What follows belongs to an exercise in optimizing a design on an open flow for small area, a short achievable clock period and few clock cycles; a production flow would make more cautious choices. The RTL was checked by simulation tests, not by an equivalence proof against the original design. The series may have gaps, and a smaller design here may also do less where the tests do not look. Power figures rest on the tool's default switching activity, not on a simulated workload.

Run 1, critical path on the layout:
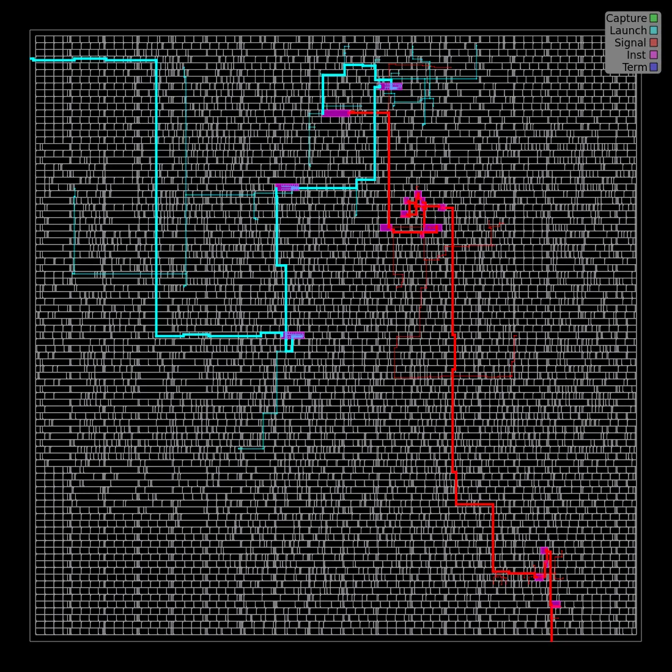
Run 1, clock tree branches:
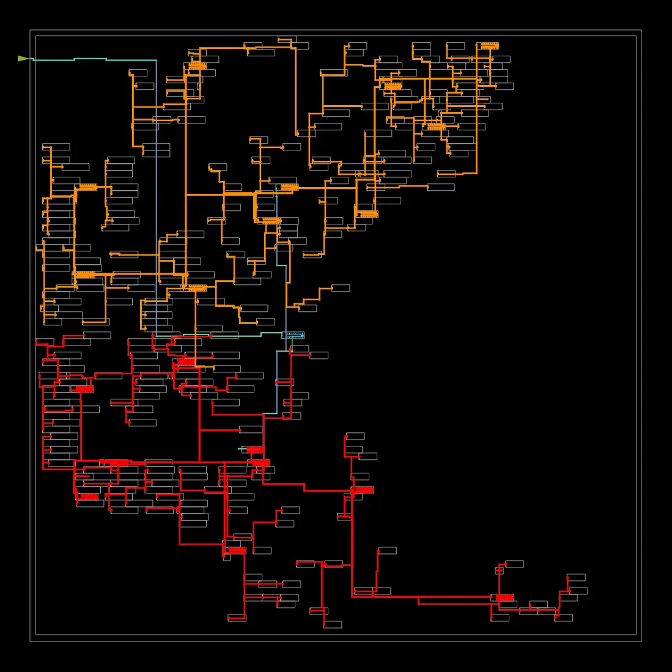
Run 1, routed metal per tile:
Scale: 1.5 px per um. The die is cut into 25 by 25 equal tiles; white is low, dark blue is high, scaled to the fullest tile. Values are wire area over tile area, all layers added.
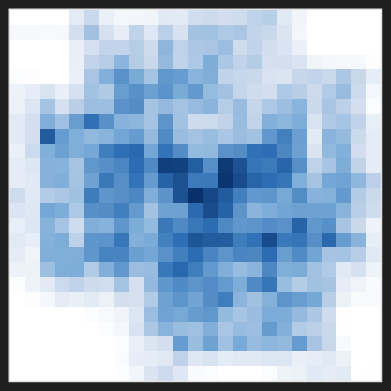
### flow/design.v
`timescale 1ns / 1ps
`default_nettype none
module lc4_add16(input wire [15:0] a, input wire [15:0] b, input wire ci, output wire [15:0] s, output wire co);
   wire [15:0] p = a ^ b;
   wire [15:0] g0 = a & b;
   wire gc0 = g0[0] | (p[0] & ci);
   wire G0 = g0[1] | (p[1] & gc0);
   wire P0 = p[1] & p[0];
   wire G1 = g0[3] | (p[3] & g0[2]);
   wire P1 = p[3] & p[2];
   wire G2 = g0[5] | (p[5] & g0[4]);
   wire P2 = p[5] & p[4];
   wire G3 = g0[7] | (p[7] & g0[6]);
   wire P3 = p[7] & p[6];
   wire G4 = g0[9] | (p[9] & g0[8]);
   wire P4 = p[9] & p[8];
   wire G5 = g0[11] | (p[11] & g0[10]);
   wire P5 = p[11] & p[10];
   wire G6 = g0[13] | (p[13] & g0[12]);
   wire P6 = p[13] & p[12];
   wire G7 = g0[15] | (p[15] & g0[14]);
   wire P7 = p[15] & p[14];
   wire G8 = G1 | (P1 & G0);
   wire P8 = P1 & P0;
   wire G9 = G3 | (P3 & G2);
   wire P9 = P3 & P2;
   wire G10 = G5 | (P5 & G4);
   wire P10 = P5 & P4;
   wire G11 = G7 | (P7 & G6);
   wire P11 = P7 & P6;
   wire G12 = G9 | (P9 & G8);
   wire P12 = P9 & P8;
   wire G13 = G11 | (P11 & G10);
   wire P13 = P11 & P10;
   wire G14 = G13 | (P13 & G12);
   wire P14 = P13 & P12;
   wire G15 = G10 | (P10 & G12);
   wire P15 = P10 & P12;
   wire G16 = G2 | (P2 & G8);
   wire P16 = P2 & P8;
   wire G17 = G4 | (P4 & G12);
   wire P17 = P4 & P12;
   wire G18 = G6 | (P6 & G15);
   wire P18 = P6 & P15;
   wire G19 = g0[2] | (p[2] & G0);
   wire P19 = p[2] & P0;
   wire G20 = g0[4] | (p[4] & G8);
   wire P20 = p[4] & P8;
   wire G21 = g0[6] | (p[6] & G16);
   wire P21 = p[6] & P16;
   wire G22 = g0[8] | (p[8] & G12);
   wire P22 = p[8] & P12;
   wire G23 = g0[10] | (p[10] & G17);
   wire P23 = p[10] & P17;
   wire G24 = g0[12] | (p[12] & G15);
   wire P24 = p[12] & P15;
   wire G25 = g0[14] | (p[14] & G18);
   wire P25 = p[14] & P18;
   assign s[0] = p[0] ^ ci;
   assign s[1] = p[1] ^ gc0;
   assign s[2] = p[2] ^ G0;
   assign s[3] = p[3] ^ G19;
   assign s[4] = p[4] ^ G8;
   assign s[5] = p[5] ^ G20;
   assign s[6] = p[6] ^ G16;
   assign s[7] = p[7] ^ G21;
   assign s[8] = p[8] ^ G12;
   assign s[9] = p[9] ^ G22;
   assign s[10] = p[10] ^ G17;
   assign s[11] = p[11] ^ G23;
   assign s[12] = p[12] ^ G15;
   assign s[13] = p[13] ^ G24;
   assign s[14] = p[14] ^ G18;
   assign s[15] = p[15] ^ G25;
   assign co = G14;
endmodule
module lc4_add17(input wire [16:0] a, input wire [16:0] b, input wire ci, output wire [16:0] s, output wire co);
   wire [16:0] p = a ^ b;
   wire [16:0] g0 = a & b;
   wire gc0 = g0[0] | (p[0] & ci);
   wire G0 = g0[1] | (p[1] & gc0);
   wire P0 = p[1] & p[0];
   wire G1 = g0[3] | (p[3] & g0[2]);
   wire P1 = p[3] & p[2];
   wire G2 = g0[5] | (p[5] & g0[4]);
   wire P2 = p[5] & p[4];
   wire G3 = g0[7] | (p[7] & g0[6]);
   wire P3 = p[7] & p[6];
   wire G4 = g0[9] | (p[9] & g0[8]);
   wire P4 = p[9] & p[8];
   wire G5 = g0[11] | (p[11] & g0[10]);
   wire P5 = p[11] & p[10];
   wire G6 = g0[13] | (p[13] & g0[12]);
   wire P6 = p[13] & p[12];
   wire G7 = g0[15] | (p[15] & g0[14]);
   wire P7 = p[15] & p[14];
   wire G8 = G1 | (P1 & G0);
   wire P8 = P1 & P0;
   wire G9 = G3 | (P3 & G2);
   wire P9 = P3 & P2;
   wire G10 = G5 | (P5 & G4);
   wire P10 = P5 & P4;
   wire G11 = G7 | (P7 & G6);
   wire P11 = P7 & P6;
   wire G12 = G9 | (P9 & G8);
   wire P12 = P9 & P8;
   wire G13 = G11 | (P11 & G10);
   wire P13 = P11 & P10;
   wire G14 = G13 | (P13 & G12);
   wire P14 = P13 & P12;
   wire G15 = G10 | (P10 & G12);
   wire P15 = P10 & P12;
   wire G16 = G2 | (P2 & G8);
   wire P16 = P2 & P8;
   wire G17 = G4 | (P4 & G12);
   wire P17 = P4 & P12;
   wire G18 = G6 | (P6 & G15);
   wire P18 = P6 & P15;
   wire G19 = g0[2] | (p[2] & G0);
   wire P19 = p[2] & P0;
   wire G20 = g0[4] | (p[4] & G8);
   wire P20 = p[4] & P8;
   wire G21 = g0[6] | (p[6] & G16);
   wire P21 = p[6] & P16;
   wire G22 = g0[8] | (p[8] & G12);
   wire P22 = p[8] & P12;
   wire G23 = g0[10] | (p[10] & G17);
   wire P23 = p[10] & P17;
   wire G24 = g0[12] | (p[12] & G15);
   wire P24 = p[12] & P15;
   wire G25 = g0[14] | (p[14] & G18);
   wire P25 = p[14] & P18;
   wire G26 = g0[16] | (p[16] & G14);
   wire P26 = p[16] & P14;
   assign s[0] = p[0] ^ ci;
   assign s[1] = p[1] ^ gc0;
   assign s[2] = p[2] ^ G0;
   assign s[3] = p[3] ^ G19;
   assign s[4] = p[4] ^ G8;
   assign s[5] = p[5] ^ G20;
   assign s[6] = p[6] ^ G16;
   assign s[7] = p[7] ^ G21;
   assign s[8] = p[8] ^ G12;
   assign s[9] = p[9] ^ G22;
   assign s[10] = p[10] ^ G17;
   assign s[11] = p[11] ^ G23;
   assign s[12] = p[12] ^ G15;
   assign s[13] = p[13] ^ G24;
   assign s[14] = p[14] ^ G18;
   assign s[15] = p[15] ^ G25;
   assign s[16] = p[16] ^ G14;
   assign co = G26;
endmodule
module lc4_add16f(input wire [15:0] a, input wire [15:0] b, input wire ci, output wire [15:0] s, output wire co);
   wire [15:0] p = a ^ b;
   wire [15:0] g0 = a & b;
   wire gc0 = g0[0] | (p[0] & ci);
   wire G0 = g0[1] | (p[1] & gc0);
   wire P0 = p[1] & p[0];
   wire G1 = g0[3] | (p[3] & g0[2]);
   wire P1 = p[3] & p[2];
   wire G2 = g0[5] | (p[5] & g0[4]);
   wire P2 = p[5] & p[4];
   wire G3 = g0[7] | (p[7] & g0[6]);
   wire P3 = p[7] & p[6];
   wire G4 = g0[9] | (p[9] & g0[8]);
   wire P4 = p[9] & p[8];
   wire G5 = g0[11] | (p[11] & g0[10]);
   wire P5 = p[11] & p[10];
   wire G6 = g0[13] | (p[13] & g0[12]);
   wire P6 = p[13] & p[12];
   wire G7 = g0[15] | (p[15] & g0[14]);
   wire P7 = p[15] & p[14];
   wire G8 = g0[2] | (p[2] & G0);
   wire P8 = p[2] & P0;
   wire G9 = G1 | (P1 & G0);
   wire P9 = P1 & P0;
   wire G10 = g0[6] | (p[6] & G2);
   wire P10 = p[6] & P2;
   wire G11 = G3 | (P3 & G2);
   wire P11 = P3 & P2;
   wire G12 = g0[10] | (p[10] & G4);
   wire P12 = p[10] & P4;
   wire G13 = G5 | (P5 & G4);
   wire P13 = P5 & P4;
   wire G14 = g0[14] | (p[14] & G6);
   wire P14 = p[14] & P6;
   wire G15 = G7 | (P7 & G6);
   wire P15 = P7 & P6;
   wire G16 = g0[4] | (p[4] & G9);
   wire P16 = p[4] & P9;
   wire G17 = G2 | (P2 & G9);
   wire P17 = P2 & P9;
   wire G18 = G10 | (P10 & G9);
   wire P18 = P10 & P9;
   wire G19 = G11 | (P11 & G9);
   wire P19 = P11 & P9;
   wire G20 = g0[12] | (p[12] & G13);
   wire P20 = p[12] & P13;
   wire G21 = G6 | (P6 & G13);
   wire P21 = P6 & P13;
   wire G22 = G14 | (P14 & G13);
   wire P22 = P14 & P13;
   wire G23 = G15 | (P15 & G13);
   wire P23 = P15 & P13;
   wire G24 = g0[8] | (p[8] & G19);
   wire P24 = p[8] & P19;
   wire G25 = G4 | (P4 & G19);
   wire P25 = P4 & P19;
   wire G26 = G12 | (P12 & G19);
   wire P26 = P12 & P19;
   wire G27 = G13 | (P13 & G19);
   wire P27 = P13 & P19;
   wire G28 = G20 | (P20 & G19);
   wire P28 = P20 & P19;
   wire G29 = G21 | (P21 & G19);
   wire P29 = P21 & P19;
   wire G30 = G22 | (P22 & G19);
   wire P30 = P22 & P19;
   wire G31 = G23 | (P23 & G19);
   wire P31 = P23 & P19;
   assign s[0] = p[0] ^ ci;
   assign s[1] = p[1] ^ gc0;
   assign s[2] = p[2] ^ G0;
   assign s[3] = p[3] ^ G8;
   assign s[4] = p[4] ^ G9;
   assign s[5] = p[5] ^ G16;
   assign s[6] = p[6] ^ G17;
   assign s[7] = p[7] ^ G18;
   assign s[8] = p[8] ^ G19;
   assign s[9] = p[9] ^ G24;
   assign s[10] = p[10] ^ G25;
   assign s[11] = p[11] ^ G26;
   assign s[12] = p[12] ^ G27;
   assign s[13] = p[13] ^ G28;
   assign s[14] = p[14] ^ G29;
   assign s[15] = p[15] ^ G30;
   assign co = G31;
endmodule
module lc4_add11f(input wire [10:0] a, input wire [10:0] b, input wire ci, output wire [10:0] s, output wire co);
   wire [10:0] p = a ^ b;
   wire [10:0] g0 = a & b;
   wire gc0 = g0[0] | (p[0] & ci);
   wire G0 = g0[1] | (p[1] & gc0);
   wire P0 = p[1] & p[0];
   wire G1 = g0[3] | (p[3] & g0[2]);
   wire P1 = p[3] & p[2];
   wire G2 = g0[5] | (p[5] & g0[4]);
   wire P2 = p[5] & p[4];
   wire G3 = g0[7] | (p[7] & g0[6]);
   wire P3 = p[7] & p[6];
   wire G4 = g0[9] | (p[9] & g0[8]);
   wire P4 = p[9] & p[8];
   wire G5 = g0[2] | (p[2] & G0);
   wire P5 = p[2] & P0;
   wire G6 = G1 | (P1 & G0);
   wire P6 = P1 & P0;
   wire G7 = g0[6] | (p[6] & G2);
   wire P7 = p[6] & P2;
   wire G8 = G3 | (P3 & G2);
   wire P8 = P3 & P2;
   wire G9 = g0[10] | (p[10] & G4);
   wire P9 = p[10] & P4;
   wire G10 = g0[4] | (p[4] & G6);
   wire P10 = p[4] & P6;
   wire G11 = G2 | (P2 & G6);
   wire P11 = P2 & P6;
   wire G12 = G7 | (P7 & G6);
   wire P12 = P7 & P6;
   wire G13 = G8 | (P8 & G6);
   wire P13 = P8 & P6;
   wire G14 = g0[8] | (p[8] & G13);
   wire P14 = p[8] & P13;
   wire G15 = G4 | (P4 & G13);
   wire P15 = P4 & P13;
   wire G16 = G9 | (P9 & G13);
   wire P16 = P9 & P13;
   assign s[0] = p[0] ^ ci;
   assign s[1] = p[1] ^ gc0;
   assign s[2] = p[2] ^ G0;
   assign s[3] = p[3] ^ G5;
   assign s[4] = p[4] ^ G6;
   assign s[5] = p[5] ^ G10;
   assign s[6] = p[6] ^ G11;
   assign s[7] = p[7] ^ G12;
   assign s[8] = p[8] ^ G13;
   assign s[9] = p[9] ^ G14;
   assign s[10] = p[10] ^ G15;
   assign co = G16;
endmodule
`timescale 1ns / 1ps
`default_nettype none
module lc4_divider
   (input  wire        clk,
    input  wire        rst,
    input  wire        i_go,         
    input  wire [15:0] i_dividend,   
    input  wire [15:0] i_divisor,
    input  wire        i_div0,       
    output wire        o_done,       
    output wire [15:0] o_shifted,    
    output wire [15:0] o_quotient,
    output wire [15:0] o_remainder);
   reg        busy;
   reg [2:0]  k;
   reg [15:0] rr;
   wire [15:0] a = i_dividend;
   wire [15:0] b = i_divisor;
   wire [16:0] cmp_s;
   wire        cmp_c;
   lc4_add17 cmp (.a({3'd0, a[15:2]}), .b(~{1'b0, b}), .ci(1'b1), .s(cmp_s), .co(cmp_c));
   wire fast = ~busy & ~cmp_c;
   wire [15:0] rin  = fast ? {2'd0, a[15:2]} : busy ? rr : 16'd0;
   wire [1:0]  bits = fast ? a[1:0] : a[15:14];
   wire [15:0] rs1, rs0;
   wire [1:0]  qc;
   lc4_div_row row1 (.i_r(rin), .i_bit(bits[1]), .i_b(b), .o_q(qc[1]), .o_r(rs1));
   lc4_div_row row0 (.i_r(rs1), .i_bit(bits[0]), .i_b(b), .o_q(qc[0]), .o_r(rs0));
   assign o_done      = i_div0 | fast | (busy & (k == 3'd0));
   assign o_shifted   = {a[13:0], qc};
   assign o_quotient  = {busy ? a[13:0] : 14'd0, qc};
   assign o_remainder = rs0;
   always @(posedge clk) begin
      if (rst)
        busy <= 1'b0;
      else if (i_go)
        busy <= ~o_done;
      k  <= busy ? k - 3'd1 : 3'd6;
      rr <= rs0;
   end
endmodule
module lc4_div_row
   (input  wire [15:0] i_r,
    input  wire        i_bit,
    input  wire [15:0] i_b,
    output wire        o_q,
    output wire [15:0] o_r);
   wire [16:0] t = {i_r, i_bit};
   wire [16:0] d;
   lc4_add17 sub (.a(t), .b(~{1'b0, i_b}), .ci(1'b1), .s(d), .co(o_q));
   assign o_r = o_q ? d[15:0] : t[15:0];
endmodule
`timescale 1ns / 1ps
`default_nettype none
module lc4_mul16
   (input  wire [15:0] i_a,
    input  wire [15:0] i_b,
    output wire [15:0] o_p);
   wire pp0_0 = i_a[0] & i_b[0];
   wire pp0_1 = i_a[0] & i_b[1];
   wire pp0_2 = i_a[0] & i_b[2];
   wire pp0_3 = i_a[0] & i_b[3];
   wire pp0_4 = i_a[0] & i_b[4];
   wire pp0_5 = i_a[0] & i_b[5];
   wire pp0_6 = i_a[0] & i_b[6];
   wire pp0_7 = i_a[0] & i_b[7];
   wire pp0_8 = i_a[0] & i_b[8];
   wire pp0_9 = i_a[0] & i_b[9];
   wire pp0_10 = i_a[0] & i_b[10];
   wire pp0_11 = i_a[0] & i_b[11];
   wire pp0_12 = i_a[0] & i_b[12];
   wire pp0_13 = i_a[0] & i_b[13];
   wire pp0_14 = i_a[0] & i_b[14];
   wire pp0_15 = i_a[0] & i_b[15];
   wire pp1_0 = i_a[1] & i_b[0];
   wire pp1_1 = i_a[1] & i_b[1];
   wire pp1_2 = i_a[1] & i_b[2];
   wire pp1_3 = i_a[1] & i_b[3];
   wire pp1_4 = i_a[1] & i_b[4];
   wire pp1_5 = i_a[1] & i_b[5];
   wire pp1_6 = i_a[1] & i_b[6];
   wire pp1_7 = i_a[1] & i_b[7];
   wire pp1_8 = i_a[1] & i_b[8];
   wire pp1_9 = i_a[1] & i_b[9];
   wire pp1_10 = i_a[1] & i_b[10];
   wire pp1_11 = i_a[1] & i_b[11];
   wire pp1_12 = i_a[1] & i_b[12];
   wire pp1_13 = i_a[1] & i_b[13];
   wire pp1_14 = i_a[1] & i_b[14];
   wire pp2_0 = i_a[2] & i_b[0];
   wire pp2_1 = i_a[2] & i_b[1];
   wire pp2_2 = i_a[2] & i_b[2];
   wire pp2_3 = i_a[2] & i_b[3];
   wire pp2_4 = i_a[2] & i_b[4];
   wire pp2_5 = i_a[2] & i_b[5];
   wire pp2_6 = i_a[2] & i_b[6];
   wire pp2_7 = i_a[2] & i_b[7];
   wire pp2_8 = i_a[2] & i_b[8];
   wire pp2_9 = i_a[2] & i_b[9];
   wire pp2_10 = i_a[2] & i_b[10];
   wire pp2_11 = i_a[2] & i_b[11];
   wire pp2_12 = i_a[2] & i_b[12];
   wire pp2_13 = i_a[2] & i_b[13];
   wire pp3_0 = i_a[3] & i_b[0];
   wire pp3_1 = i_a[3] & i_b[1];
   wire pp3_2 = i_a[3] & i_b[2];
   wire pp3_3 = i_a[3] & i_b[3];
   wire pp3_4 = i_a[3] & i_b[4];
   wire pp3_5 = i_a[3] & i_b[5];
   wire pp3_6 = i_a[3] & i_b[6];
   wire pp3_7 = i_a[3] & i_b[7];
   wire pp3_8 = i_a[3] & i_b[8];
   wire pp3_9 = i_a[3] & i_b[9];
   wire pp3_10 = i_a[3] & i_b[10];
   wire pp3_11 = i_a[3] & i_b[11];
   wire pp3_12 = i_a[3] & i_b[12];
   wire pp4_0 = i_a[4] & i_b[0];
   wire pp4_1 = i_a[4] & i_b[1];
   wire pp4_2 = i_a[4] & i_b[2];
   wire pp4_3 = i_a[4] & i_b[3];
   wire pp4_4 = i_a[4] & i_b[4];
   wire pp4_5 = i_a[4] & i_b[5];
   wire pp4_6 = i_a[4] & i_b[6];
   wire pp4_7 = i_a[4] & i_b[7];
   wire pp4_8 = i_a[4] & i_b[8];
   wire pp4_9 = i_a[4] & i_b[9];
   wire pp4_10 = i_a[4] & i_b[10];
   wire pp4_11 = i_a[4] & i_b[11];
   wire pp5_0 = i_a[5] & i_b[0];
   wire pp5_1 = i_a[5] & i_b[1];
   wire pp5_2 = i_a[5] & i_b[2];
   wire pp5_3 = i_a[5] & i_b[3];
   wire pp5_4 = i_a[5] & i_b[4];
   wire pp5_5 = i_a[5] & i_b[5];
   wire pp5_6 = i_a[5] & i_b[6];
   wire pp5_7 = i_a[5] & i_b[7];
   wire pp5_8 = i_a[5] & i_b[8];
   wire pp5_9 = i_a[5] & i_b[9];
   wire pp5_10 = i_a[5] & i_b[10];
   wire pp6_0 = i_a[6] & i_b[0];
   wire pp6_1 = i_a[6] & i_b[1];
   wire pp6_2 = i_a[6] & i_b[2];
   wire pp6_3 = i_a[6] & i_b[3];
   wire pp6_4 = i_a[6] & i_b[4];
   wire pp6_5 = i_a[6] & i_b[5];
   wire pp6_6 = i_a[6] & i_b[6];
   wire pp6_7 = i_a[6] & i_b[7];
   wire pp6_8 = i_a[6] & i_b[8];
   wire pp6_9 = i_a[6] & i_b[9];
   wire pp7_0 = i_a[7] & i_b[0];
   wire pp7_1 = i_a[7] & i_b[1];
   wire pp7_2 = i_a[7] & i_b[2];
   wire pp7_3 = i_a[7] & i_b[3];
   wire pp7_4 = i_a[7] & i_b[4];
   wire pp7_5 = i_a[7] & i_b[5];
   wire pp7_6 = i_a[7] & i_b[6];
   wire pp7_7 = i_a[7] & i_b[7];
   wire pp7_8 = i_a[7] & i_b[8];
   wire pp8_0 = i_a[8] & i_b[0];
   wire pp8_1 = i_a[8] & i_b[1];
   wire pp8_2 = i_a[8] & i_b[2];
   wire pp8_3 = i_a[8] & i_b[3];
   wire pp8_4 = i_a[8] & i_b[4];
   wire pp8_5 = i_a[8] & i_b[5];
   wire pp8_6 = i_a[8] & i_b[6];
   wire pp8_7 = i_a[8] & i_b[7];
   wire pp9_0 = i_a[9] & i_b[0];
   wire pp9_1 = i_a[9] & i_b[1];
   wire pp9_2 = i_a[9] & i_b[2];
   wire pp9_3 = i_a[9] & i_b[3];
   wire pp9_4 = i_a[9] & i_b[4];
   wire pp9_5 = i_a[9] & i_b[5];
   wire pp9_6 = i_a[9] & i_b[6];
   wire pp10_0 = i_a[10] & i_b[0];
   wire pp10_1 = i_a[10] & i_b[1];
   wire pp10_2 = i_a[10] & i_b[2];
   wire pp10_3 = i_a[10] & i_b[3];
   wire pp10_4 = i_a[10] & i_b[4];
   wire pp10_5 = i_a[10] & i_b[5];
   wire pp11_0 = i_a[11] & i_b[0];
   wire pp11_1 = i_a[11] & i_b[1];
   wire pp11_2 = i_a[11] & i_b[2];
   wire pp11_3 = i_a[11] & i_b[3];
   wire pp11_4 = i_a[11] & i_b[4];
   wire pp12_0 = i_a[12] & i_b[0];
   wire pp12_1 = i_a[12] & i_b[1];
   wire pp12_2 = i_a[12] & i_b[2];
   wire pp12_3 = i_a[12] & i_b[3];
   wire pp13_0 = i_a[13] & i_b[0];
   wire pp13_1 = i_a[13] & i_b[1];
   wire pp13_2 = i_a[13] & i_b[2];
   wire pp14_0 = i_a[14] & i_b[0];
   wire pp14_1 = i_a[14] & i_b[1];
   wire pp15_0 = i_a[15] & i_b[0];
   wire s0, c0;
   lc4_fa fa0 (.a(pp0_2), .b(pp1_1), .c(pp2_0), .s(s0), .co(c0));
   wire s1, c1;
   lc4_fa fa1 (.a(pp0_3), .b(pp1_2), .c(pp2_1), .s(s1), .co(c1));
   wire s2, c2;
   lc4_fa fa2 (.a(pp0_4), .b(pp1_3), .c(pp2_2), .s(s2), .co(c2));
   wire s3 = pp3_1 ^ pp4_0;
   wire c3 = pp3_1 & pp4_0;
   wire s4, c4;
   lc4_fa fa4 (.a(pp0_5), .b(pp1_4), .c(pp2_3), .s(s4), .co(c4));
   wire s5, c5;
   lc4_fa fa5 (.a(pp3_2), .b(pp4_1), .c(pp5_0), .s(s5), .co(c5));
   wire s6, c6;
   lc4_fa fa6 (.a(pp0_6), .b(pp1_5), .c(pp2_4), .s(s6), .co(c6));
   wire s7, c7;
   lc4_fa fa7 (.a(pp3_3), .b(pp4_2), .c(pp5_1), .s(s7), .co(c7));
   wire s8, c8;
   lc4_fa fa8 (.a(pp0_7), .b(pp1_6), .c(pp2_5), .s(s8), .co(c8));
   wire s9, c9;
   lc4_fa fa9 (.a(pp3_4), .b(pp4_3), .c(pp5_2), .s(s9), .co(c9));
   wire s10 = pp6_1 ^ pp7_0;
   wire c10 = pp6_1 & pp7_0;
   wire s11, c11;
   lc4_fa fa11 (.a(pp0_8), .b(pp1_7), .c(pp2_6), .s(s11), .co(c11));
   wire s12, c12;
   lc4_fa fa12 (.a(pp3_5), .b(pp4_4), .c(pp5_3), .s(s12), .co(c12));
   wire s13, c13;
   lc4_fa fa13 (.a(pp6_2), .b(pp7_1), .c(pp8_0), .s(s13), .co(c13));
   wire s14, c14;
   lc4_fa fa14 (.a(pp0_9), .b(pp1_8), .c(pp2_7), .s(s14), .co(c14));
   wire s15, c15;
   lc4_fa fa15 (.a(pp3_6), .b(pp4_5), .c(pp5_4), .s(s15), .co(c15));
   wire s16, c16;
   lc4_fa fa16 (.a(pp6_3), .b(pp7_2), .c(pp8_1), .s(s16), .co(c16));
   wire s17, c17;
   lc4_fa fa17 (.a(pp0_10), .b(pp1_9), .c(pp2_8), .s(s17), .co(c17));
   wire s18, c18;
   lc4_fa fa18 (.a(pp3_7), .b(pp4_6), .c(pp5_5), .s(s18), .co(c18));
   wire s19, c19;
   lc4_fa fa19 (.a(pp6_4), .b(pp7_3), .c(pp8_2), .s(s19), .co(c19));
   wire s20 = pp9_1 ^ pp10_0;
   wire c20 = pp9_1 & pp10_0;
   wire s21, c21;
   lc4_fa fa21 (.a(pp0_11), .b(pp1_10), .c(pp2_9), .s(s21), .co(c21));
   wire s22, c22;
   lc4_fa fa22 (.a(pp3_8), .b(pp4_7), .c(pp5_6), .s(s22), .co(c22));
   wire s23, c23;
   lc4_fa fa23 (.a(pp6_5), .b(pp7_4), .c(pp8_3), .s(s23), .co(c23));
   wire s24, c24;
   lc4_fa fa24 (.a(pp9_2), .b(pp10_1), .c(pp11_0), .s(s24), .co(c24));
   wire s25, c25;
   lc4_fa fa25 (.a(pp0_12), .b(pp1_11), .c(pp2_10), .s(s25), .co(c25));
   wire s26, c26;
   lc4_fa fa26 (.a(pp3_9), .b(pp4_8), .c(pp5_7), .s(s26), .co(c26));
   wire s27, c27;
   lc4_fa fa27 (.a(pp6_6), .b(pp7_5), .c(pp8_4), .s(s27), .co(c27));
   wire s28, c28;
   lc4_fa fa28 (.a(pp9_3), .b(pp10_2), .c(pp11_1), .s(s28), .co(c28));
   wire s29, c29;
   lc4_fa fa29 (.a(pp0_13), .b(pp1_12), .c(pp2_11), .s(s29), .co(c29));
   wire s30, c30;
   lc4_fa fa30 (.a(pp3_10), .b(pp4_9), .c(pp5_8), .s(s30), .co(c30));
   wire s31, c31;
   lc4_fa fa31 (.a(pp6_7), .b(pp7_6), .c(pp8_5), .s(s31), .co(c31));
   wire s32, c32;
   lc4_fa fa32 (.a(pp9_4), .b(pp10_3), .c(pp11_2), .s(s32), .co(c32));
   wire s33 = pp12_1 ^ pp13_0;
   wire c33 = pp12_1 & pp13_0;
   wire s34, c34;
   lc4_fa fa34 (.a(pp0_14), .b(pp1_13), .c(pp2_12), .s(s34), .co(c34));
   wire s35, c35;
   lc4_fa fa35 (.a(pp3_11), .b(pp4_10), .c(pp5_9), .s(s35), .co(c35));
   wire s36, c36;
   lc4_fa fa36 (.a(pp6_8), .b(pp7_7), .c(pp8_6), .s(s36), .co(c36));
   wire s37, c37;
   lc4_fa fa37 (.a(pp9_5), .b(pp10_4), .c(pp11_3), .s(s37), .co(c37));
   wire s38, c38;
   lc4_fa fa38 (.a(pp12_2), .b(pp13_1), .c(pp14_0), .s(s38), .co(c38));
   wire s39, c39;
   lc4_fa fa39 (.a(pp0_15), .b(pp1_14), .c(pp2_13), .s(s39), .co(c39));
   wire s40, c40;
   lc4_fa fa40 (.a(pp3_12), .b(pp4_11), .c(pp5_10), .s(s40), .co(c40));
   wire s41, c41;
   lc4_fa fa41 (.a(pp6_9), .b(pp7_8), .c(pp8_7), .s(s41), .co(c41));
   wire s42, c42;
   lc4_fa fa42 (.a(pp9_6), .b(pp10_5), .c(pp11_4), .s(s42), .co(c42));
   wire s43, c43;
   lc4_fa fa43 (.a(pp12_3), .b(pp13_2), .c(pp14_1), .s(s43), .co(c43));
   wire s44, c44;
   lc4_fa fa44 (.a(c0), .b(s1), .c(pp3_0), .s(s44), .co(c44));
   wire s45, c45;
   lc4_fa fa45 (.a(c1), .b(s2), .c(s3), .s(s45), .co(c45));
   wire s46, c46;
   lc4_fa fa46 (.a(c2), .b(c3), .c(s4), .s(s46), .co(c46));
   wire s47, c47;
   lc4_fa fa47 (.a(c4), .b(c5), .c(s6), .s(s47), .co(c47));
   wire s48 = s7 ^ pp6_0;
   wire c48 = s7 & pp6_0;
   wire s49, c49;
   lc4_fa fa49 (.a(c6), .b(c7), .c(s8), .s(s49), .co(c49));
   wire s50 = s9 ^ s10;
   wire c50 = s9 & s10;
   wire s51, c51;
   lc4_fa fa51 (.a(c8), .b(c9), .c(c10), .s(s51), .co(c51));
   wire s52, c52;
   lc4_fa fa52 (.a(s11), .b(s12), .c(s13), .s(s52), .co(c52));
   wire s53, c53;
   lc4_fa fa53 (.a(c11), .b(c12), .c(c13), .s(s53), .co(c53));
   wire s54, c54;
   lc4_fa fa54 (.a(s14), .b(s15), .c(s16), .s(s54), .co(c54));
   wire s55, c55;
   lc4_fa fa55 (.a(c14), .b(c15), .c(c16), .s(s55), .co(c55));
   wire s56, c56;
   lc4_fa fa56 (.a(s17), .b(s18), .c(s19), .s(s56), .co(c56));
   wire s57, c57;
   lc4_fa fa57 (.a(c17), .b(c18), .c(c19), .s(s57), .co(c57));
   wire s58, c58;
   lc4_fa fa58 (.a(c20), .b(s21), .c(s22), .s(s58), .co(c58));
   wire s59 = s23 ^ s24;
   wire c59 = s23 & s24;
   wire s60, c60;
   lc4_fa fa60 (.a(c21), .b(c22), .c(c23), .s(s60), .co(c60));
   wire s61, c61;
   lc4_fa fa61 (.a(c24), .b(s25), .c(s26), .s(s61), .co(c61));
   wire s62, c62;
   lc4_fa fa62 (.a(s27), .b(s28), .c(pp12_0), .s(s62), .co(c62));
   wire s63, c63;
   lc4_fa fa63 (.a(c25), .b(c26), .c(c27), .s(s63), .co(c63));
   wire s64, c64;
   lc4_fa fa64 (.a(c28), .b(s29), .c(s30), .s(s64), .co(c64));
   wire s65, c65;
   lc4_fa fa65 (.a(s31), .b(s32), .c(s33), .s(s65), .co(c65));
   wire s66, c66;
   lc4_fa fa66 (.a(c29), .b(c30), .c(c31), .s(s66), .co(c66));
   wire s67, c67;
   lc4_fa fa67 (.a(c32), .b(c33), .c(s34), .s(s67), .co(c67));
   wire s68, c68;
   lc4_fa fa68 (.a(s35), .b(s36), .c(s37), .s(s68), .co(c68));
   wire s69, c69;
   lc4_fa fa69 (.a(c34), .b(c35), .c(c36), .s(s69), .co(c69));
   wire s70, c70;
   lc4_fa fa70 (.a(c37), .b(c38), .c(s39), .s(s70), .co(c70));
   wire s71, c71;
   lc4_fa fa71 (.a(s40), .b(s41), .c(s42), .s(s71), .co(c71));
   wire s72 = s43 ^ pp15_0;
   wire c72 = s43 & pp15_0;
   wire s73, c73;
   lc4_fa fa73 (.a(c45), .b(s46), .c(s5), .s(s73), .co(c73));
   wire s74, c74;
   lc4_fa fa74 (.a(c46), .b(s47), .c(s48), .s(s74), .co(c74));
   wire s75, c75;
   lc4_fa fa75 (.a(c47), .b(c48), .c(s49), .s(s75), .co(c75));
   wire s76, c76;
   lc4_fa fa76 (.a(c49), .b(c50), .c(s51), .s(s76), .co(c76));
   wire s77, c77;
   lc4_fa fa77 (.a(c51), .b(c52), .c(s53), .s(s77), .co(c77));
   wire s78 = s54 ^ pp9_0;
   wire c78 = s54 & pp9_0;
   wire s79, c79;
   lc4_fa fa79 (.a(c53), .b(c54), .c(s55), .s(s79), .co(c79));
   wire s80 = s56 ^ s20;
   wire c80 = s56 & s20;
   wire s81, c81;
   lc4_fa fa81 (.a(c55), .b(c56), .c(s57), .s(s81), .co(c81));
   wire s82 = s58 ^ s59;
   wire c82 = s58 & s59;
   wire s83, c83;
   lc4_fa fa83 (.a(c57), .b(c58), .c(c59), .s(s83), .co(c83));
   wire s84, c84;
   lc4_fa fa84 (.a(s60), .b(s61), .c(s62), .s(s84), .co(c84));
   wire s85, c85;
   lc4_fa fa85 (.a(c60), .b(c61), .c(c62), .s(s85), .co(c85));
   wire s86, c86;
   lc4_fa fa86 (.a(s63), .b(s64), .c(s65), .s(s86), .co(c86));
   wire s87, c87;
   lc4_fa fa87 (.a(c63), .b(c64), .c(c65), .s(s87), .co(c87));
   wire s88, c88;
   lc4_fa fa88 (.a(s66), .b(s67), .c(s68), .s(s88), .co(c88));
   wire s89, c89;
   lc4_fa fa89 (.a(c66), .b(c67), .c(c68), .s(s89), .co(c89));
   wire s90, c90;
   lc4_fa fa90 (.a(s69), .b(s70), .c(s71), .s(s90), .co(c90));
   wire s91, c91;
   lc4_fa fa91 (.a(c74), .b(s75), .c(s50), .s(s91), .co(c91));
   wire s92, c92;
   lc4_fa fa92 (.a(c75), .b(s76), .c(s52), .s(s92), .co(c92));
   wire s93, c93;
   lc4_fa fa93 (.a(c76), .b(s77), .c(s78), .s(s93), .co(c93));
   wire s94, c94;
   lc4_fa fa94 (.a(c77), .b(c78), .c(s79), .s(s94), .co(c94));
   wire s95, c95;
   lc4_fa fa95 (.a(c79), .b(c80), .c(s81), .s(s95), .co(c95));
   wire s96, c96;
   lc4_fa fa96 (.a(c81), .b(c82), .c(s83), .s(s96), .co(c96));
   wire s97, c97;
   lc4_fa fa97 (.a(c83), .b(c84), .c(s85), .s(s97), .co(c97));
   wire s98, c98;
   lc4_fa fa98 (.a(c85), .b(c86), .c(s87), .s(s98), .co(c98));
   wire s99 = s88 ^ s38;
   wire c99 = s88 & s38;
   wire s100, c100;
   lc4_fa fa100 (.a(c87), .b(c88), .c(s89), .s(s100), .co(c100));
   wire s101 = s90 ^ s72;
   wire c101 = s90 & s72;
   wire s102, c102;
   lc4_fa fa102 (.a(c93), .b(s94), .c(s80), .s(s102), .co(c102));
   wire s103, c103;
   lc4_fa fa103 (.a(c94), .b(s95), .c(s82), .s(s103), .co(c103));
   wire s104, c104;
   lc4_fa fa104 (.a(c95), .b(s96), .c(s84), .s(s104), .co(c104));
   wire s105, c105;
   lc4_fa fa105 (.a(c96), .b(s97), .c(s86), .s(s105), .co(c105));
   wire s106, c106;
   lc4_fa fa106 (.a(c97), .b(s98), .c(s99), .s(s106), .co(c106));
   wire s107, c107;
   lc4_fa fa107 (.a(c98), .b(c99), .c(s100), .s(s107), .co(c107));
   wire s108, c108;
   lc4_fa fa108 (.a(c106), .b(s107), .c(s101), .s(s108), .co(c108));
   wire [15:0] xx = {s108, c105, c104, c103, c102, s102, c92, c91, s91, c73, s73, c44, s44, s0, pp0_1, pp0_0};
   wire [15:0] yy = {1'b0, s106, s105, s104, s103, 1'b0, s93, s92, 1'b0, s74, 1'b0, s45, 1'b0, 1'b0, pp1_0, 1'b0};
   wire        co_unused;
   lc4_add16 fin (.a(xx), .b(yy), .ci(1'b0), .s(o_p), .co(co_unused));
endmodule
module lc4_fa(input wire a, b, c, output wire s, co);
   assign s  = a ^ b ^ c;
   assign co = (a & b) | (a & c) | (b & c);
endmodule
`timescale 1ns / 1ps
`default_nettype none
module lc4_regfile
   (input  wire        clk,
    input  wire        rst,
    input  wire [2:0]  i_rs,
    output wire [15:0] o_rs_data,
    input  wire [2:0]  i_rt,
    output wire [15:0] o_rt_data,
    input  wire [2:0]  i_rd,
    input  wire [15:0] i_wdata,
    input  wire        i_rd_we);
   reg [15:0] r [0:7];
   wire [15:0] wd = rst ? 16'd0 : i_wdata;
   genvar i;
   for (i = 0; i < 8; i = i + 1) begin : g_reg
      always @(posedge clk)
        if (rst | (i_rd_we & (i_rd == i))) r[i] <= wd;
   end
   assign o_rs_data = r[i_rs];
   assign o_rt_data = r[i_rt];
endmodule
`timescale 1ns / 1ps
`default_nettype none
module lc4_core
   (input  wire        clk,
    input  wire        rst,
    output wire [15:0] o_cur_pc,
    input  wire [15:0] i_cur_insn,
    output wire [15:0] o_dmem_addr,
    input  wire [15:0] i_cur_dmem_data,
    output wire        o_dmem_we,
    output wire [15:0] o_dmem_towrite,
    output wire [1:0]  test_stall,
    output wire [15:0] test_cur_pc,
    output wire [15:0] test_cur_insn,
    output wire        test_regfile_we,
    output wire [2:0]  test_regfile_wsel,
    output wire [15:0] test_regfile_data,
    output wire        test_nzp_we,
    output wire [2:0]  test_nzp_new_bits,
    output wire        test_dmem_we,
    output wire [15:0] test_dmem_addr,
    output wire [15:0] test_dmem_data
    );
   reg [15:0] pc;
   reg [2:0]  nzp;
   reg        x_valid;
   reg [15:0] x_insn, x_pc, x_a;
   reg [2:0]  x_bsel;
   reg        w_valid;
   reg [15:0] w_pc, w_insn, w_val, w_addr;
   reg [2:0]  w_nzp;
   wire        x_stall;
   wire        x_rf_we, x_nzp_we, x_ldr;
   wire [2:0]  x_wsel, x_nzp_alu, ld_nzp;
   wire [15:0] x_res, x_b;
   wire [15:0] f_insn = i_cur_insn;
   wire [3:0]  f_op   = f_insn[15:12];
   wire [2:0]  f_asel = (f_op == 4'b0010 || f_op == 4'b1101) ? f_insn[11:9] :
                        (f_op == 4'b1000) ? 3'd7 : f_insn[8:6];
   wire [2:0]  f_bsel = (f_op == 4'b0111) ? f_insn[11:9] : f_insn[2:0];
   wire [15:0] rf_a;
   wire        x_wr = x_valid & x_rf_we;
   lc4_regfile rf (.clk(clk), .rst(rst),
                   .i_rs(f_asel), .o_rs_data(rf_a),
                   .i_rt(x_bsel), .o_rt_data(x_b),
                   .i_rd(x_wsel), .i_wdata(x_res), .i_rd_we(x_wr & ~x_stall));
   wire [15:0] f_a = (x_wr && x_wsel == f_asel) ? x_res : rf_a;
   wire [2:0]  f_nzp = ~(x_valid & x_nzp_we) ? nzp : x_ldr ? ld_nzp : x_nzp_alu;
   wire [15:0] f_npc;
   lc4_nextpc npc (.i_pc(pc), .i_insn(f_insn), .i_nzp(f_nzp), .i_reg(f_a), .o_npc(f_npc));
   genvar i;
   wire [15:0] d_shifted;
   always @(posedge clk) begin
      if (rst) begin
         pc      <= 16'h8200;
         x_valid <= 1'b0;
      end else if (!x_stall) begin
         pc      <= f_npc;
         x_valid <= 1'b1;
      end
      if (!x_stall) begin
         x_insn <= f_insn;
         x_pc   <= pc;
         x_bsel <= f_bsel;
      end
      x_a <= x_stall ? d_shifted : f_a;
   end
   assign o_cur_pc = pc;
   wire [3:0] x_op = x_insn[15:12];
   wire x_arith = (x_op == 4'b0001);
   wire x_cmp   = (x_op == 4'b0010);
   wire x_jsrx  = (x_op == 4'b0100);
   wire x_logic = (x_op == 4'b0101);
   wire x_str   = (x_op == 4'b0111);
   wire x_const = (x_op == 4'b1001);
   wire x_shift = (x_op == 4'b1010);
   wire x_hic   = (x_op == 4'b1101);
   wire x_trap  = (x_op == 4'b1111);
   assign x_ldr = (x_op == 4'b0110);
   wire x_ari_r = x_arith & ~x_insn[5];
   wire x_mul   = x_ari_r & (x_insn[4:3] == 2'b01);
   wire x_sub   = x_ari_r & (x_insn[4:3] == 2'b10);
   wire x_div   = x_ari_r & (x_insn[4:3] == 2'b11);
   wire x_mod   = x_shift & (x_insn[5:4] == 2'b11);
   wire x_shr   = x_shift & (x_insn[5] ^ x_insn[4]);    
   wire x_sll   = x_shift & (x_insn[5:4] == 2'b00);
   assign x_rf_we  = x_arith | x_jsrx | x_logic | x_ldr | x_const | x_shift | x_hic | x_trap;
   assign x_nzp_we = x_rf_we | x_cmp;
   assign x_wsel   = (x_jsrx | x_trap) ? 3'd7 : x_insn[11:9];
   wire [15:0] addr;
   lc4_agen agen (.i_base(x_a), .i_off(x_insn[5:0]), .o_addr(addr));
   wire [15:0] sx5 = {{11{x_insn[4]}}, x_insn[4:0]};
   wire [15:0] op2 = x_arith ? (x_insn[5] ? sx5 : x_b) :
                     (x_insn[8:7] == 2'b10) ? {{9{x_insn[6]}}, x_insn[6:0]} :
                     (x_insn[8:7] == 2'b11) ? {9'd0, x_insn[6:0]} : x_b;
   wire        x_neg = x_sub | x_cmp;
   wire        x_sgn = x_cmp & ~x_insn[7];
   wire [16:0] sum;
   wire        sum_co;
   lc4_add17 alu_add (.a({x_sgn & x_a[15], x_a}),
                      .b({x_sgn & op2[15], op2} ^ {17{x_neg}}),
                      .ci(x_neg), .s(sum), .co(sum_co));
   wire        c_lt = sum[16];
   wire        c_eq = (sum[15:0] == 16'd0);
   wire [15:0] x_a_rev, onehot;
   for (i = 0; i < 16; i = i + 1) begin : g_rev
      assign x_a_rev[i] = x_a[15-i];
      assign onehot[i]  = (x_insn[3:0] == i);
   end
   wire [15:0] m_a = x_shr ? x_a_rev : x_a;
   wire [15:0] m_b = x_shift ? onehot : x_b;
   wire [15:0] prod, prod_rev;
   lc4_mul16 mul (.i_a(m_a), .i_b(m_b), .o_p(prod));
   for (i = 0; i < 16; i = i + 1) begin : g_prev
      assign prod_rev[i] = prod[15-i];
   end
   wire [15:0] sra_fill = {16{x_a[15] & ~x_insn[5]}} & ~(16'hFFFF >> x_insn[3:0]);
   wire        div0 = (x_b == 16'd0);
   wire        d_done;
   wire [15:0] quo, rem;
   lc4_divider div (.clk(clk), .rst(rst), .i_go(x_valid & (x_div | x_mod)),
                    .i_dividend(x_a), .i_divisor(x_b), .i_div0(div0),
                    .o_done(d_done), .o_shifted(d_shifted),
                    .o_quotient(quo), .o_remainder(rem));
   assign x_stall = x_valid & (x_div | x_mod) & ~d_done;
   reg [15:0] lg;
   always @* begin
      if (x_insn[5]) lg = x_a & sx5;
      else case (x_insn[4:3])
             2'b00: lg = x_a & x_b;
             2'b01: lg = ~x_a;
             2'b10: lg = x_a | x_b;
             default: lg = x_a ^ x_b;
           endcase
   end
   wire [15:0] x_pc1;
   wire [16:0] xpc_c;
   assign xpc_c[0] = 1'b1;
   for (i = 0; i < 16; i = i + 1) begin : g_xpc1
      assign x_pc1[i]    = x_pc[i] ^ xpc_c[i];
      assign xpc_c[i+1]  = x_pc[i] & xpc_c[i];
   end
   wire s_sum  = x_arith & ~x_mul & ~x_div;
   wire s_prod = (x_arith & x_mul) | x_sll;
   wire s_rsh  = x_shr;
   wire s_quo  = x_div & ~div0;
   wire s_rem  = x_mod & ~div0;
   wire [15:0] res =
      ({16{s_sum}}   & sum[15:0]) |
      ({16{s_prod}}  & prod) |
      ({16{s_rsh}}   & (prod_rev | sra_fill)) |
      ({16{s_quo}}   & quo) |
      ({16{s_rem}}   & rem) |
      ({16{x_logic}} & lg) |
      ({16{x_ldr}}   & i_cur_dmem_data) |
      ({16{x_const}} & {{7{x_insn[8]}}, x_insn[8:0]}) |
      ({16{x_hic}}   & {x_insn[7:0], x_a[7:0]}) |
      ({16{x_jsrx | x_trap}} & x_pc1);
   assign x_res = res;
   wire [2:0] res_nzp = {res[15], res == 16'd0, ~res[15] & (res != 16'd0)};
   assign x_nzp_alu = x_cmp ? {c_lt, c_eq, ~c_lt & ~c_eq} : res_nzp;
   wire   ld_zero = (i_cur_dmem_data == 16'd0);
   assign ld_nzp  = {i_cur_dmem_data[15], ld_zero, ~i_cur_dmem_data[15] & ~ld_zero};
   always @(posedge clk) begin
      if (rst)
        nzp <= 3'b000;
      else if (x_valid & x_nzp_we & ~x_stall)
        nzp <= x_nzp_alu;
   end
   assign o_dmem_addr    = addr;
   assign o_dmem_we      = x_valid & x_str;
   assign o_dmem_towrite = x_b;
   always @(posedge clk) begin
      if (rst)
        w_valid <= 1'b0;
      else
        w_valid <= x_valid & ~x_stall;
      w_pc   <= x_pc;
      w_insn <= x_insn;
      w_nzp  <= x_nzp_alu;
      w_addr <= addr;
      w_val  <= x_str ? x_b : res;
   end
   wire [3:0] w_op = w_insn[15:12];
   wire w_jsrx = (w_op == 4'b0100) | (w_op == 4'b1111);
   wire w_rf   = (w_op == 4'b0001) | (w_op == 4'b0100) | (w_op == 4'b0101) |
                 (w_op == 4'b0110) | (w_op == 4'b1001) | (w_op == 4'b1010) |
                 (w_op == 4'b1101) | (w_op == 4'b1111);
   assign test_stall        = {1'b0, ~w_valid};
   assign test_cur_pc       = w_pc;
   assign test_cur_insn     = w_insn;
   assign test_regfile_we   = w_rf;
   assign test_regfile_wsel = w_jsrx ? 3'd7 : w_insn[11:9];
   assign test_regfile_data = w_val;
   assign test_nzp_we       = w_rf | (w_op == 4'b0010);
   assign test_nzp_new_bits = w_nzp;
   assign test_dmem_we      = (w_op == 4'b0111);
   assign test_dmem_addr    = w_addr;
   assign test_dmem_data    = w_val;
endmodule
module lc4_agen
   (input  wire [15:0] i_base,
    input  wire [5:0]  i_off,
    output wire [15:0] o_addr);
   genvar i;
   wire [6:0]  a_lo = {1'b0, i_base[5:0]} + {1'b0, i_off};
   wire [9:0]  a_hi = i_base[15:6];
   wire [9:0]  a_inc, a_dec;
   for (i = 0; i < 10; i = i + 1) begin : g_incdec
      if (i == 0) begin : g0
         assign a_inc[i] = ~a_hi[i];
         assign a_dec[i] = ~a_hi[i];
      end else begin : gn
         assign a_inc[i] = a_hi[i] ^ (&a_hi[i-1:0]);
         assign a_dec[i] = a_hi[i] ^ ~(|a_hi[i-1:0]);
      end
   end
   wire        a_up = a_lo[6] & ~i_off[5];
   wire        a_dn = ~a_lo[6] & i_off[5];
   assign o_addr = {a_up ? a_inc : a_dn ? a_dec : a_hi, a_lo[5:0]};
endmodule
module lc4_nextpc
   (input  wire [15:0] i_pc,
    input  wire [15:0] i_insn,
    input  wire [2:0]  i_nzp,
    input  wire [15:0] i_reg,
    output wire [15:0] o_npc);
   genvar i;
   wire f_taken = |(i_insn[11:9] & i_nzp);
   wire [15:0] pc1;
   wire [16:0] pc_c;
   assign pc_c[0] = 1'b1;
   for (i = 0; i < 16; i = i + 1) begin : g_pc1
      assign pc1[i]    = i_pc[i] ^ pc_c[i];
      assign pc_c[i+1] = i_pc[i] & pc_c[i];
   end
   wire [9:0]  lo9  = {1'b0, pc1[8:0]} + {1'b0, i_insn[8:0]};
   wire [6:0]  h7   = pc1[15:9];
   wire [6:0]  h7_p = h7 + 7'd1;
   wire [6:0]  h7_m = h7 - 7'd1;
   wire [6:0]  t9_hi = (lo9[9] & ~i_insn[8]) ? h7_p : (~lo9[9] & i_insn[8]) ? h7_m : h7;
   wire [2:0]  mid  = {1'b0, pc1[10:9]} + {1'b0, i_insn[10:9]} + {2'd0, lo9[9]};
   wire [4:0]  h5   = pc1[15:11];
   wire [4:0]  h5_p = h5 + 5'd1;
   wire [4:0]  h5_m = h5 - 5'd1;
   wire [4:0]  t11_hi = (mid[2] & ~i_insn[10]) ? h5_p : (~mid[2] & i_insn[10]) ? h5_m : h5;
   wire        f_br  = (i_insn[15:12] == 4'b0000);
   wire [15:0] f_tgt = f_br ? {t9_hi, lo9[8:0]} : {t11_hi, mid[1:0], lo9[8:0]};
   wire f_jmp   = (i_insn[15:11] == 5'b11001);
   wire f_jsr   = (i_insn[15:11] == 5'b01001);
   wire f_trap  = (i_insn[15:12] == 4'b1111);
   wire f_ind   = (i_insn[15:11] == 5'b11000) | (i_insn[15:11] == 5'b01000) |
                  (i_insn[15:12] == 4'b1000);                         
   wire f_seq   = ~(f_br | f_jmp | f_jsr | f_trap | f_ind);
   assign o_npc =
      ({16{(f_br & f_taken) | f_jmp}} & f_tgt) |
      ({16{(f_br & ~f_taken) | f_seq}} & pc1) |
      ({16{f_jsr}}  & {i_pc[15], i_insn[10:0], 4'b0000}) |
      ({16{f_trap}} & {8'h80, i_insn[7:0]}) |
      ({16{f_ind}}  & i_reg);
endmodule
### flow/run.sh
#!/bin/bash
# synth_recipe.tcl (not shown) runs the flow's synth.tcl, then flattens the netlist and writes it again
# the make line also repeats each setting of config.mk as NAME=value (left out here)
make -C /OpenROAD-flow-scripts/flow DESIGN_CONFIG=/design/flow/config.mk WORK_HOME=/design/flow/orfs CLKGATE_MAP_FILE= SYNTH_SCRIPT=/design/flow/synth_recipe.tcl finish
### flow/config.mk
export PLATFORM = sky130hd
export DESIGN_NAME = lc4_core
export DESIGN_NICKNAME = lc4_core
export VERILOG_FILES = /design/flow/design.v
export SDC_FILE = /design/flow/constraint.sdc
export NUM_CORES = 4
export LEC_CHECK = 0
export CAP_MARGIN = 20
export CORE_MARGIN = 2
export CORE_UTILIZATION = 40
export CTS_CLUSTER_DIAMETER = 100
export CTS_CLUSTER_SIZE = 20
export SLEW_MARGIN = 20
### flow/constraint.sdc
create_clock -name core_clock -period 60.0 [get_ports {clk}]
set_input_delay 12.0000 -clock core_clock [delete_from_list [all_inputs] [get_ports {clk}]]
set_output_delay 12.0000 -clock core_clock [all_outputs]
set_load 0.01 [all_outputs]
==> flow_summary.json, run 1 <==
{
  "outcome": "timing/DRC/antenna clean",
  "synth_ff_type": "edfxtp_1",
  "swShare_pct": 50.4,
  "p_comb_w": 0.00111,
  "r2r_end": "pc[0]",
  "final-seq-area_mm2": 0.00738,
  "dieArea_mm2": 0.0611,
  "powerDensity_mw_per_mm2": 57.4,
  "cp-end-kind": "primary output",
  "ys_warn_count": 4,
  "hold_end": "w_pc[12]",
  "dp_slack_ns": 43.17,
  "post_cts_resized": 0,
  "die_h_um": 247,
  "drive_above_1_share_pct": 7.40,
  "top_register": "rf.r",
  "wl_met3_um": 8670,
  "nFillCells": 5689,
  "p_int_w": 0.000762,
  "path_depth": 13,
  "criticalPathCategory": "reg2out",
  "synth_top_family_by_area": "compound AO/OA/AOI/OAI gates",
  "synth_compound_area_share_pct": 19.0,
  "clockBufferDepth": 3,
  "syn-num-nets": 2926,
  "grt_pass1_vias": 21500,
  "clockPowerShare_pct": 9.3,
  "cp_num_buf_inv": 4,
  "die_w_um": 247,
  "io_pins": 174,
  "crit_start": "x_insn[0]",
  "clock_area_share_pct": 2.37,
  "antenna_found_initial": 4,
  "tapCellCount": 773,
  "p_leak_nw": 10.9,
  "grt_use_met1_pct": 38.8,
  "synth.avg_cell_area_um2": 9.07,
  "largest_register_ffs": 128,
  "met2_wirelength_um": 44900,
  "path_delay_family": "buffers and inverters",
  "fin_skew_ns": 0.0274,
  "r2r_setup_slack_ns": 46.11,
  "maxSlewViolCount": 0,
  "synth_xor_area_share_pct": 3.71,
  "h-tree-depth": 1,
  "start_util_pct": 40.2,
  "ys_seq_elements": 287,
  "final.period_utilization_pct": 27.3,
  "finalInstanceArea_mm2": 0.0267,
  "max_freq_mhz": 61.0,
  "inverters_excl_clock": 205,
  "worst_ep_required_time_ns": 48.00,
  "port_buffers": 172,
  "clock_buffers": 31,
  "synth_top_cell_by_area": "edfxtp_1",
  "ir_drop_mv": 0.180,
  "rows": 89,
  "diodes": 0,
  "r2r_start": "x_bsel[2]",
  "topRoutingLayerUsed": "met5",
  "cpPeakStageDelay_ns": 0.90,
  "place_inst": 3453,
  "grt.total_usage_pct": 31.6,
  "net-switching-power_w": 0.000773,
  "path_clk_slew_ns": 0.09,
  "dp_hpwl_um": 73900,
  "netlist_area_mm2": 0.0237,
  "area_delta_synth_final_pct": 13.1
}
Testbench counts for the RTL of run 1, summed over its fixed seeds: cycles 49,549.
## Picture notes: 'critical path on the layout'
PnR worst setup slack: 43.62 ns
post-route insts no fill: 3489
crit path time final: 16.38 ns
TNS Setup: 0 ns
final design utilization: 45.5%

## Picture notes: 'clock tree branches'
CTS sink count: 287
TritonCTS buffer count: 20
Root Buffer: clkbuf_16

## Picture notes: 'routed metal per tile'
mean over tiles	0.28
densest ninth of the die	center
tiles over half the peak	27%
emptiest ninth of the die	south-west
nearly empty tiles	14%

Run 1, the metal 1 layer:
Scale: 2 px per um. Supply wires on this layer in gray.
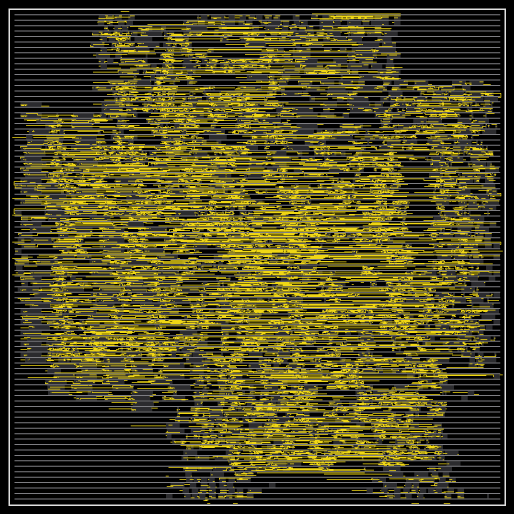

## Run 2: what changed since run 1
--- a/flow/design.v
+++ b/flow/design.v
@@ -300,7 +300,10 @@
     output wire        o_done,       
     output wire [15:0] o_shifted,    
     output wire [15:0] o_quotient,
-    output wire [15:0] o_remainder);
+    output wire [15:0] o_remainder,
+    output wire [16:0] o_t1,         
+    input  wire [15:0] i_d1,         
+    input  wire        i_q1);        
    reg        busy;
    reg [2:0]  k;
    reg [15:0] rr;
@@ -314,7 +317,9 @@
    wire [1:0]  bits = fast ? a[1:0] : a[15:14];
    wire [15:0] rs1, rs0;
    wire [1:0]  qc;
-   lc4_div_row row1 (.i_r(rin), .i_bit(bits[1]), .i_b(b), .o_q(qc[1]), .o_r(rs1));
+   assign o_t1  = {rin, bits[1]};
+   assign qc[1] = i_q1;
+   assign rs1   = i_q1 ? i_d1 : o_t1[15:0];
    lc4_div_row row0 (.i_r(rs1), .i_bit(bits[0]), .i_b(b), .o_q(qc[0]), .o_r(rs0));
    assign o_done      = i_div0 | fast | (busy & (k == 3'd0));
    assign o_shifted   = {a[13:0], qc};
@@ -345,7 +350,8 @@
 module lc4_mul16
    (input  wire [15:0] i_a,
     input  wire [15:0] i_b,
-    output wire [15:0] o_p);
+    output wire [15:0] o_x,
+    output wire [15:0] o_y);
    wire pp0_0 = i_a[0] & i_b[0];
    wire pp0_1 = i_a[0] & i_b[1];
    wire pp0_2 = i_a[0] & i_b[2];
@@ -702,8 +708,8 @@
    lc4_fa fa108 (.a(c106), .b(s107), .c(s101), .s(s108), .co(c108));
    wire [15:0] xx = {s108, c105, c104, c103, c102, s102, c92, c91, s91, c73, s73, c44, s44, s0, pp0_1, pp0_0};
    wire [15:0] yy = {1'b0, s106, s105, s104, s103, 1'b0, s93, s92, 1'b0, s74, 1'b0, s45, 1'b0, 1'b0, pp1_0, 1'b0};
-   wire        co_unused;
-   lc4_add16 fin (.a(xx), .b(yy), .ci(1'b0), .s(o_p), .co(co_unused));
+   assign o_x = xx;
+   assign o_y = yy;
 endmodule
 module lc4_fa(input wire a, b, c, output wire s, co);
    assign s  = a ^ b ^ c;
@@ -823,14 +829,19 @@
    wire [15:0] addr;
    lc4_agen agen (.i_base(x_a), .i_off(x_insn[5:0]), .o_addr(addr));
    wire [15:0] sx5 = {{11{x_insn[4]}}, x_insn[4:0]};
-   wire [15:0] op2 = x_arith ? (x_insn[5] ? sx5 : x_b) :
+   wire        x_dm  = x_div | x_mod;
+   wire        x_mm  = x_mul | (x_shift & ~x_mod);    
+   wire [16:0] d_t1;
+   wire [15:0] op2 = x_mm ? mul_y :
+                     (x_ari_r | x_mod) ? x_b :
+                     x_arith ? sx5 :
                      (x_insn[8:7] == 2'b10) ? {{9{x_insn[6]}}, x_insn[6:0]} :
                      (x_insn[8:7] == 2'b11) ? {9'd0, x_insn[6:0]} : x_b;
-   wire        x_neg = x_sub | x_cmp;
+   wire        x_neg = x_sub | x_cmp | x_dm;
    wire        x_sgn = x_cmp & ~x_insn[7];
    wire [16:0] sum;
    wire        sum_co;
-   lc4_add17 alu_add (.a({x_sgn & x_a[15], x_a}),
+   lc4_add17 alu_add (.a(x_dm ? d_t1 : x_mm ? {1'b0, mul_x} : {x_sgn & x_a[15], x_a}),
                       .b({x_sgn & op2[15], op2} ^ {17{x_neg}}),
                       .ci(x_neg), .s(sum), .co(sum_co));
    wire        c_lt = sum[16];
@@ -842,8 +853,9 @@
    end
    wire [15:0] m_a = x_shr ? x_a_rev : x_a;
    wire [15:0] m_b = x_shift ? onehot : x_b;
-   wire [15:0] prod, prod_rev;
-   lc4_mul16 mul (.i_a(m_a), .i_b(m_b), .o_p(prod));
+   wire [15:0] prod, prod_rev, mul_x, mul_y;
+   lc4_mul16 mul (.i_a(m_a), .i_b(m_b), .o_x(mul_x), .o_y(mul_y));
+   assign prod = sum[15:0];                      
    for (i = 0; i < 16; i = i + 1) begin : g_prev
       assign prod_rev[i] = prod[15-i];
    end
@@ -854,7 +866,8 @@
    lc4_divider div (.clk(clk), .rst(rst), .i_go(x_valid & (x_div | x_mod)),
                     .i_dividend(x_a), .i_divisor(x_b), .i_div0(div0),
                     .o_done(d_done), .o_shifted(d_shifted),
-                    .o_quotient(quo), .o_remainder(rem));
+                    .o_quotient(quo), .o_remainder(rem),
+                    .o_t1(d_t1), .i_d1(sum[15:0]), .i_q1(sum_co));
    assign x_stall = x_valid & (x_div | x_mod) & ~d_done;
    reg [15:0] lg;
    always @* begin
==> flow/flow/run.sh (new file) <==
#!/bin/bash
# Layout flow: the standard synthesis unchanged, then the standard ORFS
# layout steps, with two changes to how the layout is optimised (the clock,
# the SDC and every constraint stay the design's):
#  - the resizer's setup repair aims for extra slack (SETUP_SLACK_MARGIN), so
#    it sizes and buffers the critical paths instead of stopping at 60 ns;
#  - the port buffers are buf_2 cells instead of the default choice.
# Each run's full output goes to its own log here; ORFS's step logs are kept
# under orfs/logs/.
set -euo pipefail
bash standard.sh synth > synth.log 2>&1
bash standard.sh SETUP_SLACK_MARGIN=45 \
  "BUFFER_PORTS_ARGS=-buffer_cell sky130_fd_sc_hd__buf_2" finish > layout.log 2>&1
==> flow/standard.sh (new file) <==
#!/bin/bash
# synth_recipe.tcl (not shown) runs the flow's synth.tcl, then flattens the netlist and writes it again
# the make line also repeats each setting of config.mk as NAME=value (left out here)
make -C /OpenROAD-flow-scripts/flow DESIGN_CONFIG=/design/flow/config.mk WORK_HOME=/design/flow/orfs CLKGATE_MAP_FILE= SYNTH_SCRIPT=/design/flow/synth_recipe.tcl "${@:-finish}"
--- a/flow/config.mk
+++ b/flow/config.mk
@@ -7,7 +7,7 @@
 export LEC_CHECK = 0
 export CAP_MARGIN = 20
 export CORE_MARGIN = 2
-export CORE_UTILIZATION = 40
+export CORE_UTILIZATION = 50
 export CTS_CLUSTER_DIAMETER = 100
 export CTS_CLUSTER_SIZE = 20
 export SLEW_MARGIN = 20
removed: flow/run.sh
Run 2, the metal 1 layer:
Scale: 3 px per um. Supply wires on this layer in gray.
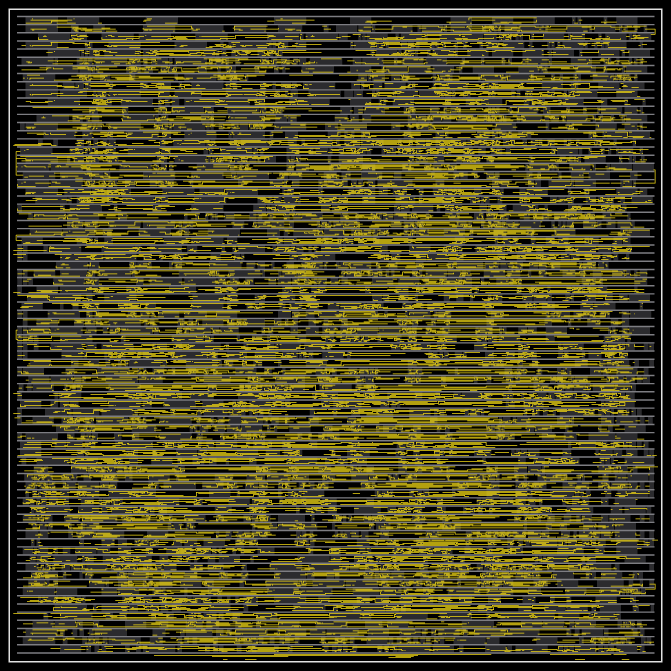
share of all routed wire	40%
main direction	horizontal
nets with wire on the layer	2771

==> flow_summary.json, run 2 <==
{
  "outcome": "timing/DRC/antenna clean",
  "utilization_pct": 56.7,
  "r2r_end": "pc[7]",
  "grt_pass1_vias": 20500,
  "ir_drop_mv": 0.0450,
  "clockRootBuffer": "clkbuf_16",
  "topRoutingLayerUsed": "met5",
  "path_delay_family": "compound AO/OA/AOI/OAI gates",
  "cts_sinks": 287,
  "final.period_utilization_pct": 25.0,
  "p_comb_w": 0.000692,
  "cp-end-kind": "primary output",
  "rows": 78,
  "path_clk_slew_ns": 0.10,
  "synth_ff_type": "edfxtp_1",
  "dieArea_mm2": 0.0471,
  "cpPeakStageDelay_ns": 0.42,
  "drive_above_1_share_pct": 16.5,
  "area_delta_synth_final_pct": 12.7,
  "clock_area_share_pct": 2.52,
  "ys_warn_count": 4,
  "finalSetupTns_ns": 0,
  "die_w_um": 217,
  "synth_top_cell_by_area": "edfxtp_1",
  "swShare_pct": 49.2,
  "maxSlewViolCount": 0,
  "fin_cells": 3338,
  "clock_buffers": 30,
  "fin_ws_ns": 44.98,
  "syn-num-nets": 2870,
  "met2_wirelength_um": 42200,
  "top_register": "rf.r",
  "clockPowerShare_pct": 13.4,
  "synth_xor_area_share_pct": 3.36,
  "synth.avg_cell_area_um2": 8.77,
  "grt.total_usage_pct": 40.1,
  "final-seq-area_mm2": 0.00738,
  "nFillCells": 4153,
  "grt_use_met1_pct": 54.4,
  "cts_buffers": 20,
  "inverters_excl_clock": 188,
  "synth_compound_area_share_pct": 19.7,
  "worst_ep_required_time_ns": 48.00,
  "r2r_start": "x_bsel[1]",
  "largest_register_ffs": 128,
  "place_inst": 3261,
  "powerDensity_mw_per_mm2": 43.0,
  "p_int_w": 0.000558,
  "dp_hpwl_um": 69500,
  "fin_skew_ns": 0.0435,
  "port_buffers": 172,
  "clockBufferDepth": 3,
  "synth_top_family_by_area": "compound AO/OA/AOI/OAI gates",
  "start_util_pct": 50.3,
  "crit_start": "x_insn[0]",
  "net-switching-power_w": 0.000541,
  "min_period_ns": 15.02,
  "tapCellCount": 600,
  "ys_seq_elements": 287,
  "die_h_um": 217,
  "cp_num_buf_inv": 6,
  "p_leak_nw": 10.9,
  "antenna_found_initial": 7
}
Testbench counts for the RTL of run 2, summed over its fixed seeds: cycles 49,549.
Run 2, clock tree branches:
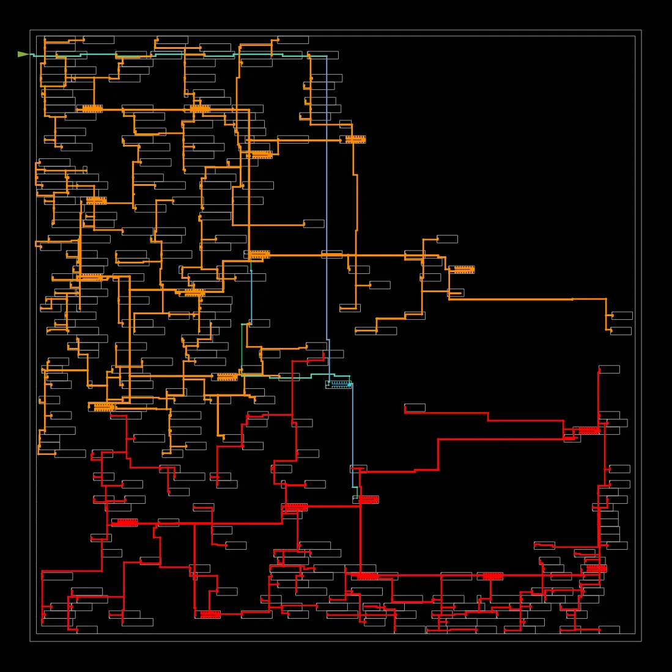
sequential cell count: 287
H-tree levels: 1

Run 2, critical path on the layout:
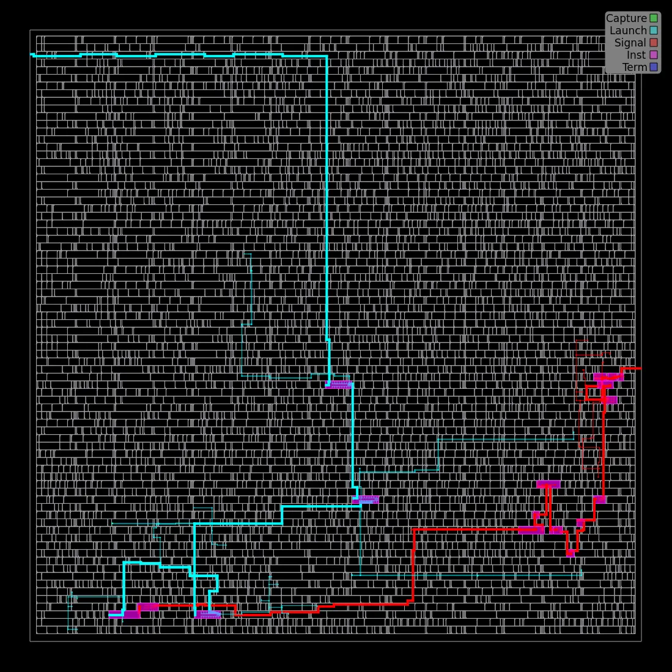

## Run 3: what changed since run 2
--- a/flow/design.v
+++ b/flow/design.v
@@ -770,7 +770,7 @@
    reg [2:0]  w_nzp;
    wire        x_stall;
    wire        x_rf_we, x_nzp_we, x_ldr;
-   wire [2:0]  x_wsel, x_nzp_alu, ld_nzp;
+   wire [2:0]  x_wsel, x_nzp_alu;
    wire [15:0] x_res, x_b;
    wire [15:0] f_insn = i_cur_insn;
    wire [3:0]  f_op   = f_insn[15:12];
@@ -784,9 +784,10 @@
                    .i_rt(x_bsel), .o_rt_data(x_b),
                    .i_rd(x_wsel), .i_wdata(x_res), .i_rd_we(x_wr & ~x_stall));
    wire [15:0] f_a = (x_wr && x_wsel == f_asel) ? x_res : rf_a;
-   wire [2:0]  f_nzp = ~(x_valid & x_nzp_we) ? nzp : x_ldr ? ld_nzp : x_nzp_alu;
+   wire [2:0]  f_nzp = ~(x_valid & x_nzp_we) ? nzp : x_nzp_alu;
    wire [15:0] f_npc;
-   lc4_nextpc npc (.i_pc(pc), .i_insn(f_insn), .i_nzp(f_nzp), .i_reg(f_a), .o_npc(f_npc));
+   lc4_nextpc npc (.i_pc(pc), .i_insn(f_insn), .i_nzp(f_nzp), .i_ld(x_valid & x_ldr),
+                   .i_ld_data(i_cur_dmem_data), .i_reg(f_a), .o_npc(f_npc));
    genvar i;
    wire [15:0] d_shifted;
    always @(posedge clk) begin
@@ -891,27 +892,28 @@
    wire s_rsh  = x_shr;
    wire s_quo  = x_div & ~div0;
    wire s_rem  = x_mod & ~div0;
-   wire [15:0] res =
+   wire [15:0] res_nl =
       ({16{s_sum}}   & sum[15:0]) |
       ({16{s_prod}}  & prod) |
       ({16{s_rsh}}   & (prod_rev | sra_fill)) |
       ({16{s_quo}}   & quo) |
       ({16{s_rem}}   & rem) |
       ({16{x_logic}} & lg) |
-      ({16{x_ldr}}   & i_cur_dmem_data) |
       ({16{x_const}} & {{7{x_insn[8]}}, x_insn[8:0]}) |
       ({16{x_hic}}   & {x_insn[7:0], x_a[7:0]}) |
       ({16{x_jsrx | x_trap}} & x_pc1);
+   wire [15:0] res = x_ldr ? i_cur_dmem_data : res_nl;
    assign x_res = res;
-   wire [2:0] res_nzp = {res[15], res == 16'd0, ~res[15] & (res != 16'd0)};
+   wire [2:0] res_nzp = {res_nl[15], res_nl == 16'd0, ~res_nl[15] & (res_nl != 16'd0)};
    assign x_nzp_alu = x_cmp ? {c_lt, c_eq, ~c_lt & ~c_eq} : res_nzp;
-   wire   ld_zero = (i_cur_dmem_data == 16'd0);
-   assign ld_nzp  = {i_cur_dmem_data[15], ld_zero, ~i_cur_dmem_data[15] & ~ld_zero};
+   wire       ld_zero = (i_cur_dmem_data == 16'd0);
+   wire [2:0] x_nzp   = x_ldr ? {i_cur_dmem_data[15], ld_zero, ~i_cur_dmem_data[15] & ~ld_zero}
+                              : x_nzp_alu;
    always @(posedge clk) begin
       if (rst)
         nzp <= 3'b000;
       else if (x_valid & x_nzp_we & ~x_stall)
-        nzp <= x_nzp_alu;
+        nzp <= x_nzp;
    end
    assign o_dmem_addr    = addr;
    assign o_dmem_we      = x_valid & x_str;
@@ -923,7 +925,7 @@
         w_valid <= x_valid & ~x_stall;
       w_pc   <= x_pc;
       w_insn <= x_insn;
-      w_nzp  <= x_nzp_alu;
+      w_nzp  <= x_nzp;
       w_addr <= addr;
       w_val  <= x_str ? x_b : res;
    end
@@ -968,11 +970,15 @@
 module lc4_nextpc
    (input  wire [15:0] i_pc,
     input  wire [15:0] i_insn,
-    input  wire [2:0]  i_nzp,
+    input  wire [2:0]  i_nzp,       
+    input  wire        i_ld,        
+    input  wire [15:0] i_ld_data,
     input  wire [15:0] i_reg,
     output wire [15:0] o_npc);
    genvar i;
-   wire f_taken = |(i_insn[11:9] & i_nzp);
+   wire       ld_zero = (i_ld_data == 16'd0);
+   wire [2:0] ld_nzp  = {i_ld_data[15], ld_zero, ~i_ld_data[15] & ~ld_zero};
+   wire f_taken = |(i_insn[11:9] & (i_ld ? ld_nzp : i_nzp));
    wire [15:0] pc1;
    wire [16:0] pc_c;
    assign pc_c[0] = 1'b1;
@@ -985,7 +991,9 @@
    wire [6:0]  h7_p = h7 + 7'd1;
    wire [6:0]  h7_m = h7 - 7'd1;
    wire [6:0]  t9_hi = (lo9[9] & ~i_insn[8]) ? h7_p : (~lo9[9] & i_insn[8]) ? h7_m : h7;
-   wire [2:0]  mid  = {1'b0, pc1[10:9]} + {1'b0, i_insn[10:9]} + {2'd0, lo9[9]};
+   wire [2:0]  mid0 = {1'b0, pc1[10:9]} + {1'b0, i_insn[10:9]};
+   wire [2:0]  mid1 = {1'b0, pc1[10:9]} + {1'b0, i_insn[10:9]} + 3'd1;
+   wire [2:0]  mid  = lo9[9] ? mid1 : mid0;
    wire [4:0]  h5   = pc1[15:11];
    wire [4:0]  h5_p = h5 + 5'd1;
    wire [4:0]  h5_m = h5 - 5'd1;
Run 3, critical path on the layout:
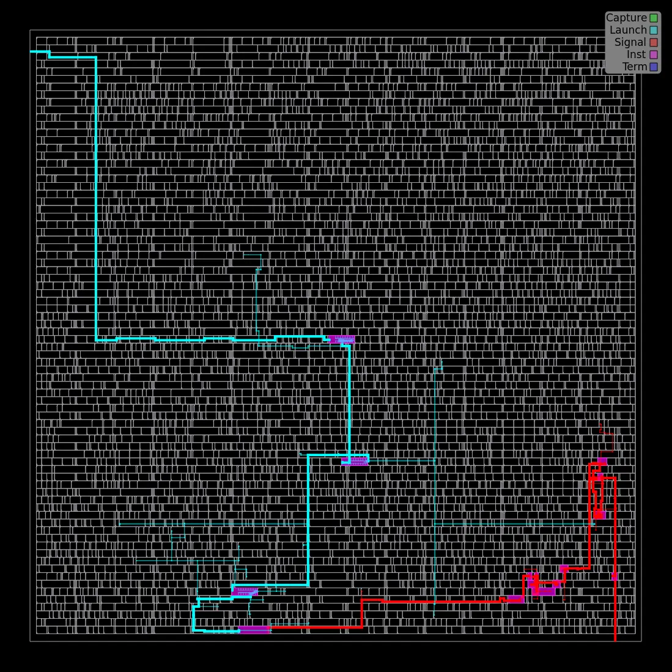
final design utilization: 56.6%
post-route insts no fill: 3331
PnR worst setup slack: 44.91 ns
crit path time final: 15.09 ns

Run 3, clock tree branches:
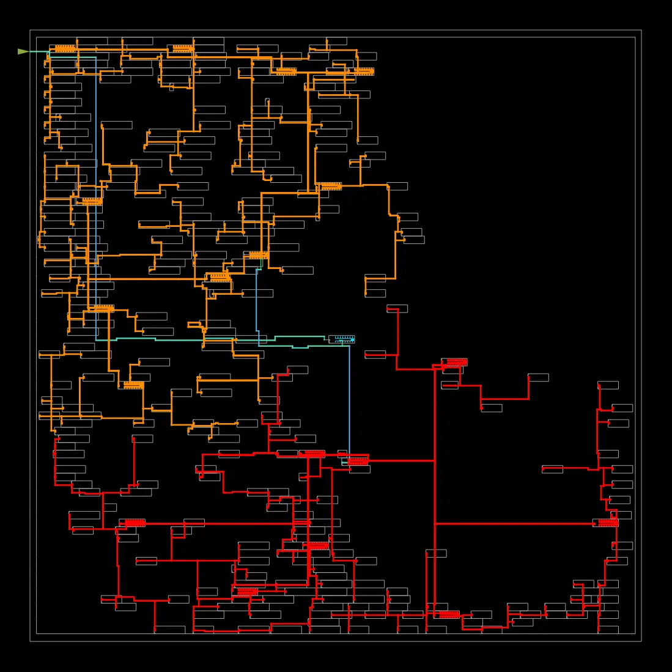
TritonCTS buffer count: 19

==> flow_summary.json, run 3 <==
{
  "outcome": "timing/DRC/antenna clean",
  "wl_met3_um": 9490,
  "min_path_cells": 0,
  "clock_area_share_pct": 2.22,
  "drive_above_1_share_pct": 16.3,
  "path_depth": 12,
  "die_h_um": 217,
  "cpPeakStageDelay_ns": 0.48,
  "top_register": "rf.r",
  "synth_top_family_by_area": "compound AO/OA/AOI/OAI gates",
  "criticalPathCategory": "reg2out",
  "r2r_start": "x_bsel[0]",
  "hold_end": "w_pc[1]",
  "grt_pass1_vias": 20700,
  "vias": 21900,
  "path_clk_slew_ns": 0.09,
  "wl_per_cell_um": 28.6,
  "synth_top_cell_by_area": "edfxtp_1",
  "synth-simple-area-share_pct": 15.6,
  "p_clk_w": 0.000135,
  "clockPowerShare_pct": 13.6,
  "top_power_group": "combinational cells",
  "synth.avg_cell_area_um2": 8.81,
  "maxSlewViolCount": 0,
  "rsz0062_at_grt": "yes",
  "finalSetupTns_ns": 0,
  "syn-num-nets": 2869,
  "hold_class": "reg2reg",
  "clockRootBuffer": "clkbuf_16",
  "grt_use_met1_pct": 52.9,
  "core_region_area_mm2": 0.0452,
  "clockBufferDepth": 3,
  "max_freq_mhz": 66.3,
  "cp_num_buf_inv": 3,
  "place_inst": 3259,
  "post_cts_resized": 38,
  "largest_register_ffs": 128,
  "dpl_cell_area_mm2": 0.0242,
  "path_max_fanout": 6,
  "io_pins": 174,
  "r2r_setup_slack_ns": 45.71,
  "buffer_area_share_pct": 6.91,
  "synth_cell_type_count": 97,
  "r2r_end": "pc[4]",
  "dp_slack_ns": 43.85,
  "dp_hpwl_um": 69600,
  "nFlopsAndLatches": 287,
  "seqPwrFrac_pct": 26.5,
  "h-tree-depth": 1,
  "final-seq-area_mm2": 0.00738,
  "diodes": 0,
  "setup_viol": 0,
  "topRoutingLayerUsed": "met4",
  "net-switching-power_w": 0.000472,
  "ir_drop_mv": 0.0387,
  "powerDensity_mw_per_mm2": 38.7,
  "synth.top_cells.by_count": "nor2_1, nand2_1, inv_1",
  "grt.total_usage_pct": 39.5,
  "synth_xor_area_share_pct": 3.34,
  "p_leak_nw": 10.9,
  "netlist_area_mm2": 0.0228,
  "synth_compound_area_share_pct": 21.5,
  "start_kind": "flip-flop",
  "die_w_um": 217,
  "finalInstanceArea_mm2": 0.0256,
  "worst_ep_required_time_ns": 48.00,
  "port_buffers": 172,
  "p_int_w": 0.000517,
  "area_delta_synth_final_pct": 12.2,
  "cpMostUsedCell": "inv_2",
  "final_cell_mix": "nor2_1, nand2_1, inv_1, buf_2, edfxtp_1",
  "mostFrequentLayoutCell": "nor2_1",
  "yosysMostFrequentCell": "nor2_1",
  "power_w": 0.000989,
  "tapCellCount": 600,
  "met2_wirelength_um": 41500,
  "cts_sinks": 287,
  "cp-end-kind": "primary output",
  "p_comb_w": 0.000592,
  "start_util_pct": 50.4,
  "rows": 78,
  "ys_warn_count": 4,
  "path_delay_family": "compound AO/OA/AOI/OAI gates",
  "antenna_found_initial": 1,
  "nFillCells": 4156,
  "synth_area_leaders": "edfxtp_1, dfxtp_1, fa_1, ha_1, nor2_1",
  "pwr-share-comb_pct": 59.9,
  "crit_start": "x_insn[0]",
  "final.period_utilization_pct": 25.2,
  "grt_max_degree": 68,
  "largestClassByArea": "multi-input combinational cells",
  "ant_nets": 0,
  "dieArea_mm2": 0.0473,
  "ys_seq_elements": 287,
  "swShare_pct": 47.7,
  "inverters_excl_clock": 198,
  "cts_hold_buf": 0,
  "wirelength_um": 95200,
  "clock_buffers": 29,
  "synth_ff_type": "edfxtp_1",
  "fin_skew_ns": 0.0237,
  "busiest_layer": "met2"
}
Testbench counts for the RTL of run 3, summed over its fixed seeds: cycles 49,549.
Run 3, routed metal per tile:
Scale: 1.5 px per um. The die is cut into 22 by 22 equal tiles; white is low, dark blue is high, scaled to the fullest tile. Values are wire area over tile area, all layers added.
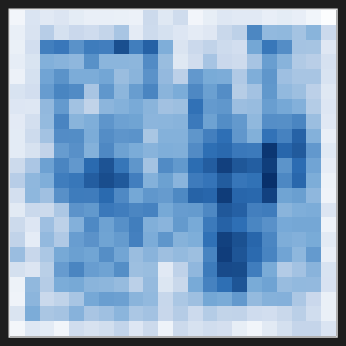

## Run 4: what changed since run 3
--- a/flow/design.v
+++ b/flow/design.v
@@ -842,9 +842,11 @@
    wire        x_sgn = x_cmp & ~x_insn[7];
    wire [16:0] sum;
    wire        sum_co;
-   lc4_add17 alu_add (.a(x_dm ? d_t1 : x_mm ? {1'b0, mul_x} : {x_sgn & x_a[15], x_a}),
-                      .b({x_sgn & op2[15], op2} ^ {17{x_neg}}),
-                      .ci(x_neg), .s(sum), .co(sum_co));
+   wire        x_link = x_jsrx | x_trap;              
+   lc4_add17 alu_add (.a(x_dm ? d_t1 : x_mm ? {1'b0, mul_x} : x_link ? {1'b0, x_pc} :
+                         {x_sgn & x_a[15], x_a}),
+                      .b(x_link ? 17'd0 : {x_sgn & op2[15], op2} ^ {17{x_neg}}),
+                      .ci(x_neg | x_link), .s(sum), .co(sum_co));
    wire        c_lt = sum[16];
    wire        c_eq = (sum[15:0] == 16'd0);
    wire [15:0] x_a_rev, onehot;
@@ -880,13 +882,6 @@
              default: lg = x_a ^ x_b;
            endcase
    end
-   wire [15:0] x_pc1;
-   wire [16:0] xpc_c;
-   assign xpc_c[0] = 1'b1;
-   for (i = 0; i < 16; i = i + 1) begin : g_xpc1
-      assign x_pc1[i]    = x_pc[i] ^ xpc_c[i];
-      assign xpc_c[i+1]  = x_pc[i] & xpc_c[i];
-   end
    wire s_sum  = x_arith & ~x_mul & ~x_div;
    wire s_prod = (x_arith & x_mul) | x_sll;
    wire s_rsh  = x_shr;
@@ -901,7 +896,8 @@
       ({16{x_logic}} & lg) |
       ({16{x_const}} & {{7{x_insn[8]}}, x_insn[8:0]}) |
       ({16{x_hic}}   & {x_insn[7:0], x_a[7:0]}) |
-      ({16{x_jsrx | x_trap}} & x_pc1);
+      ({16{x_link}}  & sum[15:0]) |
+      ({16{x_str}}   & x_b);              
    wire [15:0] res = x_ldr ? i_cur_dmem_data : res_nl;
    assign x_res = res;
    wire [2:0] res_nzp = {res_nl[15], res_nl == 16'd0, ~res_nl[15] & (res_nl != 16'd0)};
@@ -927,7 +923,7 @@
       w_insn <= x_insn;
       w_nzp  <= x_nzp;
       w_addr <= addr;
-      w_val  <= x_str ? x_b : res;
+      w_val  <= res;
    end
    wire [3:0] w_op = w_insn[15:12];
    wire w_jsrx = (w_op == 4'b0100) | (w_op == 4'b1111);
==> flow/flow/run.sh (replaced) <==
#!/bin/bash
# Layout flow: the standard synthesis unchanged, then the standard ORFS
# layout steps, with two changes to how the layout is optimised (the clock,
# the SDC and every constraint stay the design's):
#  - the resizer's setup repair aims for extra slack (SETUP_SLACK_MARGIN), so
#    it sizes and buffers the critical paths instead of stopping at 60 ns;
#  - the port buffers are buf_1 cells instead of the default choice.
# Each run's full output goes to its own log here; ORFS's step logs are kept
# under orfs/logs/.
set -euo pipefail
bash standard.sh synth > synth.log 2>&1
bash standard.sh SETUP_SLACK_MARGIN=45 \
  "BUFFER_PORTS_ARGS=-buffer_cell sky130_fd_sc_hd__buf_1" finish > layout.log 2>&1
Run 4, routed metal per tile:
Scale: 1.5 px per um. The die is cut into 22 by 22 equal tiles; white is low, dark blue is high, scaled to the fullest tile. Values are wire area over tile area, all layers added.
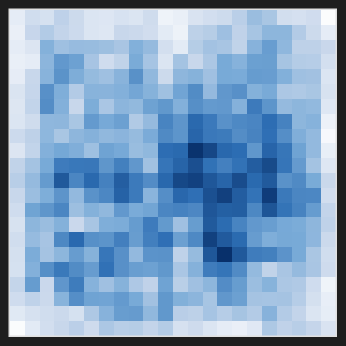
mean over tiles	0.36
tiles over half the peak	39%
nearly empty tiles	0.20%

==> flow_summary.json, run 4 <==
{
  "wl_per_cell_um": 29.7,
  "path_max_fanout": 46,
  "clock_buffers": 30,
  "path_clk_slew_ns": 0.08,
  "p_int_w": 0.000545,
  "met2_wirelength_um": 43700,
  "worst_ep_required_time_ns": 48.00,
  "ys_seq_elements": 287,
  "r2r_setup_slack_ns": 45.72,
  "clockPowerShare_pct": 13.6,
  "netlist_area_mm2": 0.0227,
  "synth_compound_area_share_pct": 21.1,
  "area_delta_synth_final_pct": 10.7,
  "net-switching-power_w": 0.000509,
  "hold_end": "w_pc[5]",
  "yosysMostFrequentCell": "nor2_1",
  "port_buffers": 172,
  "inverters_excl_clock": 179,
  "grt_use_met1_pct": 53.4,
  "nFillCells": 4191,
  "finalInstanceArea_mm2": 0.0251,
  "utilization_pct": 55.7,
  "core_region_area_mm2": 0.0451,
  "busiest_layer": "met2",
  "antenna_found_initial": 4,
  "synth.avg_cell_area_um2": 8.92,
  "grt.total_usage_pct": 40.5,
  "min_path_cells": 0,
  "criticalPathCategory": "reg2out",
  "pwr-share-comb_pct": 60.7,
  "grt_pass1_vias": 20400,
  "die_h_um": 217,
  "cp_num_buf_inv": 4,
  "top_power_group": "combinational cells",
  "final.period_utilization_pct": 25.1,
  "start_util_pct": 50.3,
  "tapCellCount": 600,
  "maxSlewViolCount": 0,
  "setup_viol": 0,
  "cts_hold_buf": 0,
  "wirelength_um": 97400,
  "cts_buffers": 20,
  "top_register": "rf.r",
  "synth_area_leaders": "edfxtp_1, dfxtp_1, fa_1, ha_1, nor2_1",
  "synth_top_cell_by_area": "edfxtp_1",
  "fin_cells": 3285,
  "cpPeakStageDelay_ns": 0.69,
  "r2r_start": "x_bsel[1]",
  "wl_met3_um": 9500,
  "vias": 21600,
  "die_w_um": 217,
  "min_period_ns": 15.06,
  "h-tree-depth": 1,
  "dp_hpwl_um": 70900,
  "largest_register_ffs": 128,
  "cts_sinks": 287,
  "hold_class": "reg2reg",
  "outcome": "timing/DRC/antenna clean",
  "synth_top_family_by_area": "compound AO/OA/AOI/OAI gates",
  "path_depth": 7,
  "topRoutingLayerUsed": "met5",
  "syn-num-nets": 2816,
  "largestClassByArea": "multi-input combinational cells",
  "finalSetupTns_ns": 0,
  "nFlopsAndLatches": 287,
  "synth_ff_type": "edfxtp_1"
}
Testbench counts for the RTL of run 4, summed over its fixed seeds: cycles 49,549.
Run 4, drive-strength map:
Scale: 2 px per um.
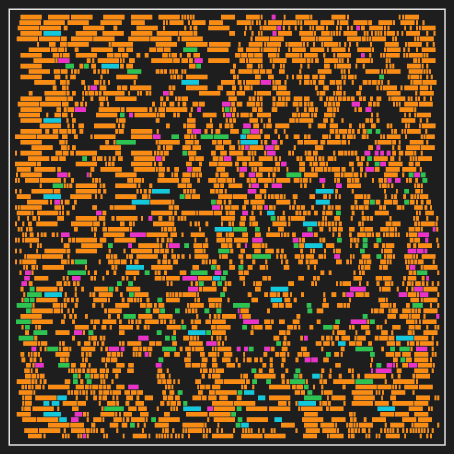
size	color	cells	most used
drive 2	magenta	114	or2_2
drive 1 or less	orange	2403	nor2_1
drive 6 and up	cyan	36	clkbuf_16
drive 3 to 4	green	130	buf_4

-- afterwards: timing with drivers on the ports --
The results above use ideal ports. As a check the final layouts listed here were re-extracted and re-timed, cells and wires unchanged. Step 1 sets driving cells, clkbuf_16 on the clock port and buf_2 on the other inputs (assumed; they add their load-dependent delay and slew). Step 2 times the ports against the registers' clock, not the clock port: input delays grow and output delays shrink by t, the midpoint of the rising clock arrivals with the driver on. Three values: ideal, step 1, step 2; two values: the first two.
| run | shift t [ns] | setup slack, ns | worst hold slack (ns) | worst register clock-pin slew, ns |
|---|---|---|---|---|
| run 1 | 0.605 | 43.619 / 43.559 / 43.069 | 0.390 / 0.390 / 0.390 | 0.10 / 0.10 |
| run 2 | 0.621 | 44.976 / 44.914 / 44.526 | 0.372 / 0.372 / 0.372 | 0.10 / 0.10 |
| run 3 | 0.603 | 44.907 / 44.844 / 44.595 | 0.399 / 0.399 / 0.399 | 0.10 / 0.10 |
| run 4 | 0.611 | 44.938 / 44.879 / 44.643 | 0.378 / 0.378 / 0.378 | 0.10 / 0.10 |
After both steps setup and hold are still met in every run listed. For run 1, which loses most, drivers alone change the setup slack by -0.060 ns; drivers and shift together by -0.550 ns.
